Source: an optimization exercise on an open RTL-to-GDS flow (aim: small area, a short achievable clock period and few clock cycles per item). Production flows keep margins and buffers that such runs may drop. RTL that was checked went through simulation tests only; none was proved equivalent to the original. The series may have gaps, and a smaller design here may also do less where the tests do not look. Function not checked in runs 2 to 4 and 10: the RTL went through the layout flow alone.

run_1/final_routing.png
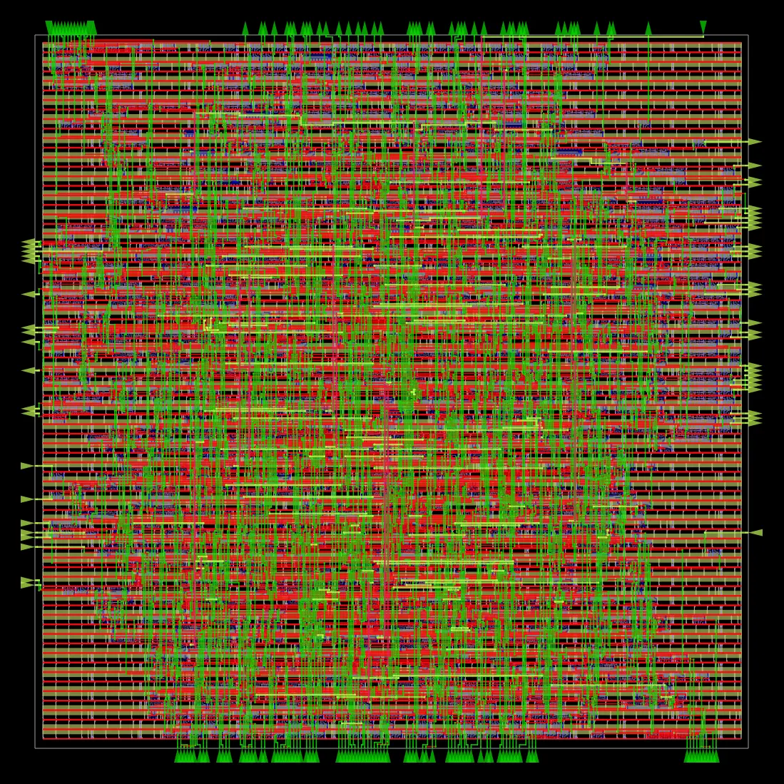
run_1/gate_families.png
Scale bar: 50 um.
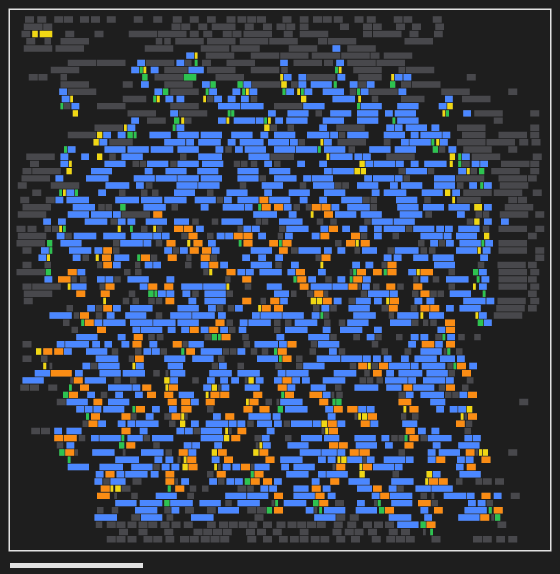
run_1/port_nets.png
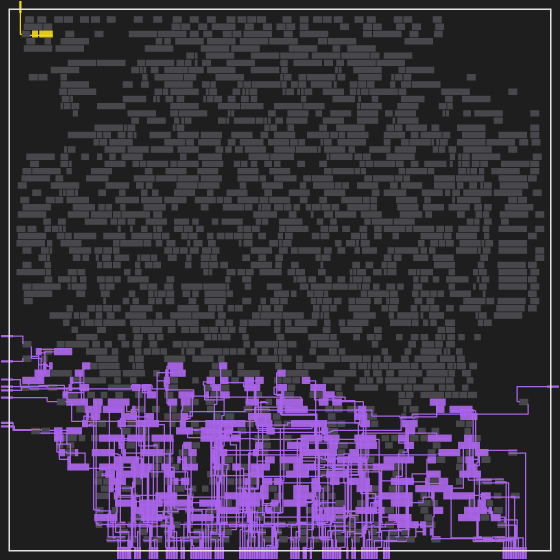
--- flow/run.sh ---
#!/bin/bash
# synth_recipe.tcl (not shown) runs the flow's synth.tcl, then flattens the netlist and writes it again
# the make line also repeats each setting of config.mk as NAME=value (left out here)
make -C /OpenROAD-flow-scripts/flow DESIGN_CONFIG=/design/flow/config.mk WORK_HOME=/design/flow/orfs CLKGATE_MAP_FILE= SYNTH_SCRIPT=/design/flow/synth_recipe.tcl finish
--- flow/config.mk ---
export PLATFORM = sky130hd
export DESIGN_NAME = xoodoo_nc
export DESIGN_NICKNAME = xoodoo_nc
export VERILOG_FILES = /design/flow/design.v
export SDC_FILE = /design/flow/constraint.sdc
export NUM_CORES = 4
export LEC_CHECK = 0
export CAP_MARGIN = 20
export CORE_MARGIN = 2
export CORE_UTILIZATION = 40
export SLEW_MARGIN = 20
--- flow/constraint.sdc ---
create_clock -name core_clock -period 7.0 [get_ports {clk}]
set_input_delay 1.4000 -clock core_clock [delete_from_list [all_inputs] [get_ports {clk}]]
set_output_delay 1.4000 -clock core_clock [all_outputs]
set_load 0.01 [all_outputs]
--- flow/design.v ---
`timescale 1ns / 1ps
module xoodoo_nc#(
parameter integer x=1,  
parameter integer y=3,  
parameter integer z=32,  
parameter integer HASH_IN_SIZE = 96,  
parameter integer CONCAT_FACTOR = 1,  
parameter integer HASH_SIZE = CONCAT_FACTOR*96,
parameter integer rounds = 3,
parameter integer rc_round = 12-rounds,  
parameter integer RC_0=32'h00000058,
parameter integer RC_1=32'h00000038,
parameter integer RC_2=32'h000003C0,
parameter integer RC_3=32'h000000D0,
parameter integer RC_4=32'h00000120,
parameter integer RC_5=32'h00000014,
parameter integer RC_6=32'h00000060,
parameter integer RC_7=32'h0000002C,
parameter integer RC_8=32'h00000380,
parameter integer RC_9=32'h000000F0,
parameter integer RC_10=32'h000001A0,
parameter integer RC_11=32'h00000012
)
(
input clk,
input rst,  
input dv,
input [HASH_IN_SIZE-1:0] state,  
output [HASH_SIZE-1:0] out,
output out_valid
    );
    reg [HASH_SIZE-1:0] out_o;
    wire [HASH_IN_SIZE-1:0]round_out[0:rounds-1];
    reg out_valid_o;
    assign out=out_o;
    assign out_valid = out_valid_o;
    generate
        round_fn ROUND_1(     
        .state(state),
        .RC(RC_8),
        .round(round_out[0])
        );
        round_fn ROUND_2(     
        .state(round_out[0]),
        .RC(RC_9),
        .round(round_out[1])
        );
        round_fn ROUND_3(     
        .state(round_out[1]),
        .RC(RC_10),
        .round(round_out[2])
        );
    endgenerate
    integer i,j,k;
    always@(posedge clk) begin
        if(rst)begin
            out_valid_o <= 1'b0;
        end
        else if(dv)begin
            out_o <= round_out[rounds-1];
            out_valid_o <= dv;
        end
        else begin
            out_valid_o <= 1'b0;
        end
    end
endmodule
module round_fn#(
parameter integer y=3  
)
(
input [95:0] state,
input [31:0] RC,
output reg [95:0] round
);
    reg [31:0] A [0:y-1];  
    reg [31:0] P;
    reg [31:0] E, E1, E2;
    reg [31:0] B [0:y-1];
    integer i,j;
    always@(*)begin
        A[0] = state[31:0];
        A[1] = state[63:32];
        A[2] = state[95:64];
        P = A[0] ^ A[1] ^ A[2];  
        E = {P[26:0],P[31:27]} ^ {P[17:0],P[31:18]};  
        for(i=0;i<y;i=i+1)begin
            A[i] = A[i] ^ E;
        end
        A[2] = {A[2][20:0],A[2][31:21]};  
        A[0] = A[0] ^ RC;
        B[0] = ~A[1] & A[2];
        B[1] = ~A[2] & A[0];
        B[2] = ~A[0] & A[1];
        for(j=0;j<y;j=j+1)begin
            A[j] = A[j] ^ B[j];
        end
        A[1] = {A[1][30:0],A[1][31]};  
        A[2] = {A[2][23:0],A[2][31:24]};  
        round={A[2],A[1],A[0]};
    end
endmodule
==> run notes, run 1 <==
* Status: complete, no violations
* Taps Inserted at 525
* Number of global-route vias before repair at 10,900
* Post-synth top cells: 244 x xnor2_1, 177 x mux2i_1, 173 x xnor3_1
* Rows at 73
* Hold EP: out_valid_o
* Initial DRC Count at 646
* Largest net degree at the start of global routing at 68
* Detailed Place HPWL at 42,400 um
* Buffering overhead at 0.180
* Fraction of area in multi-input gates at 0.626
* Post-DRT Antenna Nets at 0
* Max reg flops at 96
* CP arrival at 6.91 ns
* Mapped Avg Cell Area at 13.1 um2
* Synth warn at 4
* Top cell class by occupied area: multi-input gates
* Met3 Use GR at 0.0243
* Levels on crit path at 13
* Util after Layout at 0.520
* Syn Nets at 1,313
* CTS Buf Count at 9
* Slew headroom at 0.426
* Seq area share at 0.141
* FF+latch count at 97
* CP max FO at 6
* WS Path Type: in -> reg
* Final antenna diode count at 1
* Post-placement cell count at 2,161
* Met1 Wirelength at 22,100 um
* Met2 usage in global routing at 0.410
* Crit end category: register
* Max Transition Viols Final at 0
* CTS tree: built
* Global route hottest layer: met2
* First drt pass iteration count at 5
* Post-synth ARST share at 0
* Synth unique cells at 30
* Buffers added on ports at 195
* Die width at 204 um
* DR top layer: met4
* Placer Congestion at 0.907
* FF+latch count, synth at 97
* Largest register by flop count: out_o
* H-Tree Level Count at 3
* Die area at 0.0414 mm2
* Crit-path slowest cell: xnor3_1
* Global-route wire length before repair at 71,100 um
* Synth Area in Compound Gates at 0.000786
* WL met2 at 23,400 um
* Final setup TNS at 0 ns
* Number of non-clock buffers in the layout at 428
* Hold WS at 1.63 ns
* Post-synth EDFFs at 96
* Vias per inst at 4.90
* Largest cells by area after synthesis: xnor3_1 24%, edfxtp_1 18%, xnor2_1 13%
* Worst slew pin tran at 0.855 ns
* Resize count post-CTS at 0
Testbench counts for the RTL of run 1, summed over its fixed seeds: cycles 16,000, items 16,000.
Notes on final_routing.png above:
Total GRT Usage: 0.239
via count: 10,700
met3 WL: 2290 um
routed wire length: 48,600 um

Notes on gate_families.png above:
family	color	cells
NOR gates	yellow	102
NAND gates	green	95
XOR/XNOR gates	blue	658
multiplexers	orange	191

Notes on port_nets.png above:
port	color	bits	direction	end cells	buffers	wire
dv	yellow	1	input	2	1	18.0 um
state	purple	96	input	256	113	6,490 um

==> inputs of run 2 (changes only) <==
==> flow/design.v (replaced) <==
module xoodoo_nc #(
    parameter [5:0] CUT = 6'b100010
) (
    input         clk,
    input         rst,    
    input         dv,
    input  [95:0] state,
    output [95:0] out,
    output        out_valid
);
    localparam integer NST = CUT[0] + CUT[1] + CUT[2] + CUT[3] + CUT[4] + 1;
    function [31:0] rotl;
        input [31:0] v;
        input integer n;
        rotl = (v << n) | (v >> (32 - n));
    endfunction
    function [95:0] half_a;
        input [95:0] s;
        input [31:0] rc;
        reg [31:0] a0, a1, a2, p, e;
        begin
            a0 = s[31:0]; a1 = s[63:32]; a2 = s[95:64];
            p = a0 ^ a1 ^ a2;
            e = rotl(p, 5) ^ rotl(p, 14);
            a0 = a0 ^ e ^ rc;
            a1 = a1 ^ e;
            a2 = rotl(a2 ^ e, 11);
            half_a = {a2, a1, a0};
        end
    endfunction
    function [95:0] half_b;
        input [95:0] s;
        reg [31:0] a0, a1, a2, b0, b1, b2;
        begin
            a0 = s[31:0]; a1 = s[63:32]; a2 = s[95:64];
            b0 = a0 ^ (~a1 & a2);
            b1 = a1 ^ (~a2 & a0);
            b2 = a2 ^ (~a0 & a1);
            half_b = {rotl(b2, 8), rotl(b1, 1), b0};
        end
    endfunction
    wire [95:0] h [0:6];
    assign h[0] = state;
    genvar k;
    generate
        for (k = 0; k < 6; k = k + 1) begin : g_half
            wire [95:0] c;
            if (k % 2 == 0) begin : g_a
                assign c = half_a(h[k], k == 0 ? 32'h380 : k == 2 ? 32'hF0 : 32'h1A0);
            end else begin : g_b
                assign c = half_b(h[k]);
            end
            if (CUT[k] || k == 5) begin : g_reg
                reg [95:0] r;
                always @(posedge clk) r <= c;
                assign h[k+1] = r;
            end else begin : g_comb
                assign h[k+1] = c;
            end
        end
    endgenerate
    assign out = h[6];
    reg  [NST-1:0] v;
    wire [NST:0]   v_in = {v, dv};
    always @(posedge clk) begin
        if (rst) v <= {NST{1'b0}};
        else     v <= v_in[NST-1:0];
    end
    assign out_valid = v[NST-1];
endmodule
run_2/gate_families.png
Scale bar: 50 um.
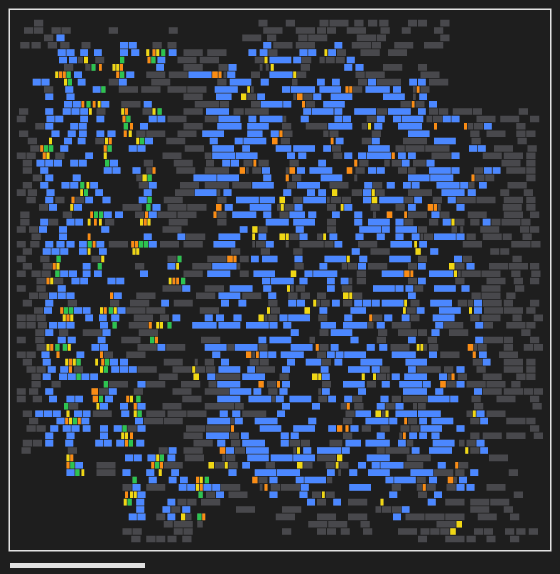
family	color	cells	where
XOR/XNOR gates	blue	624	all over the die
NOR gates	yellow	119	all over the die
NAND gates	orange	112	all over the die
inverting AOI/OAI gates	green	61	a column on the left

run_2/port_nets.png
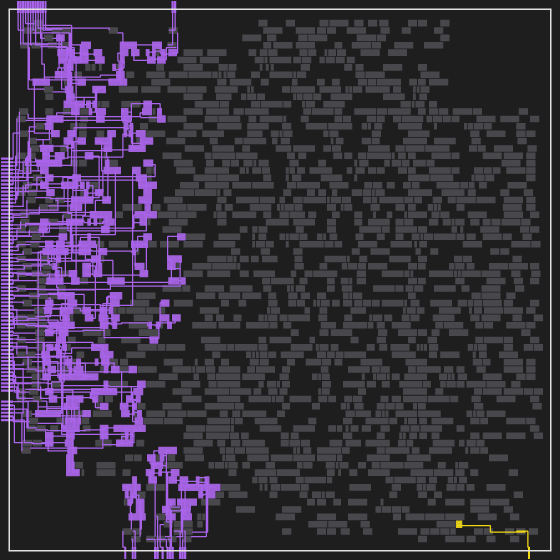
port	color	bits	direction	end cells	buffers	wire
dv	yellow	1	input	1	1	38.9 um
state	purple	96	input	344	96	4,940 um

==> run 2 against run 1 <==
Compared with the run above:
- wire length shrank 4.8%
- non-clock buffer count shrank 232
- core utilization shrank 3.0 points
- final cell count shrank 1.6%
- flip-flop and latch count grew 97
- highest routed layer unchanged
- still clean on timing, DRC and antenna
- sequential share of layout area grew 7.0 points
- design area shrank 10%
- critical path depth shrank 5
- global-route usage shrank 0.38 points
- synthesized cell count grew 16%
==> run notes, run 2 <==
* # hold bufs at CTS at 0
* Hold WS at 0.448 ns
* CLK BUF at 19
* Final nets at 1,719
* Capturing point of the worst reg2reg path: g_half[5].g_reg.r[6]
* Post-synth EDFFs at 0
* FF+latch count at 194
* CTS Buf Count at 17
* Placer Congestion at 0.906
* Die area at 0.0397 mm2
* Comb_multi_in at 1,169
* Hold_sp: v[0]
* Global route hottest layer: met2
* Number of non-clock buffers in the layout at 196
* Via count at 10,200
* Buffering overhead at 0.106
* Clock-pin transition on the worst setup and hold timing paths at 0.08 ns
* Bufs and invs on worst path at 0
* Detailed Place HPWL at 40,200 um
* Filler Cell Count at 3,367
* First drt pass iteration count at 6
* Synth warn at 1
* Global-route wire length before repair at 65,400 um
* Met3 WL at 1730 um
* Met1 Use GR at 0.318
* Crit end category: register
* Hold EP: v[1]
* Top cell class by occupied area: multi-input gates
* Fraction of area in multi-input gates at 0.608
* Routed wire length at 46,200 um
* CP max FO at 6
* Setup Buffers After CTS at 0
* Initial DRC Count at 612
* Clock network area share at 0.0321
* Clk_skew at 0.0112 ns
* Primary FF master, synth: dfxtp_1
* Post-synth ARST share at 0
* Post-synthesis sequential area ratio at 0.254
* Final number of setup-violating endpoints at 0
* Met2 usage in global routing at 0.396
* FF+latch count, synth at 194
* Placed cell areas at 0.0178 mm2
* Status: complete, no violations
* Mapped Avg Cell Area at 10.8 um2
* DR top layer: met4
* MaxCap Viol Count at 0
* Seq area share at 0.211
* Synth unique cells at 29
* Met3 Use GR at 0.0294
* Synth Area in Simple Gates at 0.0745
* Slew headroom at 0.345
* Final antenna diode count at 0
* FF+latch area at 0.00388 mm2
* Synth Area in Compound Gates at 0.0200
* Finished layout cell area at 0.0184 mm2
* Fin crit share at 0.595
* Worst slew pin tran at 0.975 ns
* Largest register by flop count: g_half.g_reg.r
* Rows at 71
* Buffers added on ports at 195
* CTS tree: built
* WL met2 at 21,800 um
* DR DRC count at 0
* Met1 Wirelength at 21,700 um
* Post-DRT Antenna Nets at 0
* Worst hold path depth at 1
* Post-Synthesis Cells at 1,410
* H-Tree Level Count at 4
* Max Transition Viols Final at 0
* Final setup TNS at 0 ns
* Number of global-route vias before repair at 9,702
* Post-synth top cells: 311 x xnor2_1, 220 x mux2i_1, 194 x dfxtp_1
* Taps Inserted at 511
* Util after Layout at 0.490
* CP arrival at 4.51 ns
* Hold WC Path Type: reg -> reg
* Max reg flops at 192
* Total GRT Usage at 0.235
* Die width at 199 um
* WS Path Type: reg -> reg
* Crit-path slowest cell: dfxtp_1
* Clock Latency Late Sink at 0.45 ns
* Syn Nets at 1,509
* Post-placement cell count at 2,112
* Vias per inst at 4.75
* Levels on crit path at 8
* Resize count post-CTS at 0
* Largest net degree at the start of global routing at 19
* Largest cells by area after synthesis: dfxtp_1 25%, xnor2_1 18%, mux2i_1 14%
* Fin crit period at 4.17 ns
==> inputs of run 3 (changes only) <==
--- a/flow/design.v
+++ b/flow/design.v
@@ -1,5 +1,5 @@
 module xoodoo_nc #(
-    parameter [5:0] CUT = 6'b100010
+    parameter [5:0] CUT = 6'b100101
 ) (
     input         clk,
     input         rst,    
run_3/port_nets.png
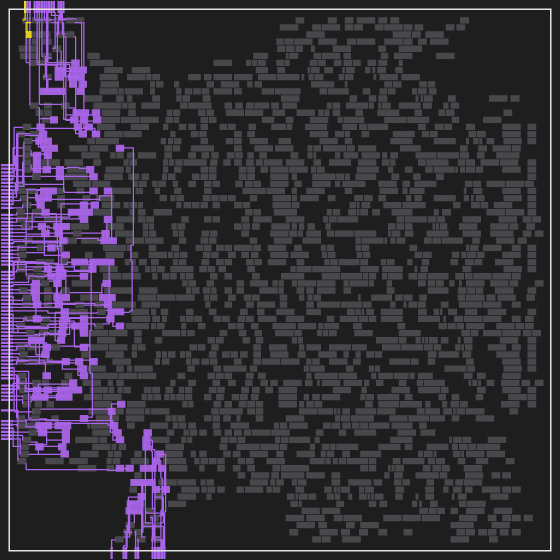
port	color	bits	direction	end cells	buffers	wire
dv	yellow	1	input	1	1	10.4 um
state	purple	96	input	160	96	3,400 um

run_3/final_routing.png
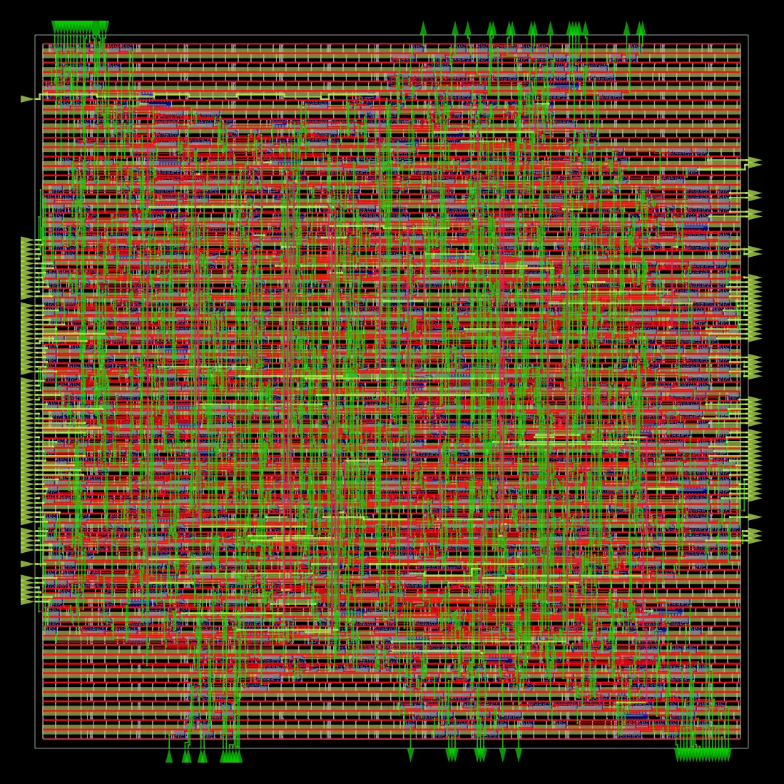
DR top layer: met4
routed wire length: 42,900 um

==> run 3 against run 2 <==
Compared with the run above:
- design area rose by 9.8%
- via count fell by 5.3%
- highest routed layer unchanged
- final cell count rose by 3.8%
- worst setup slack improved by 1.3 ns
- synthesized cell count rose by 2.3%
- first-iteration DRC count fell by 52%
- register-to-register slack improved by 1.3 ns
- flip-flop and latch count rose by 97
- critical path type unchanged
- core utilization rose by 0.73 points
- die area rose by 7.4%
- largest cell class unchanged
==> run notes, run 3 <==
* Capturing point of the worst reg2reg path: g_half[5].g_reg.r[86]
* CP arrival at 3.33 ns
* RSZ-0062 raised after global routing: no
* Status: complete, no violations
* WL/cell at 19.3 um
* Post-Synthesis Cells at 1,442
* Met1 Wirelength at 18,600 um
* I/O pin cnt at 196
* CTS tree: built
* Post-synth ARST share at 0
* Most frequent cell after synthesis: xnor2_1
* FF+latch area at 0.00583 mm2
* Placer Congestion at 0.872
* Largest register by flop count: g_half.g_reg.r
* Largest net degree at the start of global routing at 14
* Hold EP: v[2]
* Number of global-route vias before repair at 9,750
* Taps Inserted at 532
* Buffers added on ports at 195
* Fraction of area in multi-input gates at 0.520
* Clk_skew at 0.0199 ns
* Reg2reg start: g_half[2].g_reg.r[73]
* CTS Sinks at 291
* Mapped Avg Cell Area at 11.4 um2
* WL met2 at 20,400 um
* Levels on crit path at 6
* Congestion Overflow GR at 0
* Number of non-clock buffers in the layout at 195
* Filler Cell Count at 3,620
* Max reg flops at 288
* CP Cell Sequence: nor2b_1 -> xnor2_1 -> xnor3_2 -> xor2_1 -> mux2i_1 -> xnor2_1
* Post-synth top cells: 475 x xnor2_1, 291 x dfxtp_1, 210 x xor2_1
* Final Hold Fails at 0
* Post-synthesis sequential area ratio at 0.355
* Post-placement setup slack at 3.77 ns
* Max Transition Viols Final at 0
* Synthesized area at 0.0164 mm2
* Util after Layout at 0.498
* Clock-pin transition on the worst setup and hold timing paths at 0.06 ns
* Met2 usage in global routing at 0.347
* H-Tree Level Count at 2
* Post-synth EDFFs at 0
* Syn Nets at 1,541
* Most frequent cells in the layout: 475 x xnor2_1, 291 x dfxtp_1, 210 x xor2_1, 195 x clkdlybuf4s50_1, 179 x nor2b_1
* Largest cells by area after synthesis: dfxtp_1 35%, xnor2_1 25%, xor2_1 11%
* Fin crit share at 0.413
* Die area at 0.0427 mm2
* Top cell class by occupied area: multi-input gates
* Critical path endpoint: g_half[5].g_reg.r[86]
* Fin crit period at 2.89 ns
* Hold_sp: v[1]
* Max incr delay on CP at 0.85 ns
* Bufs and invs on worst path at 0
* CTS Buf Count at 34
* Rows at 74
* Total GRT Usage at 0.202
* Clock Latency Late Sink at 0.52 ns
* Worst slew pin tran at 1.09 ns
* Hold WS at 0.446 ns
* CP required at 7.44 ns
* Global-route wire length before repair at 61,300 um
* Synth warn at 1
* Clock network area share at 0.0591
* Crit end category: register
* Die width at 207 um
* Hold WC Path Type: reg -> reg
* Worst hold path depth at 1
* Global route hottest layer: met2
* Post-synthesis mux area share at 0.0585
* Critical path's top delay family: XOR/XNOR gates
* First drt pass iteration count at 4
* Via count at 9,647
* WS Path Type: reg -> reg
* Vias per inst at 4.33
* Synth Area in Simple Gates at 0.0983
* Resize count post-CTS at 0
* Setup Buffers After CTS at 0
* Buffering overhead at 0.0965
* Met3 WL at 1980 um
* FF+latch count at 291
* Final nets at 1,772
* Primary FF master, synth: dfxtp_1
* Synth unique cells at 24
* Xor and xnor area share after synthesis at 0.483
* Footprint of the multi-input gates at 0.0105 mm2
* Met3 Use GR at 0.0331
* Post-DRT Antenna Nets at 0
* CP max FO at 5
* Inverters at 21
* Longest Clk Path Bufs at 3
* Most used cell along the critical path: xnor2_1
* Detailed Place HPWL at 37,900 um
* Met1 Use GR at 0.249
* Final number of setup-violating endpoints at 0
* Final antenna diode count at 0
* Final setup TNS at 0 ns
* Crit-path slowest cell: xnor2_1
* # hold bufs at CTS at 0
* Starting density of the core at 0.404
* Slew headroom at 0.267
* Die Y at 207 um
* FF+latch count, synth at 291
* MaxCap Viol Count at 0
* Finished layout cell area at 0.0202 mm2
* Initial DRC Count at 294
* Post-placement cell count at 2,169
* Clk root buf: clkbuf_16
* Comb_multi_in at 1,130
* Synth Area in Compound Gates at 0
* CLK BUF at 44
* Seq area share at 0.288
* Synth area leader: dfxtp_1
* DR DRC count at 0
* Placed cell areas at 0.0190 mm2
* Largest family of logic cells by synthesized area: XOR/XNOR gates
==> inputs of run 4 (changes only) <==
--- a/flow/design.v
+++ b/flow/design.v
@@ -1,5 +1,5 @@
 module xoodoo_nc #(
-    parameter [5:0] CUT = 6'b100101
+    parameter [5:0] CUT = 6'b110101
 ) (
     input         clk,
     input         rst,    
run_4/final_routing.png
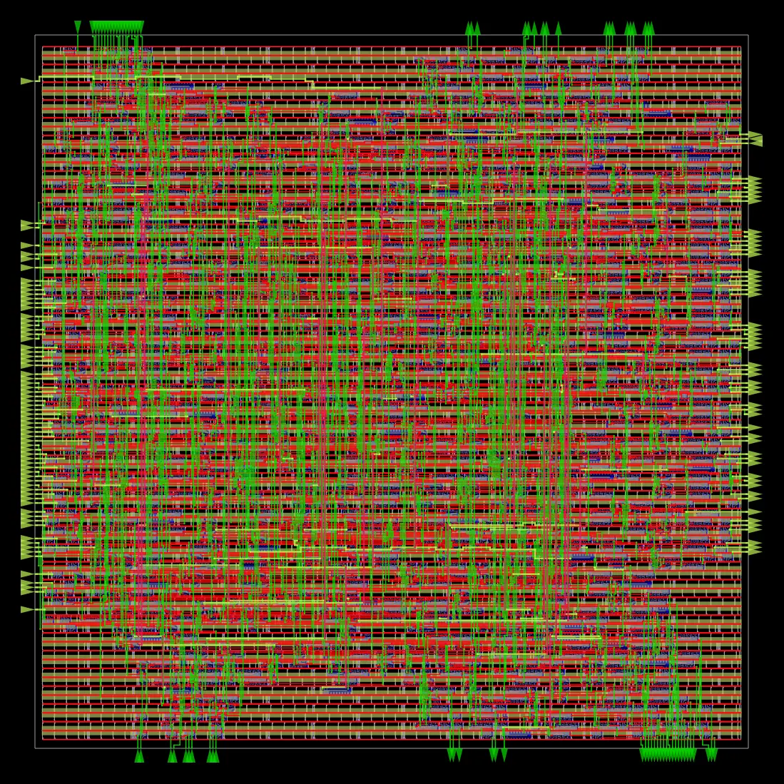
Total GRT Usage: 0.195
WL met2: 22,200 um
via count: 10,200
routed wire length: 45,700 um
met3 WL: 1850 um

run_4/pins.png
Pins as bars across the die edge, other pins in gray.
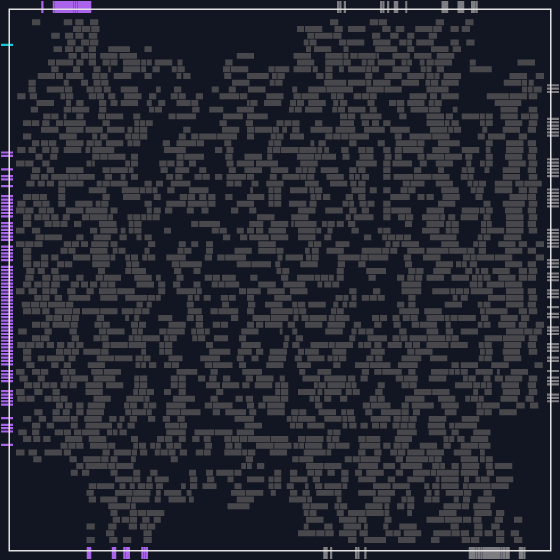
port	color	pins	direction	edge
state	purple	96	input	68 left, 18 top, 10 bottom
clk	cyan	1	input	left
all pins by edge	69 left, 54 right, 37 bottom, 36 top

==> run 4 against run 3 <==
Compared with the run above:
- still clean on timing, DRC and antenna
- global-route usage shrank 0.64 points
- worst hold slack lost 0.0030 ns
- count of clock-buffer cells in the layout grew 14
- synthesized cell count grew 7.1%
==> run notes, run 4 <==
* Status: complete, no violations
* Post-synthesis mux area share at 0
* Footprint of the multi-input gates at 0.0106 mm2
* Critical path's top delay family: buffers and inverters
* Number of global-route vias before repair at 10,500
* FF+latch count, synth at 388
* Post-synth EDFFs at 0
* Fin crit period at 2.84 ns
* Critical path endpoint: out[14]
* Bufs and invs on worst path at 1
* Placer Congestion at 0.876
* First drt pass iteration count at 4
* Die Y at 218 um
* Buffers added on ports at 195
* Synth area leader: dfxtp_1
* Top cell class by occupied area: multi-input gates
* MaxCap Viol Count at 0
* Post-placement cell count at 2,339
* Max Transition Viols Final at 0
* RSZ-0062 raised after global routing: no
* H-Tree Level Count at 2
* WL/cell at 18.9 um
* CP Cell Sequence: clkdlybuf4s50_1
* Final number of setup-violating endpoints at 0
* Hold_sp: v[1]
* Met1 Wirelength at 19,200 um
* Xor and xnor area share after synthesis at 0.476
* CLK BUF at 58
* Final Hold Fails at 0
* Max reg flops at 384
* Final nets at 1,882
* Clk_skew at 0.0167 ns
* Initial DRC Count at 351
* Synth warn at 1
* Starting density of the core at 0.405
* # hold bufs at CTS at 0
* CTS tree: built
* Post-DRT Antenna Nets at 0
* Clock Latency Late Sink at 0.58 ns
* Synth Area in Simple Gates at 0.102
* Finished layout cell area at 0.0225 mm2
* Final setup TNS at 0 ns
* Detailed Place HPWL at 40,200 um
* CP max FO at 1
* Reg2reg start: g_half[2].g_reg.r[83]
* Crit-path slowest cell: clkdlybuf4s50_1
* Fraction of area in multi-input gates at 0.472
* Filler Cell Count at 4,078
* DR top layer: met4
* Worst hold path depth at 1
* Taps Inserted at 600
* DR DRC count at 0
* Global-route wire length before repair at 66,400 um
* Fin crit share at 0.405
* Mapped Avg Cell Area at 11.9 um2
* I/O pin cnt at 196
* Syn Nets at 1,643
* Resize count post-CTS at 0
* Met3 Use GR at 0.0392
* Clock network area share at 0.0637
* Post-synth top cells: 718 x xnor2_1, 388 x dfxtp_1, 170 x nor2b_1
* Global route hottest layer: met2
* Worst slew pin tran at 0.905 ns
* Util after Layout at 0.497
* Most frequent cells in the layout: 718 x xnor2_1, 388 x dfxtp_1, 195 x clkdlybuf4s50_1, 170 x nor2b_1, 96 x nand2b_1
* Final antenna diode count at 1
* Hold EP: v[2]
* CP required at 5.60 ns
* Post-synth ARST share at 0
* CTS Buf Count at 42
* Die area at 0.0477 mm2
* Max incr delay on CP at 0.54 ns
* Primary FF master, synth: dfxtp_1
* Inverters at 0
==> inputs of run 5 (changes only) <==
==> flow/design.v (replaced) <==
module xoodoo_nc #(
    parameter [5:0] CUT = 6'b100101
) (
    input         clk,
    input         rst,    
    input         dv,
    input  [95:0] state,
    output [95:0] out,
    output        out_valid
);
    localparam integer NST = CUT[0] + CUT[1] + CUT[2] + CUT[3] + CUT[4] + 1;
    wire [95:0] h [0:6];
    assign h[0] = state;
    genvar k;
    generate
        for (k = 0; k < 6; k = k + 1) begin : g_half
            wire [95:0] c;
            if (k % 2 == 0) begin : g_a
                xoo_theta #(.RC(k == 0 ? 32'h380 : k == 2 ? 32'hF0 : 32'h1A0))
                    u_theta (.s(h[k]), .o(c));
            end else begin : g_b
                xoo_chi u_chi (.s(h[k]), .o(c));
            end
            if (CUT[k] || k == 5) begin : g_reg
                reg [95:0] r;
                always @(posedge clk) r <= c;
                assign h[k+1] = r;
            end else begin : g_comb
                assign h[k+1] = c;
            end
        end
    endgenerate
    assign out = h[6];
    reg  [NST-1:0] v;
    wire [NST:0]   v_in = {v, dv};
    always @(posedge clk) begin
        if (rst) v <= {NST{1'b0}};
        else     v <= v_in[NST-1:0];
    end
    assign out_valid = v[NST-1];
endmodule
module xoo_xor32 #(
    parameter [31:0] K = 32'h0
) (
    input  [31:0] a,
    input  [31:0] b,
    output [31:0] y
);
    assign y = a ^ b ^ K;
endmodule
module xoo_theta #(
    parameter [31:0] RC = 32'h0
) (
    input  [95:0] s,
    output [95:0] o
);
    wire [31:0] a0 = s[31:0], a1 = s[63:32], a2 = s[95:64];
    wire [31:0] p01, p, e, b0, b1, b2;
    xoo_xor32 u_p01 (.a(a0),  .b(a1), .y(p01));
    xoo_xor32 u_p   (.a(p01), .b(a2), .y(p));
    xoo_xor32 u_e   (.a({p[26:0], p[31:27]}), .b({p[17:0], p[31:18]}), .y(e));
    xoo_xor32 #(.K(RC)) u_b0 (.a(a0), .b(e), .y(b0));
    xoo_xor32 u_b1  (.a(a1), .b(e), .y(b1));
    xoo_xor32 u_b2  (.a(a2), .b(e), .y(b2));
    assign o = {b2[20:0], b2[31:21], b1, b0};
endmodule
module xoo_chi (
    input  [95:0] s,
    output [95:0] o
);
    wire [31:0] a0 = s[31:0], a1 = s[63:32], a2 = s[95:64];
    wire [31:0] b0 = a0 ^ (~a1 & a2);
    wire [31:0] b1 = a1 ^ (~a2 & a0);
    wire [31:0] b2 = a2 ^ (~a0 & a1);
    assign o = {b2[23:0], b2[31:24], b1[30:0], b1[31], b0};
endmodule
--- a/flow/config.mk
+++ b/flow/config.mk
@@ -9,3 +9,4 @@
 export CORE_MARGIN = 2
 export CORE_UTILIZATION = 40
 export SLEW_MARGIN = 20
+export SYNTH_HIERARCHICAL = 1
run_5/port_nets.png
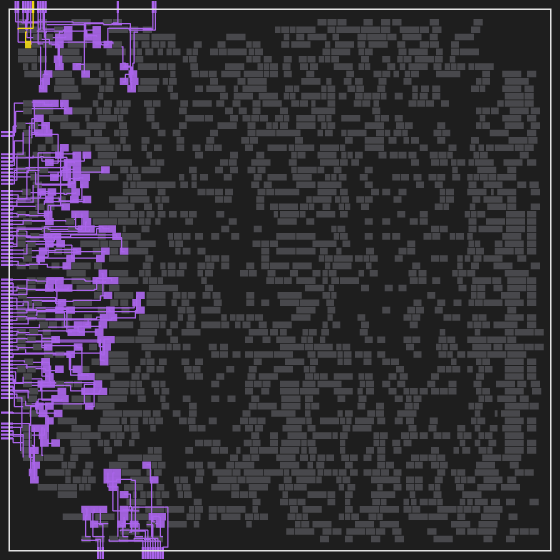
port	color	bits	direction	end cells	buffers	wire
state	purple	96	input	160	96	2,990 um
dv	yellow	1	input	1	1	16.9 um

run_5/met2.png
Scale bar: 50 um.
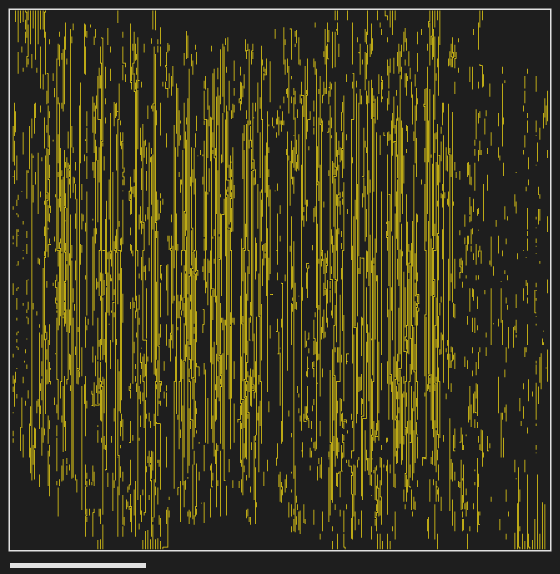
nets with wire on the layer	1,470
main direction	vertical
longest straight run	120 um

==> run 5 against run 4 <==
Compared with the run above:
- first-iteration DRC count shrank 22%
- synthesized cell count decreased by 6.3%
- area after synthesis down 17%
- via count down 8.6%
- final cell count decreased by 8.6%
- clock skew rose by 0.0016 ns
- largest cell class unchanged
- flip-flop and latch count down 97
- non-clock buffer count unchanged
- critical path type is now reg -> reg
- maximum frequency is 0.38% lower
- count of clock-buffer cells in the layout shrank 21
- critical endpoint is now g_half[5].g_reg.r[51]
- register-to-register slack worse by 0.38 ns
==> run notes, run 5 <==
* Status: complete, no violations
* Global-route wire length before repair at 60,600 um
* Final Hold Fails at 0
* Met2 usage in global routing at 0.403
* Via count at 9,294
* Largest cells by area after synthesis: dfxtp_1 38%, xor2_1 33%, xnor2_1 17%
* Die width at 199 um
* Setup Buffers After CTS at 0
* Placed cell areas at 0.0178 mm2
* Routed wire length at 41,900 um
* Synthesized area at 0.0152 mm2
* DR DRC count at 0
* Most frequent cell after synthesis: xor2_1
* Util after Layout at 0.501
* Levels on crit path at 8
* Footprint of the multi-input gates at 0.00939 mm2
* Reg2reg start: g_half[2].g_reg.r[76]
* Capturing point of the worst reg2reg path: g_half[5].g_reg.r[51]
* Largest register by flop count: g_half.g_reg.r
* Top cell class by occupied area: multi-input gates
* Met3 Use GR at 0.0249
* Placer Congestion at 0.874
* Critical path endpoint: g_half[5].g_reg.r[51]
* FF+latch count at 291
* Synth Area in Simple Gates at 0.120
* Buffers added on ports at 195
* MaxCap Viol Count at 0
* H-Tree Level Count at 1
* Post-synth EDFFs at 0
* Total GRT Usage at 0.216
* Fin crit period at 2.85 ns
* Max incr delay on CP at 0.51 ns
* RSZ-0062 raised after global routing: no
* Mapped Avg Cell Area at 10.5 um2
* Longest Clk Path Bufs at 3
* Vias per inst at 4.21
* Post-placement cell count at 2,152
* First drt pass iteration count at 4
* Max reg flops at 288
* Final number of setup-violating endpoints at 0
* Clock Latency Late Sink at 0.57 ns
* Resize count post-CTS at 0
* Syn Nets at 1,545
* CP arrival at 3.29 ns
* Post-DRT Antenna Nets at 0
* CP Cell Sequence: nand2b_1 -> xnor2_1 -> xor2_1 -> xor2_1 -> xor2_1 -> xor2_1 -> nand2b_1 -> xnor2_1
* Detailed Place HPWL at 37,800 um
* Filler Cell Count at 3,491
* Largest family of logic cells by synthesized area: XOR/XNOR gates
* Most frequent cells in the layout: 566 x xor2_1, 298 x xnor2_1, 291 x dfxtp_1, 288 x nand2b_1, 195 x clkdlybuf4s50_1
* CTS tree: built
* Inverters at 0
* Clock network area share at 0.0551
* Bufs and invs on worst path at 0
* Hold WS at 0.455 ns
* Final setup TNS at 0 ns
* Worst hold path depth at 1
* WL met2 at 21,400 um
* Synth unique cells at 5
* CTS Buf Count at 31
* Taps Inserted at 511
* Number of global-route vias before repair at 9,619
* Post-synth ARST share at 0
* Fin crit share at 0.407
* Max Transition Viols Final at 0
* Crit-path slowest cell: xor2_1
* Post-synthesis sequential area ratio at 0.383
* Congestion Overflow GR at 0
* Buffering overhead at 0.104
* Rows at 71
* Primary FF master, synth: dfxtp_1
* CTS Sinks at 291
* # hold bufs at CTS at 0
* Met3 WL at 1380 um
* Clk_skew at 0.0183 ns
* Comb_multi_in at 1,155
* DR top layer: met4
Testbench counts for the RTL of run 5, summed over its fixed seeds: cycles 16,016, items 16,000.
==> inputs of run 6 (changes only) <==
--- a/flow/config.mk
+++ b/flow/config.mk
@@ -8,5 +8,6 @@
 export CAP_MARGIN = 20
 export CORE_MARGIN = 2
 export CORE_UTILIZATION = 40
+export SETUP_SLACK_MARGIN = 4.6
 export SLEW_MARGIN = 20
 export SYNTH_HIERARCHICAL = 1
run_6/pins.png
Pins as bars across the die edge, other pins in gray.
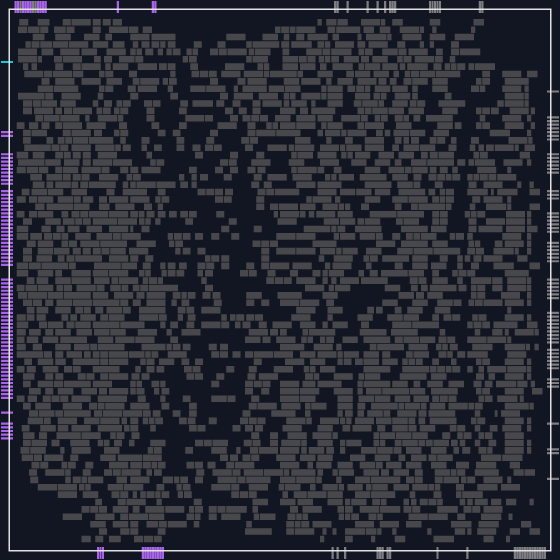
port	color	pins	direction	edge
clk	cyan	1	input	left
state	purple	96	input	71 left, 13 top, 12 bottom
all pins by edge	72 left, 57 right, 35 bottom, 32 top

run_6/final_routing.png
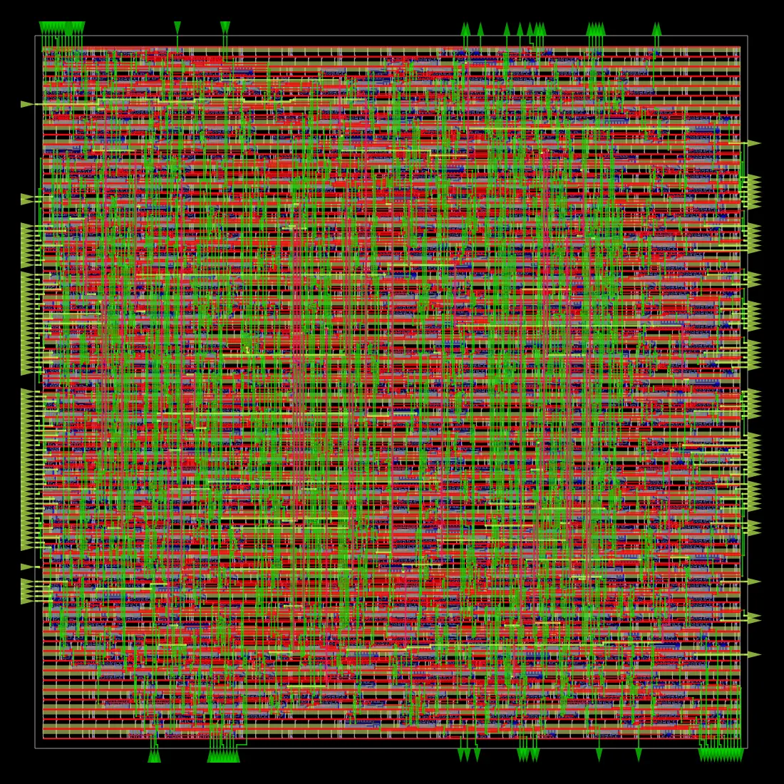
routed wire length: 44,700 um
WL met2: 22,900 um
Total GRT Usage: 0.226
met3 WL: 1590 um
via count: 9,735

==> run 6 against run 5 <==
Compared with the run above:
- flip-flop and latch count unchanged
- critical path depth increased by 1
- die area unchanged
- largest cell class unchanged
- still clean
- critical endpoint is now g_half[5].g_reg.r[32]
- synthesized cell count unchanged
- core utilization increased by 10 points
- via count increased by 4.7%
- final cell count increased by 5.0%
==> run notes, run 6 <==
* Status: complete, no violations
* Synth Area in Simple Gates at 0.120
* DR top layer: met4
* Worst slew pin tran at 0.738 ns
* Post-Synthesis Cells at 1,446
* Finished layout cell area at 0.0228 mm2
* Most frequent cell after synthesis: xor2_1
* Met1 Use GR at 0.263
* Post-synth ARST share at 0
* Comb_multi_in at 1,155
* WS Path Type: reg -> reg
* Post-synthesis sequential area ratio at 0.383
* Hold EP: v[1]
* Synth Area in Compound Gates at 0
* Top flop regs: g_half.g_reg.r x288, v x3
* Buffering overhead at 0.117
* Max Transition Viols Final at 0
* Util after Layout at 0.606
* Startpoint types: register
* WL/cell at 19.3 um
* Final Non-Filler Cells at 2,320
* Reg2reg start: g_half[2].g_reg.r[89]
* Global route hottest layer: met2
* CP max FO at 3
* Crit-path slowest cell: dfxtp_1
* # hold bufs at CTS at 0
* Largest register by flop count: g_half.g_reg.r
* Largest family of logic cells by synthesized area: XOR/XNOR gates
* Hold_sp: v[0]
* Crit end category: register
* Worst hold path depth at 1
* Met1 Wirelength at 18,000 um
* Post-DRT Antenna Nets at 0
* Die width at 199 um
* Resize count post-CTS at 670
* Buffers added on ports at 195
* Bufs and invs on worst path at 1
* Capturing point of the worst reg2reg path: g_half[5].g_reg.r[32]
* Max reg flops at 288
* Seq area share at 0.258
* FMAX at 0.415 GHz
* Synth area leader: dfxtp_1
* Clk root buf: clkbuf_16
* Largest net degree at the start of global routing at 15
* Initial DRC Count at 245
* CP Cell Sequence: nand2b_1 -> xnor2_4 -> xor2_1 -> xor2_2 -> buf_4 -> xor2_4 -> xor2_1 -> nand2b_1 -> xnor2_1
* Post-placement cell count at 2,152
* CTS Sinks at 291
* Syn Nets at 1,545
* Primary FF master, synth: dfxtp_1
* Top cell class by occupied area: multi-input gates
* Clock Latency Late Sink at 0.57 ns
* Fin crit period at 2.41 ns
* Post-placement setup slack at 3.52 ns
* Die Y at 199 um
* DR DRC count at 0
* Worst Setup SP: g_half[2].g_reg.r[89]
* Number of global-route vias before repair at 10,200
* Met3 Use GR at 0.0324
* CP arrival at 2.85 ns
* Mapped Avg Cell Area at 10.5 um2
* Final setup TNS at 0 ns
* Clock network area share at 0.0456
* Final Hold Fails at 0
* Clk_skew at 0.0198 ns
* Placer Congestion at 0.874
* Commonest non-fill, non-tap cell in the layout: xor2_1
* Fraction of area in multi-input gates at 0.551
* Xor and xnor area share after synthesis at 0.497
* CP required at 7.44 ns
* Placed cell areas at 0.0178 mm2
* Clock-pin transition on the worst setup and hold timing paths at 0.07 ns
* Critical path's top delay family: XOR/XNOR gates
* Levels on crit path at 9
* Filler Cell Count at 3,072
* Most frequent cells in the layout: 315 x xor2_1, 287 x nand2b_1, 256 x dfxtp_1, 213 x xnor2_1, 201 x xor2_2
* Die area at 0.0396 mm2
* RSZ-0062 raised after global routing: yes
* FF+latch count at 291
* Final antenna diode count at 0
* Hold WS at 0.455 ns
* Fin crit share at 0.344
* Global-route wire length before repair at 63,200 um
* Post-synth EDFFs at 0
* Final number of setup-violating endpoints at 0
* CTS tree: built
* Congestion Overflow GR at 0
* Vias per inst at 4.20
* Synthesized area at 0.0152 mm2
* Initial antenna violation count at 0
* Met2 usage in global routing at 0.406
* Starting density of the core at 0.405
* Area Overhead vs Synth at 49.6%
* Core Box Area at 0.0376 mm2
* MaxCap Viol Count at 0
* FF+latch area at 0.00587 mm2
* Detailed Place HPWL at 37,800 um
* Max incr delay on CP at 0.34 ns
* Rows at 71
* Longest Clk Path Bufs at 3
* Taps Inserted at 511
* Largest cells by area after synthesis: dfxtp_1 38%, xor2_1 33%, xnor2_1 17%
* First drt pass iteration count at 4
* Footprint of the multi-input gates at 0.0125 mm2
* Number of non-clock buffers in the layout at 306
* Fin worst setup slack at 4.59 ns
* Synth warn at 7
* I/O pin cnt at 196
* FF-to-FF path depth at 9
* Post-synth top cells: 566 x xor2_1, 298 x xnor2_1, 291 x dfxtp_1
* Synth unique cells at 5
* Hold WC Path Type: reg -> reg
* Inverters at 0
* Layout cell share with drive strength beyond 1 at 0.350
* Final nets at 1,884
* CTS Buf Count at 31
* Critical path endpoint: g_half[5].g_reg.r[32]
* CLK BUF at 37
* FF+latch count, synth at 291
* Slew headroom at 0.505
* H-Tree Level Count at 1
* Top-area cell type share of the netlist area at 0.383
* Post-synthesis mux area share at 0
* Setup Buffers After CTS at 63
==> inputs of run 7 (changes only) <==
==> flow/flow/run.sh (new file) <==
#!/bin/bash
# The standard layout, with plain buffers (not delay cells) on the ports.
set -euo pipefail
bash standard.sh "BUFFER_PORTS_ARGS=-buffer_cell sky130_fd_sc_hd__buf_1" finish > standard.log 2>&1
==> flow/standard.sh (new file) <==
#!/bin/bash
# synth_recipe.tcl (not shown) runs the flow's synth.tcl, then flattens the netlist and writes it again
# the make line also repeats each setting of config.mk as NAME=value (left out here)
make -C /OpenROAD-flow-scripts/flow DESIGN_CONFIG=/design/flow/config.mk WORK_HOME=/design/flow/orfs CLKGATE_MAP_FILE= SYNTH_SCRIPT=/design/flow/synth_recipe.tcl "${@:-finish}"
--- a/flow/config.mk
+++ b/flow/config.mk
@@ -8,6 +8,5 @@
 export CAP_MARGIN = 20
 export CORE_MARGIN = 2
 export CORE_UTILIZATION = 40
-export SETUP_SLACK_MARGIN = 4.6
 export SLEW_MARGIN = 20
 export SYNTH_HIERARCHICAL = 1
removed: flow/run.sh
run_7/final_routing.png
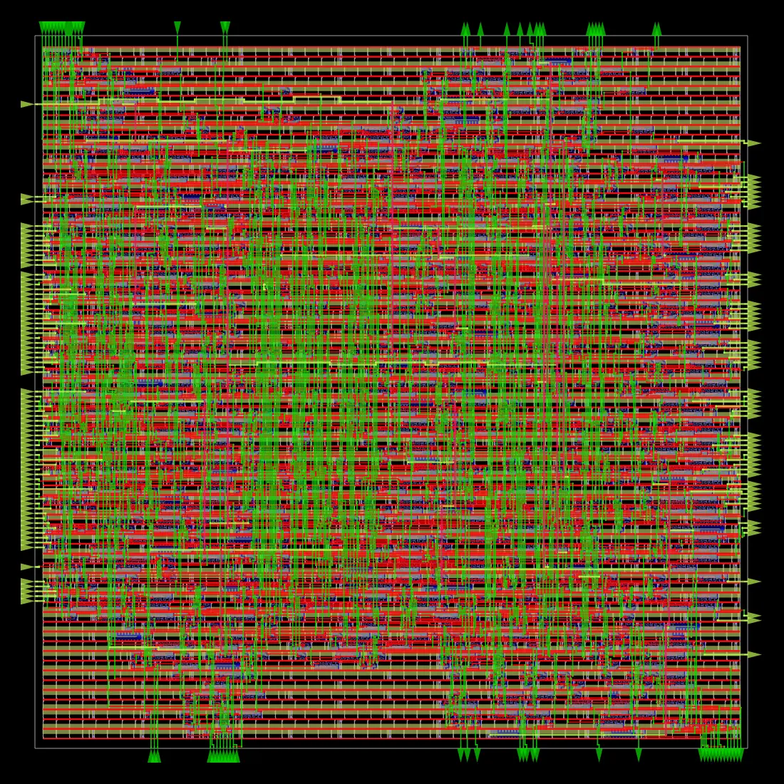
WL met2: 20,100 um
WL/cell: 18.4 um
routed wire length: 40,800 um
Total GRT Usage: 0.209
met3 WL: 1350 um

run_7/final_clocks.png
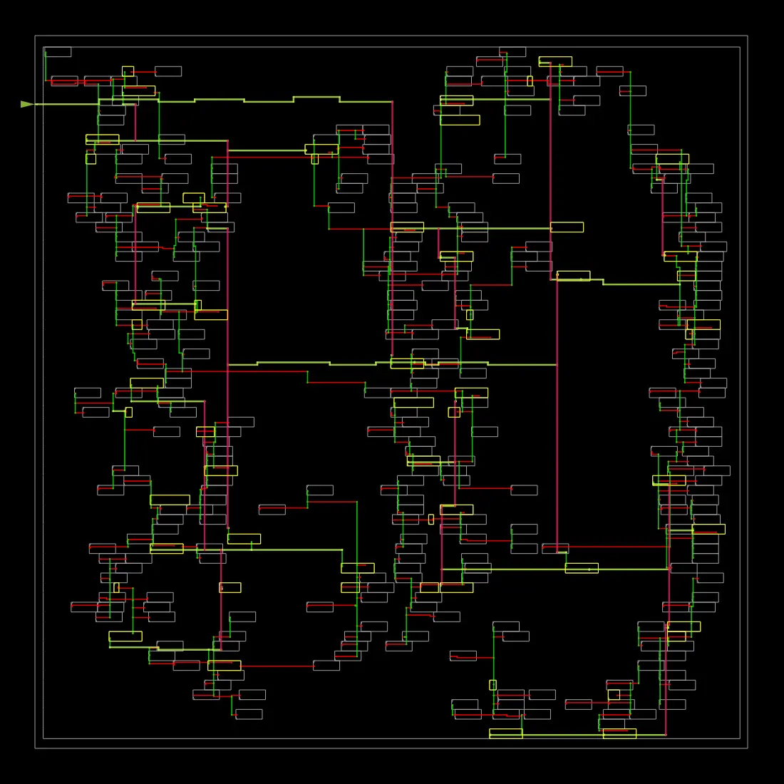
Clock Latency Late Sink: 0.54 ns
CTS Buf Count: 34

==> run 7 against run 6 <==
Compared with the run above:
- count of clock-buffer cells in the layout increased by 6
- worst setup slack got worse by 0.40 ns
- maximum frequency decreased by 14%
- design area decreased by 22%
- first-iteration DRC count increased by 32%
- non-clock buffer count decreased by 111
- wire length decreased by 8.8%
- clock skew increased by 0.0037 ns
- still clean on timing, DRC and antenna
==> run notes, run 7 <==
* Status: complete, no violations
* Final Hold Fails at 0
* Util after Layout at 0.472
* Post-synthesis mux area share at 0
* First drt pass iteration count at 4
* Critical path's top delay family: XOR/XNOR gates
* CTS tree: built
* Area Overhead vs Synth at 16.6%
* WS Path Type: reg -> reg
* Largest cells by area after synthesis: dfxtp_1 38%, xor2_1 33%, xnor2_1 17%
* Met3 Use GR at 0.0280
* Max reg flops at 288
* Synth unique cells at 5
* MaxCap Viol Count at 0
* Starting density of the core at 0.405
* Setup Buffers After CTS at 0
* Critical path endpoint: g_half[5].g_reg.r[1]
* Fin crit share at 0.401
* Slew headroom at 0.520
* Adder-cell share of the synthesized area at 0
* Top flop regs: g_half.g_reg.r x288, v x3
* Crit-path slowest cell: xor2_1
* Finished layout cell area at 0.0177 mm2
* CTS Sinks at 291
* H-Tree Level Count at 2
* DR top layer: met4
* Clk_skew at 0.0235 ns
* Placed cell areas at 0.0166 mm2
* CP max FO at 3
* Layout cell share with drive strength beyond 1 at 0.0329
* Fin worst setup slack at 4.19 ns
* Clock network area share at 0.0648
* Hold_sp: v[1]
* CP required at 7.42 ns
* Die Y at 199 um
* Buffers added on ports at 195
* Largest net degree at the start of global routing at 14
* Fraction of area in multi-input gates at 0.529
* Rows at 71
* Largest register by flop count: g_half.g_reg.r
* Final number of setup-violating endpoints at 0
* Levels on crit path at 8
* DR DRC count at 0
* Most used cell along the critical path: xor2_1
* Worst hold path depth at 1
* Mapped Avg Cell Area at 10.5 um2
* Taps Inserted at 511
* Post-placement cell count at 2,152
* Met1 Use GR at 0.259
* Post-synthesis sequential area ratio at 0.383
* Bufs and invs on worst path at 0
* Number of global-route vias before repair at 9,535
* FMAX at 0.356 GHz
* Startpoint types: register
* Hold EP: v[2]
* FF+latch area at 0.00583 mm2
* Resize count post-CTS at 0
* Number of non-clock buffers in the layout at 195
* Top cell class by occupied area: multi-input gates
* Capturing point of the worst reg2reg path: g_half[5].g_reg.r[1]
* Max Transition Viols Final at 0
* Synth warn at 7
* Final Non-Filler Cells at 2,211
* Comb_multi_in at 1,155
* Longest Clk Path Bufs at 3
* Vias per inst at 4.23
* Synth Area in Compound Gates at 0
* FF+latch count at 291
* Synth area leader: dfxtp_1
* Top-area cell type share of the netlist area at 0.383
* Seq area share at 0.328
* Hold WS at 0.441 ns
* CLK BUF at 43
* Filler Cell Count at 3,617
* Post-placement setup slack at 3.90 ns
* Final setup TNS at 0 ns
* Reg2reg start: g_half[2].g_reg.r[71]
* Post-DRT Antenna Nets at 0
* Xor and xnor area share after synthesis at 0.497
* Post-synth EDFFs at 0
* Die width at 199 um
* Core Box Area at 0.0376 mm2
* Die area at 0.0396 mm2
* Met2 usage in global routing at 0.376
* Initial antenna violation count at 1
* Congestion Overflow GR at 0
* Most frequent cell after synthesis: xor2_1
* FF-to-FF path depth at 8
* Fin crit period at 2.81 ns
* Initial DRC Count at 324
* Inverters at 0
* RSZ-0062 raised after global routing: no
* Final nets at 1,776
* Detailed Place HPWL at 36,100 um
* Global-route wire length before repair at 59,100 um
* Via count at 9,351
* # hold bufs at CTS at 0
* Global route hottest layer: met2
* Post-synth top cells: 566 x xor2_1, 298 x xnor2_1, 291 x dfxtp_1
* Placer Congestion at 0.894
* CP arrival at 3.23 ns
* Synth Area in Simple Gates at 0.120
* R2r setup slk at 4.19 ns
* Largest family of logic cells by synthesized area: XOR/XNOR gates
* Final antenna diode count at 0
* Met1 Wirelength at 18,500 um
* Worst slew pin tran at 0.715 ns
* Footprint of the multi-input gates at 0.00939 mm2
* Max incr delay on CP at 0.58 ns
* Primary FF master, synth: dfxtp_1
* FF+latch count, synth at 291
* Clk root buf: clkbuf_16
* Post-synth ARST share at 0
* Post-Synthesis Cells at 1,446
* CP Cell Sequence: nand2b_1 -> xnor2_1 -> xor2_1 -> xor2_1 -> xor2_1 -> xor2_1 -> nand2b_1 -> xnor2_1
* Syn Nets at 1,545
* Synthesized area at 0.0152 mm2
* Most frequent cells in the layout: 566 x xor2_1, 298 x xnor2_1, 291 x dfxtp_1, 288 x nand2b_1, 195 x buf_1
* Worst Setup SP: g_half[2].g_reg.r[71]
* I/O pin cnt at 196
* Buffering overhead at 0.0413
* Hold WC Path Type: reg -> reg
* Commonest non-fill, non-tap cell in the layout: xor2_1
* Clock-pin transition on the worst setup and hold timing paths at 0.06 ns
* Crit end category: register
==> inputs of run 8 (changes only) <==
==> flow/flow/run.sh (replaced) <==
#!/bin/bash
# The standard layout, with plain buffers (not delay cells) on the ports.
set -euo pipefail
bash standard.sh "BUFFER_PORTS_ARGS=-buffer_cell sky130_fd_sc_hd__buf_2" finish > standard.log 2>&1
run_8/pins.png
Pins as bars across the die edge, other pins in gray.
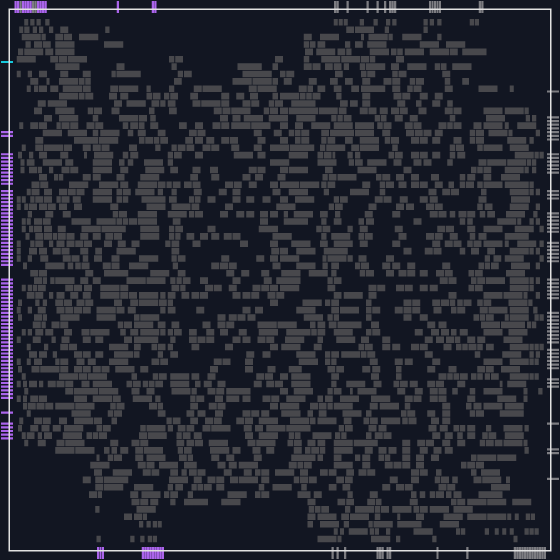
port	color	pins	direction	edge
state	purple	96	input	71 left, 13 top, 12 bottom
clk	cyan	1	input	left

run_8/final_clocks.png
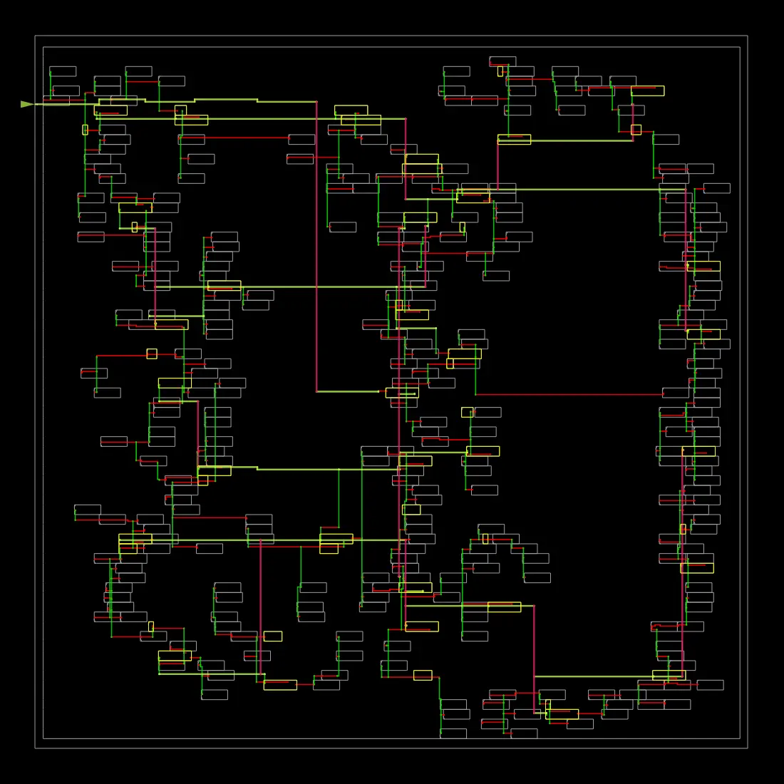
Clock Latency Late Sink: 0.57 ns
CTS Buf Count: 31
CLK BUF: 44
clk_skew: 0.0121 ns

==> run 8 against run 7 <==
Compared with the run above:
- still clean
- clock skew fell by 0.011 ns
- count of clock-buffer cells in the layout rose by 1
- design area rose by 0.44%
- sequential share of layout area fell by 0.15 points
==> run notes, run 8 <==
* Status: complete, no violations
* Capturing point of the worst reg2reg path: g_half[5].g_reg.r[1]
* Rows at 71
* RSZ-0062 raised after global routing: no
* Bufs and invs on worst path at 0
* Taps Inserted at 511
* Met1 Wirelength at 18,100 um
* Hold EP: v[2]
* WS Path Type: reg -> reg
* Met2 usage in global routing at 0.378
* Clock network area share at 0.0553
* Largest cells by area after synthesis: dfxtp_1 38%, xor2_1 33%, xnor2_1 17%
* WL met2 at 20,200 um
* Most used cell along the critical path: xor2_1
* Most frequent cell after synthesis: xor2_1
* Hold_sp: v[1]
* Number of non-clock buffers in the layout at 195
* Primary FF master, synth: dfxtp_1
* Critical path endpoint: g_half[5].g_reg.r[1]
* Final setup TNS at 0 ns
* Top-area cell type share of the netlist area at 0.383
* Die area at 0.0396 mm2
* Syn Nets at 1,545
* Placer Congestion at 0.912
* Total GRT Usage at 0.208
* Inverters at 0
* FMAX at 0.356 GHz
* Post-synthesis sequential area ratio at 0.383
* Met3 WL at 1500 um
* Buffers added on ports at 195
* R2r setup slk at 4.19 ns
* Finished layout cell area at 0.0178 mm2
* Post-synthesis mux area share at 0
* Placed cell areas at 0.0168 mm2
* Crit-path slowest cell: xnor2_1
* Final Non-Filler Cells at 2,205
* Layout cell share with drive strength beyond 1 at 0.142
* Post-synth ARST share at 0
* Global-route wire length before repair at 59,200 um
* Longest Clk Path Bufs at 3
* CP arrival at 3.26 ns
* Crit end category: register
* Post-DRT Antenna Nets at 0
* Footprint of the multi-input gates at 0.00939 mm2
* Synth Area in Simple Gates at 0.120
* MaxCap Viol Count at 0
* Fin crit share at 0.402
* Slew headroom at 0.490
* Mapped Avg Cell Area at 10.5 um2
* CTS Sinks at 291
* Levels on crit path at 7
* Synth warn at 7
* Worst slew pin tran at 0.759 ns
* Met3 Use GR at 0.0280
* Post-synth EDFFs at 0
* FF-to-FF path depth at 7
* Synth area leader: dfxtp_1
* Via count at 9,319
* Xor and xnor area share after synthesis at 0.497
* I/O pin cnt at 196
* Hold WC Path Type: reg -> reg
* Clk root buf: clkbuf_16
* WL/cell at 18.4 um
* Die Y at 199 um
* DR top layer: met4
* Startpoint types: register
* Post-Synthesis Cells at 1,446
* FF+latch count, synth at 291
* Core Box Area at 0.0376 mm2
* Synth unique cells at 5
* Initial DRC Count at 277
* Fraction of area in multi-input gates at 0.527
* CP required at 7.45 ns
* FF+latch area at 0.00583 mm2
* Synth Area in Compound Gates at 0
* Detailed Place HPWL at 36,400 um
* Number of global-route vias before repair at 9,468
* Reg2reg start: g_half[2].g_reg.r[0]
* Largest register by flop count: g_half.g_reg.r
* Max incr delay on CP at 0.58 ns
* Buffering overhead at 0.0548
* Starting density of the core at 0.405
* Area Overhead vs Synth at 17.1%
* Post-placement setup slack at 3.96 ns
* Util after Layout at 0.474
* Routed wire length at 40,700 um
* CP Cell Sequence: nand2b_1 -> xnor2_1 -> xor2_1 -> xor2_1 -> xor2_1 -> nand2b_1 -> xnor2_1
* Critical path's top delay family: XOR/XNOR gates
* H-Tree Level Count at 1
* Resize count post-CTS at 0
* Die width at 199 um
* Fin worst setup slack at 4.19 ns
* Final number of setup-violating endpoints at 0
* # hold bufs at CTS at 0
* Setup Buffers After CTS at 0
* Final nets at 1,773
* Synthesized area at 0.0152 mm2
* CTS tree: built
* Global route hottest layer: met2
* Adder-cell share of the synthesized area at 0
* Post-placement cell count at 2,152
* Top cell class by occupied area: multi-input gates
* First drt pass iteration count at 4
==> inputs of run 9 (changes only) <==
--- a/flow/config.mk
+++ b/flow/config.mk
@@ -8,5 +8,6 @@
 export CAP_MARGIN = 20
 export CORE_MARGIN = 2
 export CORE_UTILIZATION = 40
+export SETUP_SLACK_MARGIN = 4.5
 export SLEW_MARGIN = 20
 export SYNTH_HIERARCHICAL = 1
run_9/final_clocks.png
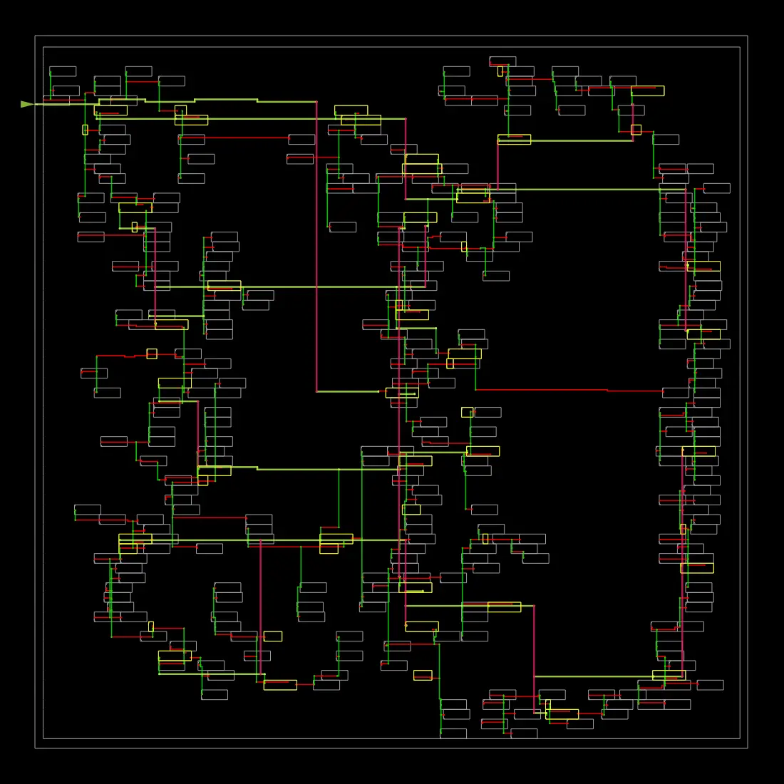
FF+latch count: 291
clk_skew: 0.0121 ns
CTS Sinks: 291

run_9/met2.png
Scale bar: 50 um.
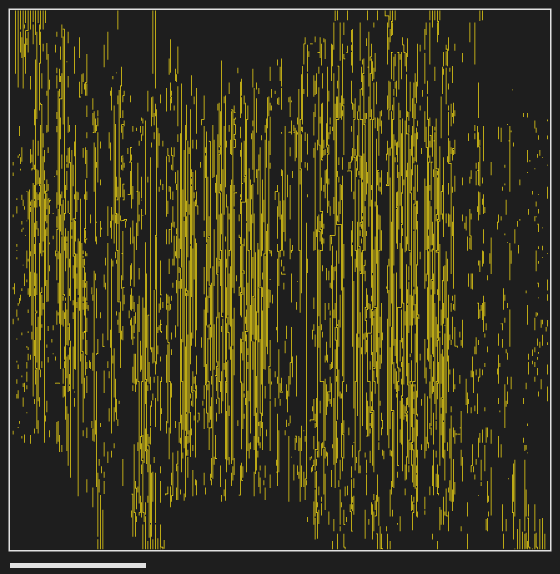
longest straight run	105 um
wire length on this layer	21.0 mm
share of all routed wire	51%
nets with wire on the layer	1,528
main direction	vertical

==> run 9 against run 8 <==
Compared with the run above:
- still clean on timing, DRC and antenna
- sequential share of layout area down 2.5 points
- synthesized cell count unchanged
- die area did not move
- via count up 0.94%
==> run notes, run 9 <==
* Worst slew pin tran at 0.703 ns
* Status: complete, no violations
* Longest Clk Path Bufs at 3
* FF+latch area at 0.00583 mm2
* Syn Nets at 1,545
* Most frequent cells in the layout: 473 x xor2_1, 291 x dfxtp_1, 288 x nand2b_1, 243 x xnor2_1, 195 x buf_2
* Placer Congestion at 0.912
* Largest family of logic cells by synthesized area: XOR/XNOR gates
* Fin worst setup slack at 4.56 ns
* Die area at 0.0396 mm2
* Resize count post-CTS at 68
* CTS Buf Count at 31
* Post-synth EDFFs at 0
* Capturing point of the worst reg2reg path: g_half[5].g_reg.r[54]
* Xor and xnor area share after synthesis at 0.497
* Bufs and invs on worst path at 1
* Hold EP: v[2]
* Primary FF master, synth: dfxtp_1
* Slew headroom at 0.528
* # hold bufs at CTS at 0
* Largest cells by area after synthesis: dfxtp_1 38%, xor2_1 33%, xnor2_1 17%
* Final setup TNS at 0 ns
* Levels on crit path at 9
* Hold WS at 0.456 ns
* Post-synthesis sequential area ratio at 0.383
* Top flop regs: g_half.g_reg.r x288, v x3
* DR top layer: met4
* CP Cell Sequence: nand2b_1 -> xnor2_1 -> xor2_1 -> xor2_2 -> buf_4 -> xor2_2 -> xor2_2 -> nand2b_1 -> xnor2_1
* Synth unique cells at 5
* Core Box Area at 0.0376 mm2
* Post-placement cell count at 2,152
* Met3 WL at 1500 um
* Largest net degree at the start of global routing at 15
* Mapped Avg Cell Area at 10.5 um2
* Fin crit share at 0.349
* MaxCap Viol Count at 0
* RSZ-0062 raised after global routing: yes
* Synth warn at 7
* Final Non-Filler Cells at 2,234
* WS Path Type: reg -> reg
* Largest register by flop count: g_half.g_reg.r
* Fin crit period at 2.44 ns
* CP arrival at 2.89 ns
* Hold WC Path Type: reg -> reg
* Reg2reg start: g_half[2].g_reg.r[91]
* Most frequent cell after synthesis: xor2_1
* Final antenna diode count at 0
* Global route hottest layer: met2
* Clock Latency Late Sink at 0.57 ns
* Rows at 71
* Critical path endpoint: g_half[5].g_reg.r[54]
* Worst Setup SP: g_half[2].g_reg.r[91]
* Met3 Use GR at 0.0281
* Area Overhead vs Synth at 26.7%
* CP max FO at 3
* Setup Buffers After CTS at 12
* First drt pass iteration count at 4
* H-Tree Level Count at 1
* Met1 Wirelength at 17,900 um
* Synth Area in Simple Gates at 0.120
* R2r setup slk at 4.56 ns
* Total GRT Usage at 0.210
* Clock network area share at 0.0511
* Congestion Overflow GR at 0
* Synth Area in Compound Gates at 0
* Final nets at 1,802
==> inputs of run 10 (changes only) <==
--- a/flow/design.v
+++ b/flow/design.v
@@ -1,5 +1,5 @@
 module xoodoo_nc #(
-    parameter [5:0] CUT = 6'b100101
+    parameter [5:0] CUT = 6'b110101
 ) (
     input         clk,
     input         rst,    
--- a/flow/config.mk
+++ b/flow/config.mk
@@ -8,6 +8,5 @@
 export CAP_MARGIN = 20
 export CORE_MARGIN = 2
 export CORE_UTILIZATION = 40
-export SETUP_SLACK_MARGIN = 4.5
 export SLEW_MARGIN = 20
 export SYNTH_HIERARCHICAL = 1
run_10/final_routing.png
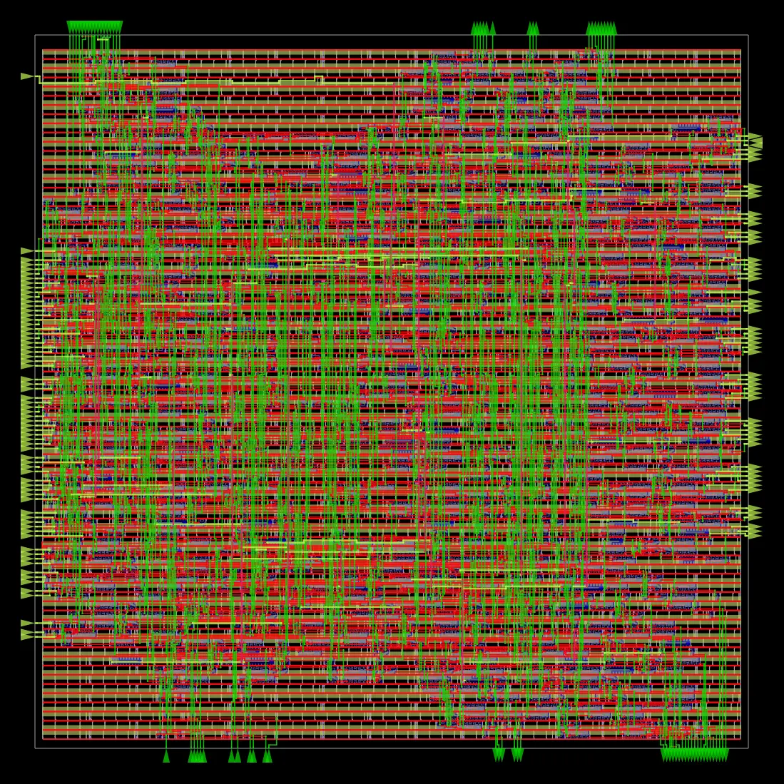
WL met2: 21,500 um
Met1 Wirelength: 18,700 um
routed wire length: 43,000 um
WL/cell: 18.3 um

run_10/port_nets.png
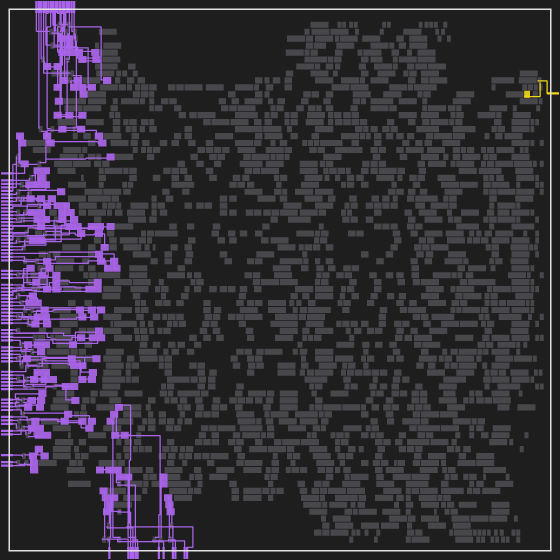
port	color	bits	direction	end cells	buffers	wire
dv	yellow	1	input	1	1	21.1 um
state	purple	96	input	160	96	2,940 um

==> run 10 against run 9 <==
Compared with the run above:
- still clean on timing, DRC and antenna
- via count is 5.2% higher
- critical path depth is 3 lower
- design area is 4.9% higher
- largest cell class unchanged
- highest routed layer unchanged
==> run notes, run 10 <==
* Hold_sp: v[1]
* Post-placement setup slack at 3.95 ns
* Number of non-clock buffers in the layout at 195
* Resize count post-CTS at 0
* Largest register by flop count: g_half.g_reg.r
* Post-synth top cells: 566 x xor2_1, 388 x dfxtp_1, 298 x xnor2_1
* Comb_multi_in at 1,156
* Rows at 75
* First drt pass iteration count at 4
* CP required at 7.42 ns
* Startpoint types: register
* Initial DRC Count at 306
* Critical path's top delay family: XOR/XNOR gates
* Congestion Overflow GR at 0
* Via count at 9,895
* Final setup TNS at 0 ns
* Post-Synthesis Cells at 1,544
* Die area at 0.0446 mm2
* CLK BUF at 61
* DR top layer: met4
* Bufs and invs on worst path at 0
* Max reg flops at 384
* Crit end category: register
* Post-placement cell count at 2,278
* Fin worst setup slack at 4.56 ns
* Final Non-Filler Cells at 2,350
* CTS tree: built
* Synth Area in Compound Gates at 0
* Worst Setup SP: g_half[0].g_reg.r[95]
* Synthesized area at 0.0172 mm2
* Final Hold Fails at 0
* Worst slew pin tran at 0.724 ns
* R2r setup slk at 4.56 ns
* # hold bufs at CTS at 0
* Placer Congestion at 0.875
* Post-synthesis sequential area ratio at 0.453
* Met3 WL at 1730 um
* CP arrival at 2.86 ns
* Fraction of area in multi-input gates at 0.464
* Core Box Area at 0.0421 mm2
* WS Path Type: reg -> reg
* Clk root buf: clkbuf_16
* Buffering overhead at 0.0482
* Max Transition Viols Final at 0
* Final number of setup-violating endpoints at 0
* DR DRC count at 0
* Post-synth ARST share at 0
* Levels on crit path at 6
* CTS Buf Count at 41
* Layout cell share with drive strength beyond 1 at 0.143
* Most used cell along the critical path: xor2_1
* Clock network area share at 0.0700
* Post-DRT Antenna Nets at 0
* Met3 Use GR at 0.0335
* Starting density of the core at 0.407
* Crit-path slowest cell: xor2_1
* Status: complete, no violations
* Met1 Use GR at 0.235
* Hold WC Path Type: reg -> reg
* Clock-pin transition on the worst setup and hold timing paths at 0.06 ns
* FF-to-FF path depth at 6
* Detailed Place HPWL at 37,700 um
* Total GRT Usage at 0.195
* Primary FF master, synth: dfxtp_1
* Adder-cell share of the synthesized area at 0
* Number of global-route vias before repair at 10,000
* Area Overhead vs Synth at 17.9%
* Fin crit share at 0.348
* Global-route wire length before repair at 62,000 um
* Top flop regs: g_half.g_reg.r x384, v x4
* Worst hold path depth at 1
* Top cell class by occupied area: multi-input gates
* Die width at 211 um
* Capturing point of the worst reg2reg path: g_half[2].g_reg.r[37]
* Vias per inst at 4.21
* Post-synth EDFFs at 0
* Footprint of the multi-input gates at 0.00939 mm2
* Max incr delay on CP at 0.54 ns
* Critical path endpoint: g_half[2].g_reg.r[37]
* FF+latch area at 0.00777 mm2
* Placed cell areas at 0.0188 mm2
* Finished layout cell area at 0.0202 mm2
* Synth area leader: dfxtp_1
* Most frequent cells in the layout: 566 x xor2_1, 388 x dfxtp_1, 298 x xnor2_1, 288 x nand2b_1, 195 x buf_2
* Util after Layout at 0.480
* Initial antenna violation count at 0
* Hold WS at 0.446 ns
* FF+latch count at 388
* FF+latch count, synth at 388
==> inputs of run 11 (changes only) <==
--- a/flow/design.v
+++ b/flow/design.v
@@ -1,5 +1,5 @@
 module xoodoo_nc #(
-    parameter [5:0] CUT = 6'b110101
+    parameter [5:0] CUT = 6'b100101
 ) (
     input         clk,
     input         rst,    
--- a/flow/config.mk
+++ b/flow/config.mk
@@ -7,6 +7,8 @@
 export LEC_CHECK = 0
 export CAP_MARGIN = 20
 export CORE_MARGIN = 2
-export CORE_UTILIZATION = 40
+export CORE_UTILIZATION = 60
+export PLACE_DENSITY = 0.75
+export SETUP_SLACK_MARGIN = 4.5
 export SLEW_MARGIN = 20
 export SYNTH_HIERARCHICAL = 1
run_11/final_routing.png
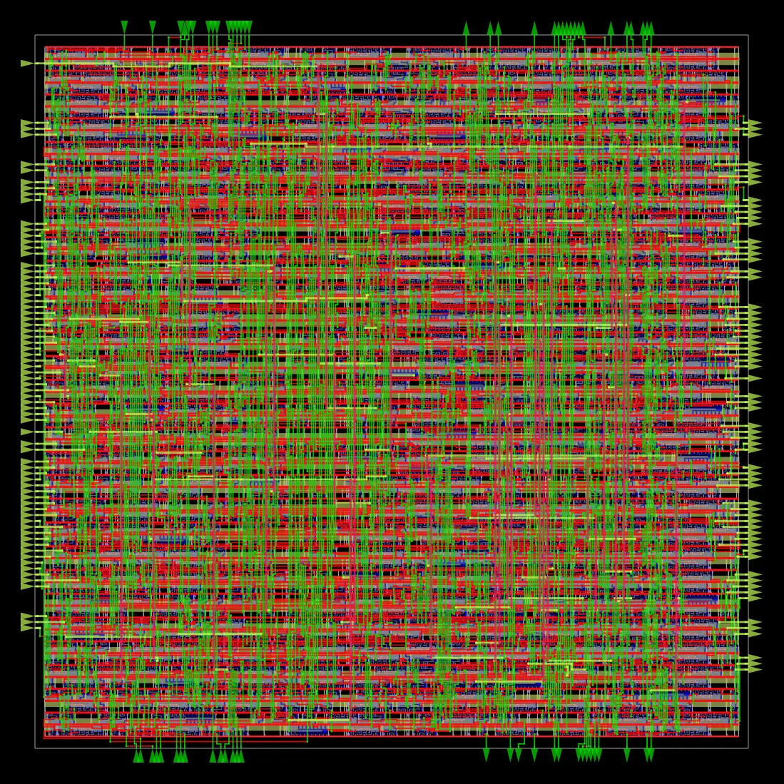
WL/cell: 19.0 um
Total GRT Usage: 0.291

run_11/port_nets.png
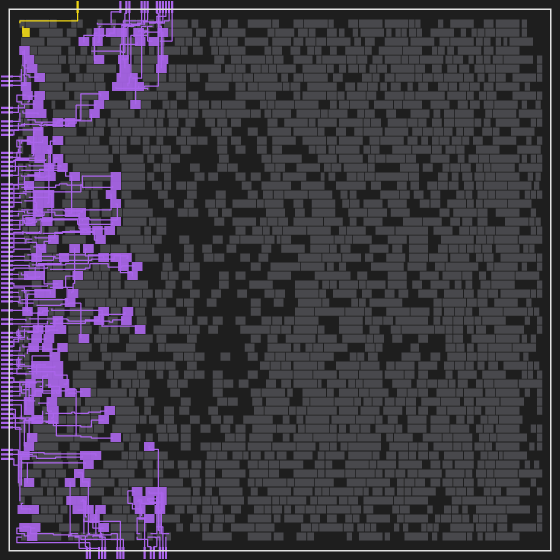
port	color	bits	direction	end cells	buffers	wire
dv	yellow	1	input	1	1	23.1 um
state	purple	96	input	160	96	2,420 um

==> run 11 against run 10 <==
Compared with the run above:
- still clean on timing, DRC and antenna
- wire length down 9.2%
- count of clock-buffer cells in the layout down 21
- critical path type unchanged
- critical endpoint is now g_half[5].g_reg.r[73]
- largest cell class unchanged
==> run notes, run 11 <==
* Rows at 58
* Post-DRT Antenna Nets at 0
* Via count at 9,702
* Clock-pin transition on the worst setup and hold timing paths at 0.06 ns
* Max incr delay on CP at 0.37 ns
* Top-area cell type share of the netlist area at 0.383
* Post-synthesis sequential area ratio at 0.383
* Post-synth top cells: 566 x xor2_1, 298 x xnor2_1, 291 x dfxtp_1
* Die width at 163 um
* RSZ-0062 raised after global routing: yes
* Area Overhead vs Synth at 24.7%
* Crit-path slowest cell: xor2_1
* FF+latch area at 0.00583 mm2
* Worst hold path depth at 1
* Final Non-Filler Cells at 2,050
* Most frequent cells in the layout: 480 x xor2_1, 291 x dfxtp_1, 288 x nand2b_1, 247 x xnor2_1, 195 x buf_2
* Fin crit period at 2.56 ns
* CTS Sinks at 291
* WS Path Type: reg -> reg
* Reg2reg start: g_half[2].g_reg.r[91]
* Top flop regs: g_half.g_reg.r x288, v x3
* Adder-cell share of the synthesized area at 0
* Post-Synthesis Cells at 1,446
* Largest register by flop count: g_half.g_reg.r
* Worst slew pin tran at 0.727 ns
* Global route hottest layer: met2
* FF+latch count, synth at 291
* Filler Cell Count at 1,689
* Status: complete, no violations
* Max Transition Viols Final at 0
* Hold WS at 0.444 ns
* Crit end category: register
* Global-route wire length before repair at 56,600 um
* MaxCap Viol Count at 0
* H-Tree Level Count at 1
* Post-placement setup slack at 4.00 ns
* Bufs and invs on worst path at 1
* Number of global-route vias before repair at 9,900
* Synth Area in Simple Gates at 0.120
* Die Y at 163 um
* DR DRC count at 0
* CLK BUF at 40
* Worst Setup SP: g_half[2].g_reg.r[91]
* Critical path's top delay family: XOR/XNOR gates
* Core Box Area at 0.0250 mm2
* Slew headroom at 0.512
* Top cell class by occupied area: multi-input gates
* FF-to-FF path depth at 9
* Largest family of logic cells by synthesized area: XOR/XNOR gates
* Footprint of the multi-input gates at 0.0105 mm2
* Placed cell areas at 0.0166 mm2
* Hold WC Path Type: reg -> reg
* Setup Buffers After CTS at 1
* Longest Clk Path Bufs at 3
* Routed wire length at 39,000 um
* Buffering overhead at 0.0612
* Critical path endpoint: g_half[5].g_reg.r[73]
* Post-synth ARST share at 0
* Met1 Wirelength at 15,500 um
* Fin worst setup slack at 4.44 ns
* Die area at 0.0266 mm2
* Vias per inst at 4.73
* Number of non-clock buffers in the layout at 218
* Initial DRC Count at 416
* Post-synth EDFFs at 0
* Inverters at 0
* Synth area leader: dfxtp_1
* # hold bufs at CTS at 0
* Clk_skew at 0.0199 ns
* Initial antenna violation count at 0
* Placer Congestion at 0.920
* CTS tree: built
* Largest net degree at the start of global routing at 15
Testbench counts for the RTL of run 11, summed over its fixed seeds: cycles 16,016, items 16,000.
==> inputs of run 12 (changes only) <==
--- a/flow/config.mk
+++ b/flow/config.mk
@@ -7,8 +7,8 @@
 export LEC_CHECK = 0
 export CAP_MARGIN = 20
 export CORE_MARGIN = 2
-export CORE_UTILIZATION = 60
-export PLACE_DENSITY = 0.75
+export CORE_UTILIZATION = 40
+export CTS_BUF_LIST = sky130_fd_sc_hd__clkbuf_8
 export SETUP_SLACK_MARGIN = 4.5
 export SLEW_MARGIN = 20
 export SYNTH_HIERARCHICAL = 1
run_12/pins.png
Pins as bars across the die edge, other pins in gray.
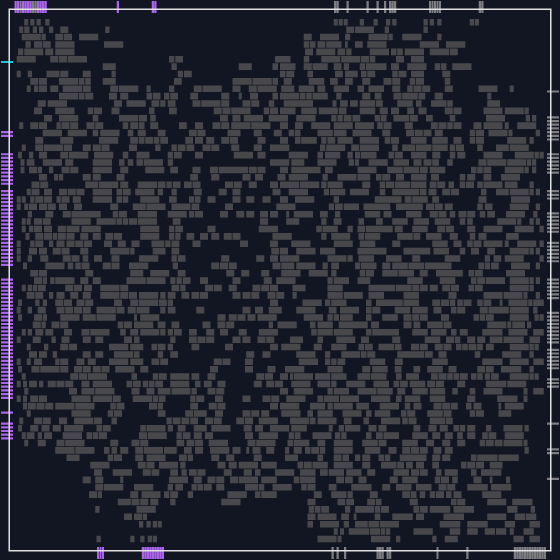
port	color	pins	direction	edge
state	purple	96	input	71 left, 13 top, 12 bottom
clk	cyan	1	input	left
all pins by edge	72 left, 57 right, 35 bottom, 32 top

run_12/final_routing.png
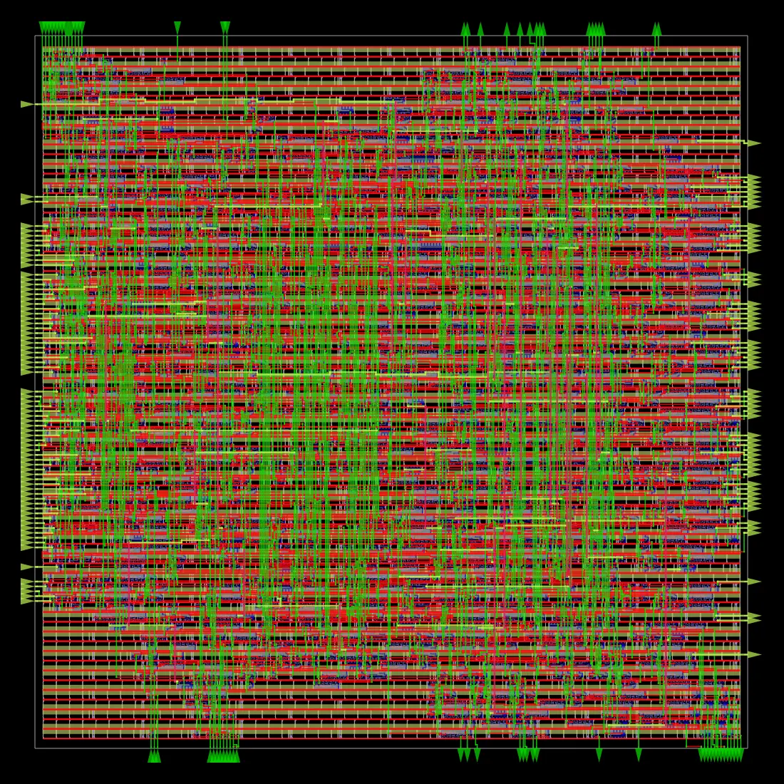
WL/cell: 18.3 um
routed wire length: 41,300 um
Total GRT Usage: 0.212
met3 WL: 1590 um

==> run 12 against run 11 <==
Compared with the run above:
- clock skew is 0.0073 ns higher
- worst setup slack improved by 0.12 ns
- critical path type is now reg -> out
- highest routed layer unchanged
==> run notes, run 12 <==
* Hold_sp: v[1]
* Final Hold Fails at 0
* Startpoint types: register
* FF-to-FF path depth at 9
* Buffers added on ports at 195
* Clock-pin transition on the worst setup and hold timing paths at 0.06 ns
* Top flop regs: g_half.g_reg.r x288, v x3
* Clk_skew at 0.0272 ns
* Commonest non-fill, non-tap cell in the layout: xor2_1
* H-Tree Level Count at 2
* RSZ-0062 raised after global routing: yes
* Met1 Use GR at 0.257
* Met3 Use GR at 0.0329
* Final antenna diode count at 0
* Largest net degree at the start of global routing at 13
* Synth Area in Simple Gates at 0.120
* Die area at 0.0396 mm2
* CP required at 5.60 ns
* CP Cell Sequence: buf_6
* Synth area leader: dfxtp_1
* CTS Buf Count at 49
* Synth warn at 7
* Worst hold path depth at 1
* Synth Area in Compound Gates at 0
* Fin crit period at 2.45 ns
* Most frequent cells in the layout: 478 x xor2_1, 288 x nand2b_1, 269 x dfxtp_1, 248 x xnor2_1, 176 x buf_2
* Status: complete, no violations
* R2r setup slk at 4.56 ns
* Met1 Wirelength at 17,900 um
* Post-placement cell count at 2,152
* Number of global-route vias before repair at 9,751
* Adder-cell share of the synthesized area at 0
* Clock network area share at 0.0546
* Levels on crit path at 1
* Synth unique cells at 5
* Met2 usage in global routing at 0.384
* Capturing point of the worst reg2reg path: g_half[5].g_reg.r[30]
* Comb_multi_in at 1,155
* Critical path endpoint: out[68]
* Reg2reg start: g_half[2].g_reg.r[46]
* Taps Inserted at 511
* Slew headroom at 0.496
* Post-placement setup slack at 3.96 ns
* First drt pass iteration count at 4
* Inverters at 0
* Fin crit share at 0.350
* Buffering overhead at 0.0675
* DR DRC count at 0
* Worst slew pin tran at 0.751 ns
* Hold EP: v[2]
* Rows at 71
* Vias per inst at 4.18
* Post-synth ARST share at 0
* Fraction of area in multi-input gates at 0.544
* Hold WC Path Type: reg -> reg
* Detailed Place HPWL at 36,400 um
* Mapped Avg Cell Area at 10.5 um2
* CLK BUF at 57
* Final nets at 1,820
* Finished layout cell area at 0.0194 mm2
* Layout cell share with drive strength beyond 1 at 0.261
* Critical path's top delay family: flip-flops
* Post-Synthesis Cells at 1,446
* Number of non-clock buffers in the layout at 224
* Xor and xnor area share after synthesis at 0.497
* Longest Clk Path Bufs at 3
* Resize count post-CTS at 85
* FF+latch area at 0.00585 mm2
* Bufs and invs on worst path at 1
* Post-synthesis mux area share at 0
* Initial DRC Count at 256
* Top-area cell type share of the netlist area at 0.383
* Final setup TNS at 0 ns
* Crit-path slowest cell: dfxtp_2
* WL met2 at 20,500 um
* Primary FF master, synth: dfxtp_1
* Most frequent cell after synthesis: xor2_1
* Post-synth EDFFs at 0
* Largest cells by area after synthesis: dfxtp_1 38%, xor2_1 33%, xnor2_1 17%
* Global-route wire length before repair at 59,700 um
* Footprint of the multi-input gates at 0.0106 mm2
* Final Non-Filler Cells at 2,265
* Largest register by flop count: g_half.g_reg.r
* Area Overhead vs Synth at 27.8%
* Filler Cell Count at 3,422
* CP max FO at 1
* FF+latch count, synth at 291
* Syn Nets at 1,545
* Placer Congestion at 0.912
* I/O pin cnt at 196
* Post-synth top cells: 566 x xor2_1, 298 x xnor2_1, 291 x dfxtp_1
* FF+latch count at 291
* Placed cell areas at 0.0168 mm2
* CTS tree: built
* Top cell class by occupied area: multi-input gates
* FMAX at 0.408 GHz
* Largest family of logic cells by synthesized area: XOR/XNOR gates
* Global route hottest layer: met2
* Crit end category: output port
* # hold bufs at CTS at 0
* Core Box Area at 0.0376 mm2
* Congestion Overflow GR at 0
* Fin worst setup slack at 4.55 ns
* Post-synthesis sequential area ratio at 0.383
* Starting density of the core at 0.405
* Die Y at 199 um
* Max reg flops at 288
* CTS Sinks at 291
* Via count at 9,472
* Hold WS at 0.456 ns
==> inputs of run 13 (changes only) <==
--- a/flow/config.mk
+++ b/flow/config.mk
@@ -8,7 +8,8 @@
 export CAP_MARGIN = 20
 export CORE_MARGIN = 2
 export CORE_UTILIZATION = 40
-export CTS_BUF_LIST = sky130_fd_sc_hd__clkbuf_8
+export CTS_CLUSTER_DIAMETER = 120
+export CTS_CLUSTER_SIZE = 30
 export SETUP_SLACK_MARGIN = 4.5
 export SLEW_MARGIN = 20
 export SYNTH_HIERARCHICAL = 1
run_13/port_nets.png
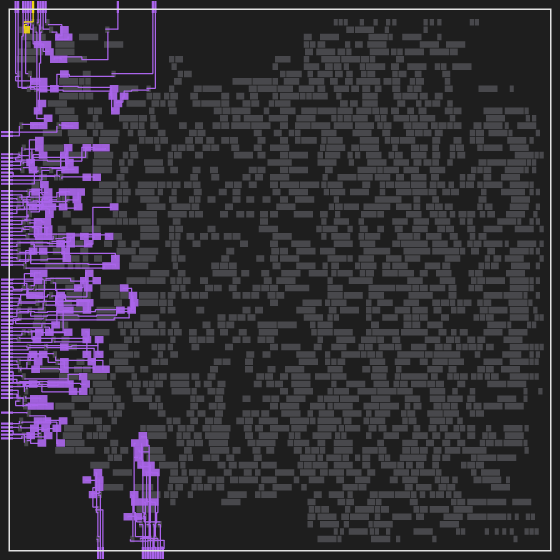
port	color	bits	direction	end cells	buffers	wire
dv	yellow	1	input	1	1	10.0 um
state	purple	96	input	160	96	2,880 um

run_13/final_routing.png
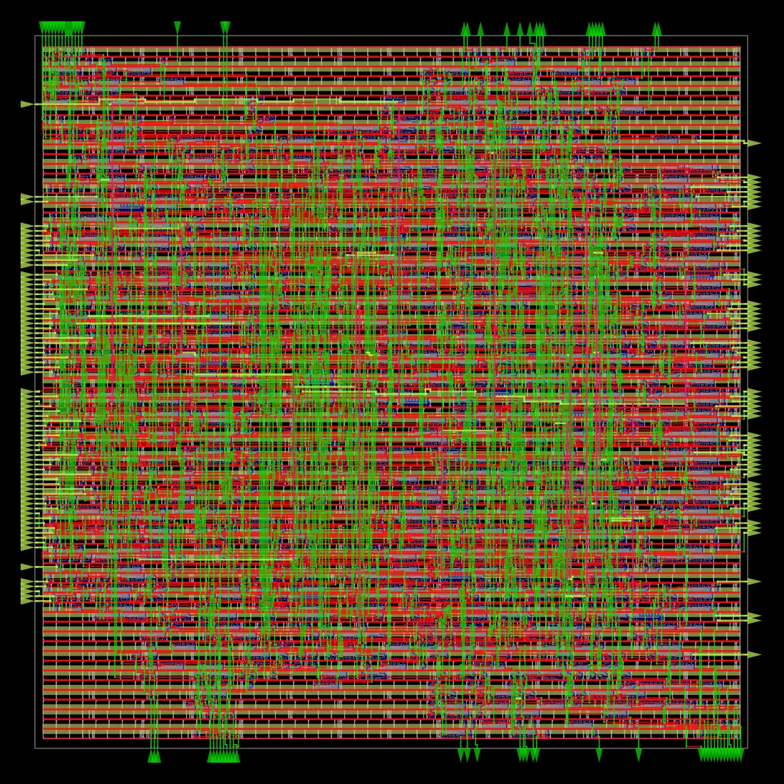
Met1 Wirelength: 18,000 um
met3 WL: 1130 um
via count: 9,288
routed wire length: 40,600 um
WL/cell: 18.5 um

==> run 13 against run 12 <==
Compared with the run above:
- final cell count fell by 3.0%
- synthesized cell count is the same
- still clean
- register-to-register slack worse by 0.02 ns
- non-clock buffer count is 1 higher
- critical path type is now reg -> reg
- critical path depth up 8
- first-iteration DRC count rose by 29%
- area after synthesis did not move
- critical endpoint is now g_half[5].g_reg.r[82]
==> run notes, run 13 <==
* Clock Latency Late Sink at 0.50 ns
* Worst hold path depth at 1
* Xor and xnor area share after synthesis at 0.497
* Setup Buffers After CTS at 13
* Top-area cell type share of the netlist area at 0.383
* Core Box Area at 0.0376 mm2
* Fin crit period at 2.46 ns
* Synth Area in Simple Gates at 0.120
* Final Hold Fails at 0
* Final antenna diode count at 0
* Initial antenna violation count at 0
* Worst Setup SP: g_half[2].g_reg.r[91]
* # hold bufs at CTS at 0
* WL met2 at 20,600 um
* DR top layer: met4
* Max Transition Viols Final at 0
* Longest Clk Path Bufs at 3
* Filler Cell Count at 3,453
* Hold WC Path Type: reg -> reg
* Post-Synthesis Cells at 1,446
* Largest net degree at the start of global routing at 31
* Crit-path slowest cell: dfxtp_1
* Top cell class by occupied area: multi-input gates
* First drt pass iteration count at 4
* Max reg flops at 288
* Global-route wire length before repair at 59,000 um
* Buffers added on ports at 195
* Die area at 0.0396 mm2
* FF-to-FF path depth at 9
* Util after Layout at 0.499
* Footprint of the multi-input gates at 0.0108 mm2
* Critical path endpoint: g_half[5].g_reg.r[82]
* Max incr delay on CP at 0.37 ns
* Rows at 71
* Clock-pin transition on the worst setup and hold timing paths at 0.11 ns
* DR DRC count at 0
* Finished layout cell area at 0.0188 mm2
* Startpoint types: register
* Post-placement cell count at 2,152
* R2r setup slk at 4.54 ns
* Final Non-Filler Cells at 2,197
* Synth area leader: dfxtp_1
* FF+latch area at 0.00583 mm2
* Synth Area in Compound Gates at 0
* Clock network area share at 0.0181
* Syn Nets at 1,545
* Post-placement setup slack at 3.96 ns
* Congestion Overflow GR at 0
* Clk root buf: clkbuf_16
* Primary FF master, synth: dfxtp_1
* Inverters at 0
* Crit end category: register
* Fin worst setup slack at 4.54 ns
* Initial DRC Count at 331
* Critical path's top delay family: XOR/XNOR gates
* Largest family of logic cells by synthesized area: XOR/XNOR gates
* CP Cell Sequence: nand2b_1 -> xnor2_1 -> xor2_1 -> xor2_2 -> buf_4 -> xor2_2 -> xor2_2 -> nand2b_1 -> xnor2_1
* Reg2reg start: g_half[2].g_reg.r[91]
* Post-synth EDFFs at 0
* Largest register by flop count: g_half.g_reg.r
* Starting density of the core at 0.405
* Synthesized area at 0.0152 mm2
* Area Overhead vs Synth at 23.3%
* Fin crit share at 0.351
* Buffering overhead at 0.0640
* Placer Congestion at 0.912
* Number of non-clock buffers in the layout at 225
* Detailed Place HPWL at 36,400 um
* Vias per inst at 4.23
* Final nets at 1,785
* MaxCap Viol Count at 0
* Bufs and invs on worst path at 1
* WS Path Type: reg -> reg
* Synth unique cells at 5
* Taps Inserted at 511
* CTS tree: built
* Comb_multi_in at 1,155
* CTS Buf Count at 13
* Post-synth ARST share at 0
* Met2 usage in global routing at 0.383
* Synth warn at 7
* Most frequent cell after synthesis: xor2_1
* Slew headroom at 0.523
* Largest cells by area after synthesis: dfxtp_1 38%, xor2_1 33%, xnor2_1 17%
* Number of global-route vias before repair at 9,408
* Die width at 199 um
* FF+latch count, synth at 291
* Most used cell along the critical path: xor2_2
* Mapped Avg Cell Area at 10.5 um2
* CP arrival at 2.84 ns
* I/O pin cnt at 196
* H-Tree Level Count at 1
* Layout cell share with drive strength beyond 1 at 0.238
* FF+latch count at 291
* Clk_skew at 0.0124 ns
* Fraction of area in multi-input gates at 0.573
* FMAX at 0.406 GHz
* Hold_sp: v[0]
* CTS Sinks at 291
* Top flop regs: g_half.g_reg.r x288, v x3
* Placed cell areas at 0.0168 mm2
* Seq area share at 0.311
* CP max FO at 3
* Met3 Use GR at 0.0207
* Total GRT Usage at 0.207
* Final number of setup-violating endpoints at 0
* Levels on crit path at 9
* Hold EP: v[1]
* Die Y at 199 um
* RSZ-0062 raised after global routing: yes
* Post-DRT Antenna Nets at 0
* Commonest non-fill, non-tap cell in the layout: xor2_1
* CLK BUF at 13
* Status: complete, no violations
* Global route hottest layer: met2
* Hold WS at 0.464 ns
==> inputs of run 14 (changes only) <==
--- a/flow/config.mk
+++ b/flow/config.mk
@@ -8,8 +8,8 @@
 export CAP_MARGIN = 20
 export CORE_MARGIN = 2
 export CORE_UTILIZATION = 40
-export CTS_CLUSTER_DIAMETER = 120
-export CTS_CLUSTER_SIZE = 30
-export SETUP_SLACK_MARGIN = 4.5
+export CTS_CLUSTER_DIAMETER = 100
+export CTS_CLUSTER_SIZE = 25
+export SETUP_SLACK_MARGIN = 4.6
 export SLEW_MARGIN = 20
 export SYNTH_HIERARCHICAL = 1
run_14/gate_families.png
Scale bar: 50 um.
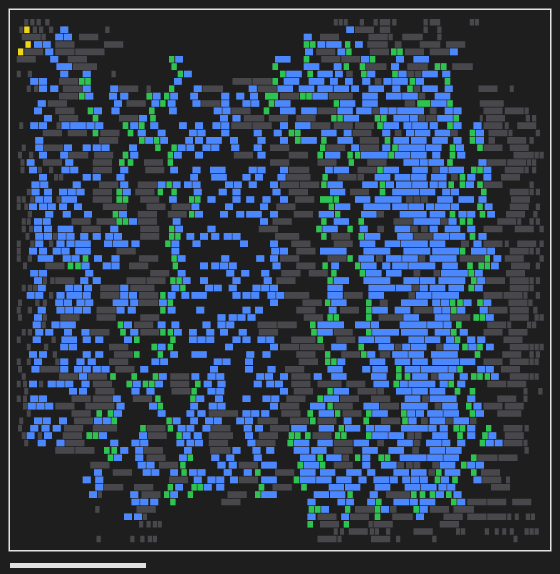
family	color	cells
NAND gates	green	288
NOR gates	yellow	3
XOR/XNOR gates	blue	864

run_14/pins.png
Pins as bars across the die edge, other pins in gray.
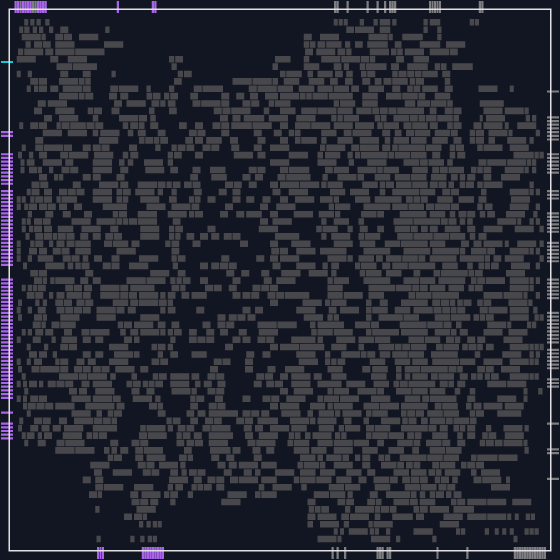
port	color	pins	direction	edge
clk	cyan	1	input	left
state	purple	96	input	71 left, 13 top, 12 bottom

==> run 14 against run 13 <==
Compared with the run above:
- still clean
- via count up 1.6%
- area after synthesis is the same
- worst setup slack better by 0.079 ns
- non-clock buffer count grew 27
- core utilization is 3.7 points higher
- sequential share of layout area down 2.0 points
- maximum frequency is 3.3% higher
- critical path depth unchanged
==> run notes, run 14 <==
* Status: complete, no violations
* Xor and xnor area share after synthesis at 0.497
* Hold_sp: v[1]
* Synth Area in Simple Gates at 0.120
* CP max FO at 3
* Setup Buffers After CTS at 23
* Most frequent cells in the layout: 402 x xor2_1, 285 x nand2b_1, 275 x dfxtp_1, 215 x xnor2_1, 192 x buf_2
* Clk_skew at 0.0225 ns
* Core Box Area at 0.0376 mm2
* Largest family of logic cells by synthesized area: XOR/XNOR gates
* Critical path endpoint: g_half[5].g_reg.r[24]
* WL/cell at 18.6 um
* Die Y at 199 um
* Most frequent cell after synthesis: xor2_1
* Largest register by flop count: g_half.g_reg.r
* Routed wire length at 41,500 um
* Max reg flops at 288
* Max incr delay on CP at 0.36 ns
* # hold bufs at CTS at 0
* FF+latch area at 0.00585 mm2
* R2r setup slk at 4.62 ns
* Final setup TNS at 0 ns
* Mapped Avg Cell Area at 10.5 um2
* First drt pass iteration count at 4
* Clk root buf: clkbuf_16
* Number of non-clock buffers in the layout at 252
* Post-synth EDFFs at 0
* Clock Latency Late Sink at 0.51 ns
* Die width at 199 um
* Startpoint types: register
* Largest cells by area after synthesis: dfxtp_1 38%, xor2_1 33%, xnor2_1 17%
* Util after Layout at 0.536
* Fraction of area in multi-input gates at 0.577
* Post-synth ARST share at 0
* Number of global-route vias before repair at 9,523
* Initial antenna violation count at 0
* Final antenna diode count at 0
* Met2 usage in global routing at 0.388
* Vias per inst at 4.23
* CTS tree: built
* Fin crit share at 0.340
* Top cell class by occupied area: multi-input gates
* Worst hold path depth at 1
* Global-route wire length before repair at 59,300 um
* RSZ-0062 raised after global routing: yes
* Adder-cell share of the synthesized area at 0
* Seq area share at 0.290
* Worst slew pin tran at 0.739 ns
* Top flop regs: g_half.g_reg.r x288, v x3
* Fin worst setup slack at 4.62 ns
* Met1 Wirelength at 18,000 um
* Synth area leader: dfxtp_1
* Footprint of the multi-input gates at 0.0116 mm2
* Clock-pin transition on the worst setup and hold timing paths at 0.09 ns
* Hold WS at 0.460 ns
* Slew headroom at 0.504
* Congestion Overflow GR at 0
* Fin crit period at 2.38 ns
* Area Overhead vs Synth at 32.4%
* Placer Congestion at 0.912
* Synthesized area at 0.0152 mm2
* Detailed Place HPWL at 36,400 um
* Final Hold Fails at 0
* FF-to-FF path depth at 9
* Buffers added on ports at 195
* Largest net degree at the start of global routing at 26
* Resize count post-CTS at 125
* Bufs and invs on worst path at 1
* Commonest non-fill, non-tap cell in the layout: xor2_1
* Post-placement setup slack at 3.96 ns
* WL met2 at 21,200 um
* Global route hottest layer: met2
* Critical path's top delay family: XOR/XNOR gates
* Levels on crit path at 9
* Most used cell along the critical path: xor2_2
* Final nets at 1,815
* CP required at 7.44 ns
* CP Cell Sequence: nand2b_1 -> xnor2_2 -> xor2_2 -> xor2_2 -> buf_4 -> xor2_2 -> xor2_1 -> nand2b_1 -> xnor2_1
* Post-synthesis mux area share at 0
* Hold EP: v[2]
* MaxCap Viol Count at 0
* Taps Inserted at 511
* Synth Area in Compound Gates at 0
* Met1 Use GR at 0.261
* Primary FF master, synth: dfxtp_1
* Die area at 0.0396 mm2
* I/O pin cnt at 196
* Via count at 9,439
* Max Transition Viols Final at 0
* Crit end category: register
* Longest Clk Path Bufs at 3
* Initial DRC Count at 258
* CP arrival at 2.82 ns
* Post-synthesis sequential area ratio at 0.383
* FMAX at 0.420 GHz
* Buffering overhead at 0.0736
* FF+latch count, synth at 291
* Filler Cell Count at 3,276
* Placed cell areas at 0.0168 mm2
* DR DRC count at 0
* Hold WC Path Type: reg -> reg
* Layout cell share with drive strength beyond 1 at 0.314
* Starting density of the core at 0.405
* Reg2reg start: g_half[2].g_reg.r[51]
* Final number of setup-violating endpoints at 0
* Met3 WL at 1320 um
* CTS Sinks at 291
* Synth unique cells at 5
* Clock network area share at 0.0270
* DR top layer: met4
* Top-area cell type share of the netlist area at 0.383
* Rows at 71
* Comb_multi_in at 1,155
* Met3 Use GR at 0.0214
* FF+latch count at 291
* CTS Buf Count at 16
* Crit-path slowest cell: dfxtp_1
* Total GRT Usage at 0.208
* Synth warn at 7
==> inputs of run 15 (changes only) <==
--- a/flow/config.mk
+++ b/flow/config.mk
@@ -10,6 +10,6 @@
 export CORE_UTILIZATION = 40
 export CTS_CLUSTER_DIAMETER = 100
 export CTS_CLUSTER_SIZE = 25
-export SETUP_SLACK_MARGIN = 4.6
+export SETUP_SLACK_MARGIN = 4.4
 export SLEW_MARGIN = 20
 export SYNTH_HIERARCHICAL = 1
run_15/pins.png
Pins as bars across the die edge, other pins in gray.
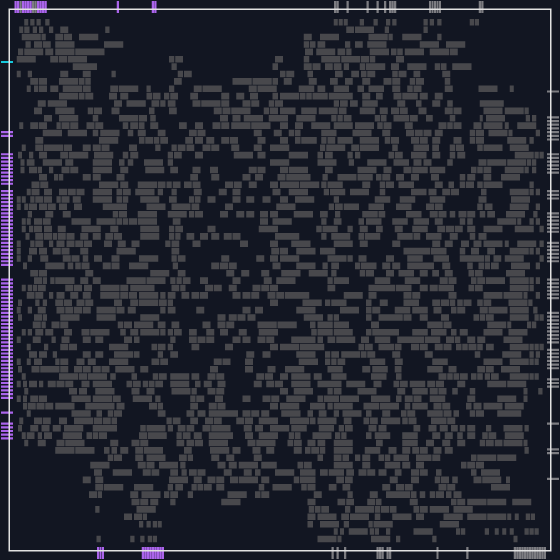
port	color	pins	direction	edge
state	purple	96	input	71 left, 13 top, 12 bottom
clk	cyan	1	input	left
all pins by edge	72 left, 57 right, 35 bottom, 32 top

run_15/final_clocks.png
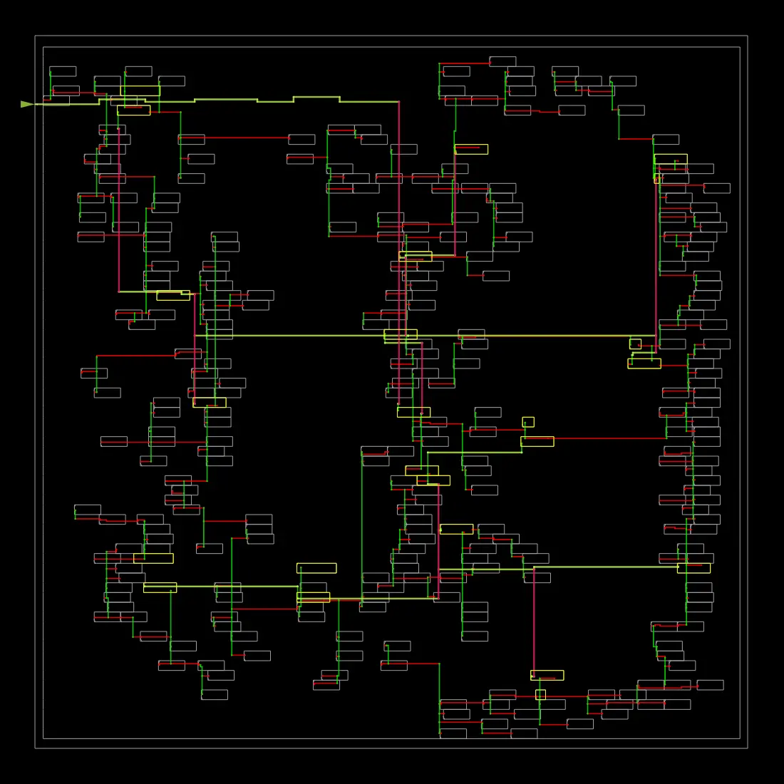
CLK BUF: 18
Clock Latency Late Sink: 0.51 ns
clk_skew: 0.0256 ns
CTS Buf Count: 16

==> run 15 against run 14 <==
Compared with the run above:
- still clean
- wire length fell by 2.6%
- non-clock buffer count fell by 40
- design area fell by 9.3%
- sequential share of layout area rose by 2.8 points
- synthesized cell count did not move
- critical path depth fell by 1
- worst setup slack got worse by 0.13 ns
- flip-flop and latch count did not move
- clock skew rose by 0.0031 ns
- highest routed layer unchanged
==> run notes, run 15 <==
* First drt pass iteration count at 4
* Syn Nets at 1,545
* Synthesized area at 0.0152 mm2
* Area Overhead vs Synth at 20.2%
* Congestion Overflow GR at 0
* H-Tree Level Count at 1
* Core Box Area at 0.0376 mm2
* Max Transition Viols Final at 0
* Capturing point of the worst reg2reg path: g_half[5].g_reg.r[77]
* # hold bufs at CTS at 0
* Clock-pin transition on the worst setup and hold timing paths at 0.09 ns
* Primary FF master, synth: dfxtp_1
* Met1 Wirelength at 17,700 um
* Hold WC Path Type: reg -> reg
* Crit end category: register
* Number of global-route vias before repair at 9,374
* FF-to-FF path depth at 8
* Rows at 71
* Resize count post-CTS at 35
* Global-route wire length before repair at 58,200 um
* Setup Buffers After CTS at 2
* Top-area cell type share of the netlist area at 0.383
* Starting density of the core at 0.405
* Post-synthesis sequential area ratio at 0.383
* RSZ-0062 raised after global routing: yes
* Reg2reg start: g_half[2].g_reg.r[86]
* Synth warn at 7
* Xor and xnor area share after synthesis at 0.497
* Top flop regs: g_half.g_reg.r x288, v x3
* CP max FO at 3
* Slew headroom at 0.524
* Most frequent cells in the layout: 500 x xor2_1, 291 x dfxtp_1, 288 x nand2b_1, 267 x xnor2_1, 195 x buf_2
* Status: complete, no violations
* Placed cell areas at 0.0168 mm2
* Post-placement setup slack at 3.96 ns
* Fin worst setup slack at 4.49 ns
* Synth Area in Simple Gates at 0.120
* Final nets at 1,775
* Fin crit period at 2.51 ns
* Hold_sp: v[1]
* Synth area leader: dfxtp_1
* Post-synthesis mux area share at 0
* Worst slew pin tran at 0.709 ns
* FF+latch count at 291
* I/O pin cnt at 196
* Largest register by flop count: g_half.g_reg.r
* Layout cell share with drive strength beyond 1 at 0.197
* DR top layer: met4
* Total GRT Usage at 0.206
* Vias per inst at 4.20
* Largest family of logic cells by synthesized area: XOR/XNOR gates
* Placer Congestion at 0.912
* Crit-path slowest cell: xor2_2
* Top cell class by occupied area: multi-input gates
* Synth Area in Compound Gates at 0
* Clock network area share at 0.0298
* Final Non-Filler Cells at 2,193
* WL met2 at 19,600 um
* FF+latch area at 0.00583 mm2
* CP Cell Sequence: nand2b_1 -> xnor2_1 -> xor2_1 -> xor2_2 -> xor2_2 -> xnor2_1 -> nand2b_1 -> xnor2_1
* Bufs and invs on worst path at 0
* Inverters at 0
* Initial DRC Count at 273
* Post-Synthesis Cells at 1,446
* CP arrival at 2.89 ns
* Met1 Use GR at 0.255
* Initial antenna violation count at 0
* Hold WS at 0.460 ns
* Die Y at 199 um
* Buffers added on ports at 195
* Final antenna diode count at 0
* Detailed Place HPWL at 36,400 um
* Post-synth EDFFs at 0
* Filler Cell Count at 3,504
* Global route hottest layer: met2
* Post-placement cell count at 2,152
* R2r setup slk at 4.49 ns
* Critical path endpoint: g_half[5].g_reg.r[77]
* Adder-cell share of the synthesized area at 0
* Util after Layout at 0.487
* Number of non-clock buffers in the layout at 212
* Met2 usage in global routing at 0.358
* Mapped Avg Cell Area at 10.5 um2
* Finished layout cell area at 0.0183 mm2
* Startpoint types: register
* Die area at 0.0396 mm2
* Longest Clk Path Bufs at 3
* Critical path's top delay family: XOR/XNOR gates
* Post-synth top cells: 566 x xor2_1, 298 x xnor2_1, 291 x dfxtp_1
* Largest net degree at the start of global routing at 26
* Final number of setup-violating endpoints at 0
* CTS tree: built
* Fin crit share at 0.359
* Levels on crit path at 8
* WS Path Type: reg -> reg
* Largest cells by area after synthesis: dfxtp_1 38%, xor2_1 33%, xnor2_1 17%
* Fraction of area in multi-input gates at 0.556
* Footprint of the multi-input gates at 0.0102 mm2
* Most used cell along the critical path: xnor2_1
* Buffering overhead at 0.0604
* Seq area share at 0.319
* Via count at 9,216
* CTS Sinks at 291
* Clk root buf: clkbuf_16
* Post-DRT Antenna Nets at 0
* Most frequent cell after synthesis: xor2_1
* Final setup TNS at 0 ns
* Worst Setup SP: g_half[2].g_reg.r[86]
* CP required at 7.38 ns
* Routed wire length at 40,400 um
* Commonest non-fill, non-tap cell in the layout: xor2_1
* WL/cell at 18.4 um
* Die width at 199 um
* DR DRC count at 0
* Taps Inserted at 511
* Hold EP: v[2]
* FF+latch count, synth at 291
* MaxCap Viol Count at 0
* Final Hold Fails at 0
* Max incr delay on CP at 0.40 ns
* Max reg flops at 288
* Post-synth ARST share at 0
* Met3 WL at 1580 um
* Comb_multi_in at 1,155
* Synth unique cells at 5
* Worst hold path depth at 1
* Met3 Use GR at 0.0288
* FMAX at 0.398 GHz

==> layout pictures side by side <==
The clock network.
Plate I
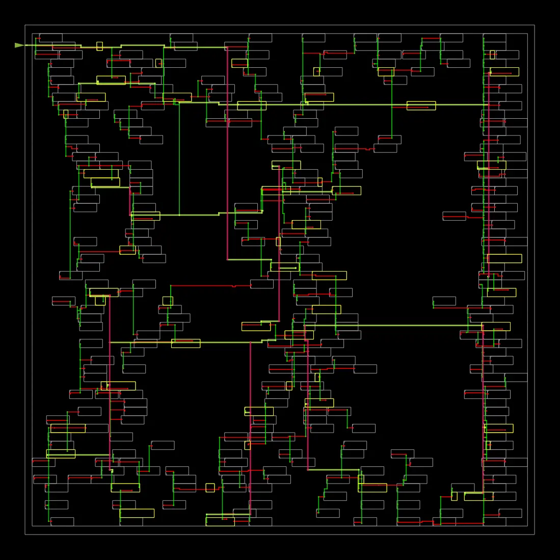
Plate II
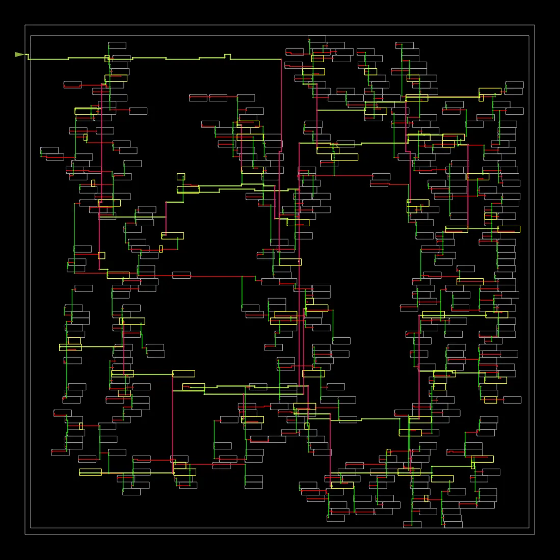
Plate III
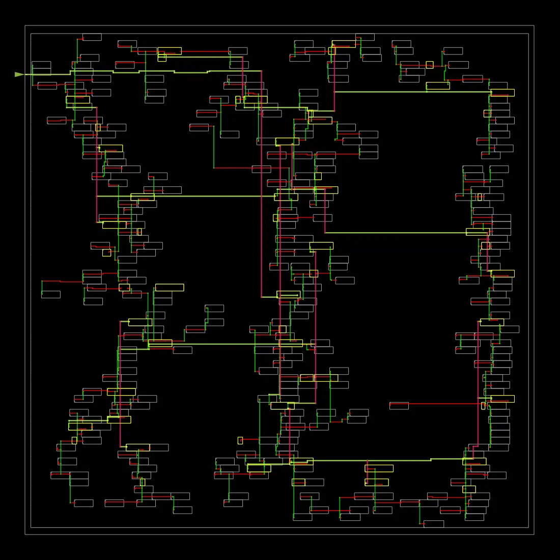
Plate IV
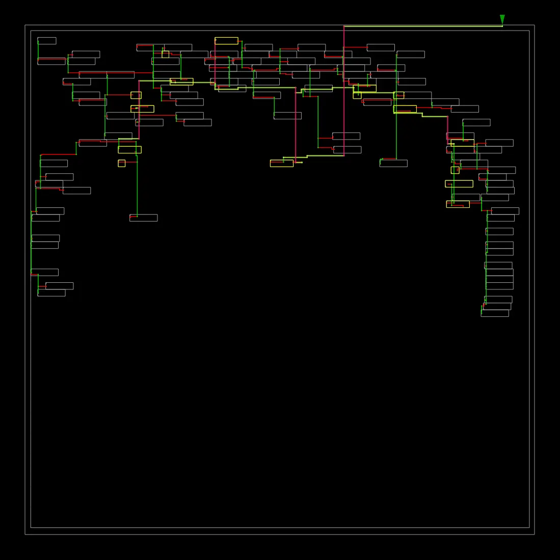
Plate V
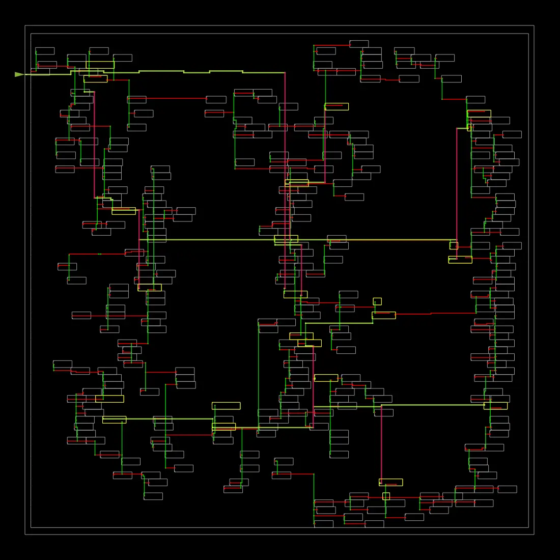
Plate VI
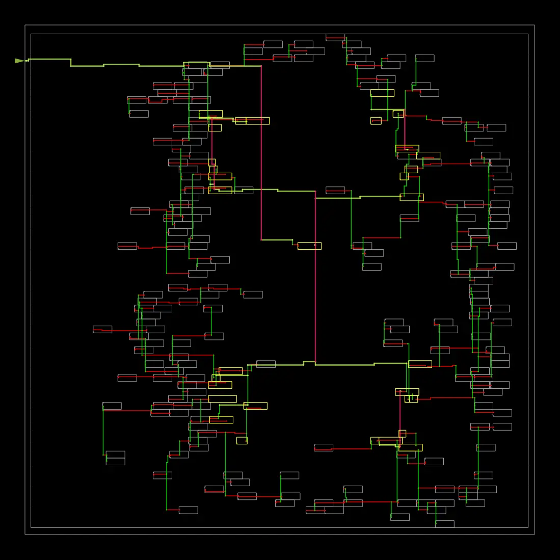
Of these, most sequential cells: Plate II
Of these, fewest clock buffers: Plate IV
run 10: Plate II
run 2: Plate VI
run 14: Plate V
run 11: Plate I
run 6: Plate III
run 1: Plate IV


==> notes/layouts.md <==
Pictures saved along the way, in no particular order.

Pin placement.
Pins as bars across the die edge, other pins in gray.
(a)
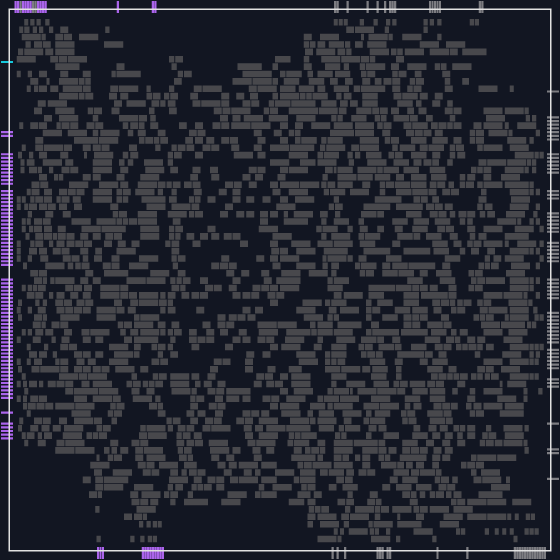
(b)
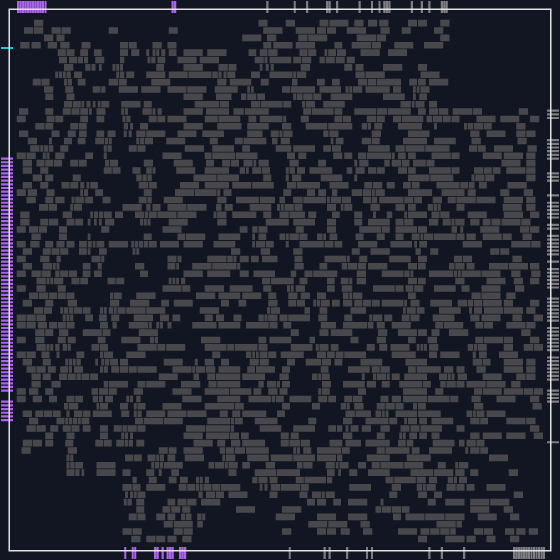
(c)
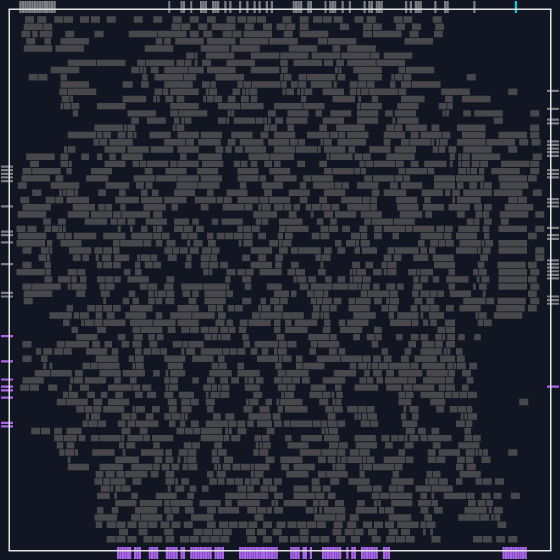
(d)
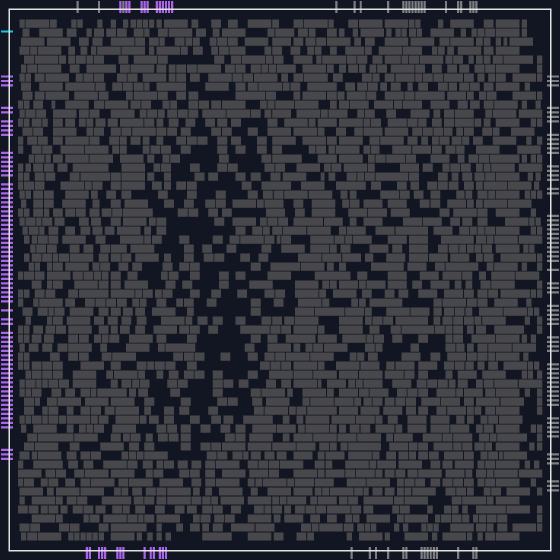
run 11: (d)
run 1: (c)
run 9: (a)
run 2: (b)

Key to (d):
port	color	pins	direction	edge
clk	cyan	1	input	left
state	purple	96	input	70 left, 14 bottom, 12 top

## re-timing with driven ports
The flow's constraints put no driver on any port. The routed layouts listed below were extracted and timed again, unchanged, in two steps.
Step 1 assumes that a clkbuf_16 drives the clock port and a buf_2 every other input.
Step 2 times the ports against the registers' clock, not the clock port: input delays grow and output delays shrink by t, the midpoint of the rising clock arrivals with the driver on.
a / b / c = ideal / step 1 / step 2; a / b = the first two.
| run | shift t [ns] | slack for setup (ns) | worst setup path after step 2 | latest minus earliest clock arrival (ns) |
|---|---|---|---|---|
| run 1 | 0.399 | 0.205 / 0.228 / -0.171 | input to register | 0.014 / 0.014 |
| run 2 | 0.504 | 2.834 / 2.834 / 2.627 | input to register | 0.011 / 0.011 |
| run 3 | 0.569 | 4.109 / 4.109 / 3.794 | input to register | 0.020 / 0.020 |
| run 4 | 0.621 | 4.163 / 4.109 / 3.801 | input to register | 0.018 / 0.017 |
| run 5 | 0.615 | 4.152 / 4.125 / 3.549 | input to register | 0.019 / 0.019 |
| run 6 | 0.614 | 4.590 / 4.548 / 4.055 | input to register | 0.020 / 0.020 |
| run 7 | 0.579 | 4.193 / 4.193 / 3.946 | input to register | 0.025 / 0.025 |
| run 8 | 0.621 | 4.189 / 4.189 / 4.010 | input to register | 0.013 / 0.012 |
| run 9 | 0.619 | 4.557 / 4.510 / 4.055 | input to register | 0.012 / 0.013 |
| run 10 | 0.603 | 4.564 / 4.542 / 3.999 | input to register | 0.013 / 0.013 |
| run 11 | 0.601 | 4.436 / 4.436 / 4.064 | input to register | 0.022 / 0.022 |
| run 12 | 0.645 | 4.552 / 4.503 / 4.079 | input to register | 0.027 / 0.027 |
| run 13 | 0.549 | 4.540 / 4.540 / 4.090 | input to register | 0.012 / 0.012 |
| run 14 | 0.556 | 4.618 / 4.583 / 4.105 | input to register | 0.024 / 0.024 |
| run 15 | 0.555 | 4.486 / 4.486 / 4.044 | input to register | 0.027 / 0.026 |
With both steps, setup timing fails in run 1, where it was met with ideal ports. The setup slack of run 5, which loses most, moves by -0.027 ns with the drivers and by -0.603 ns with both steps.
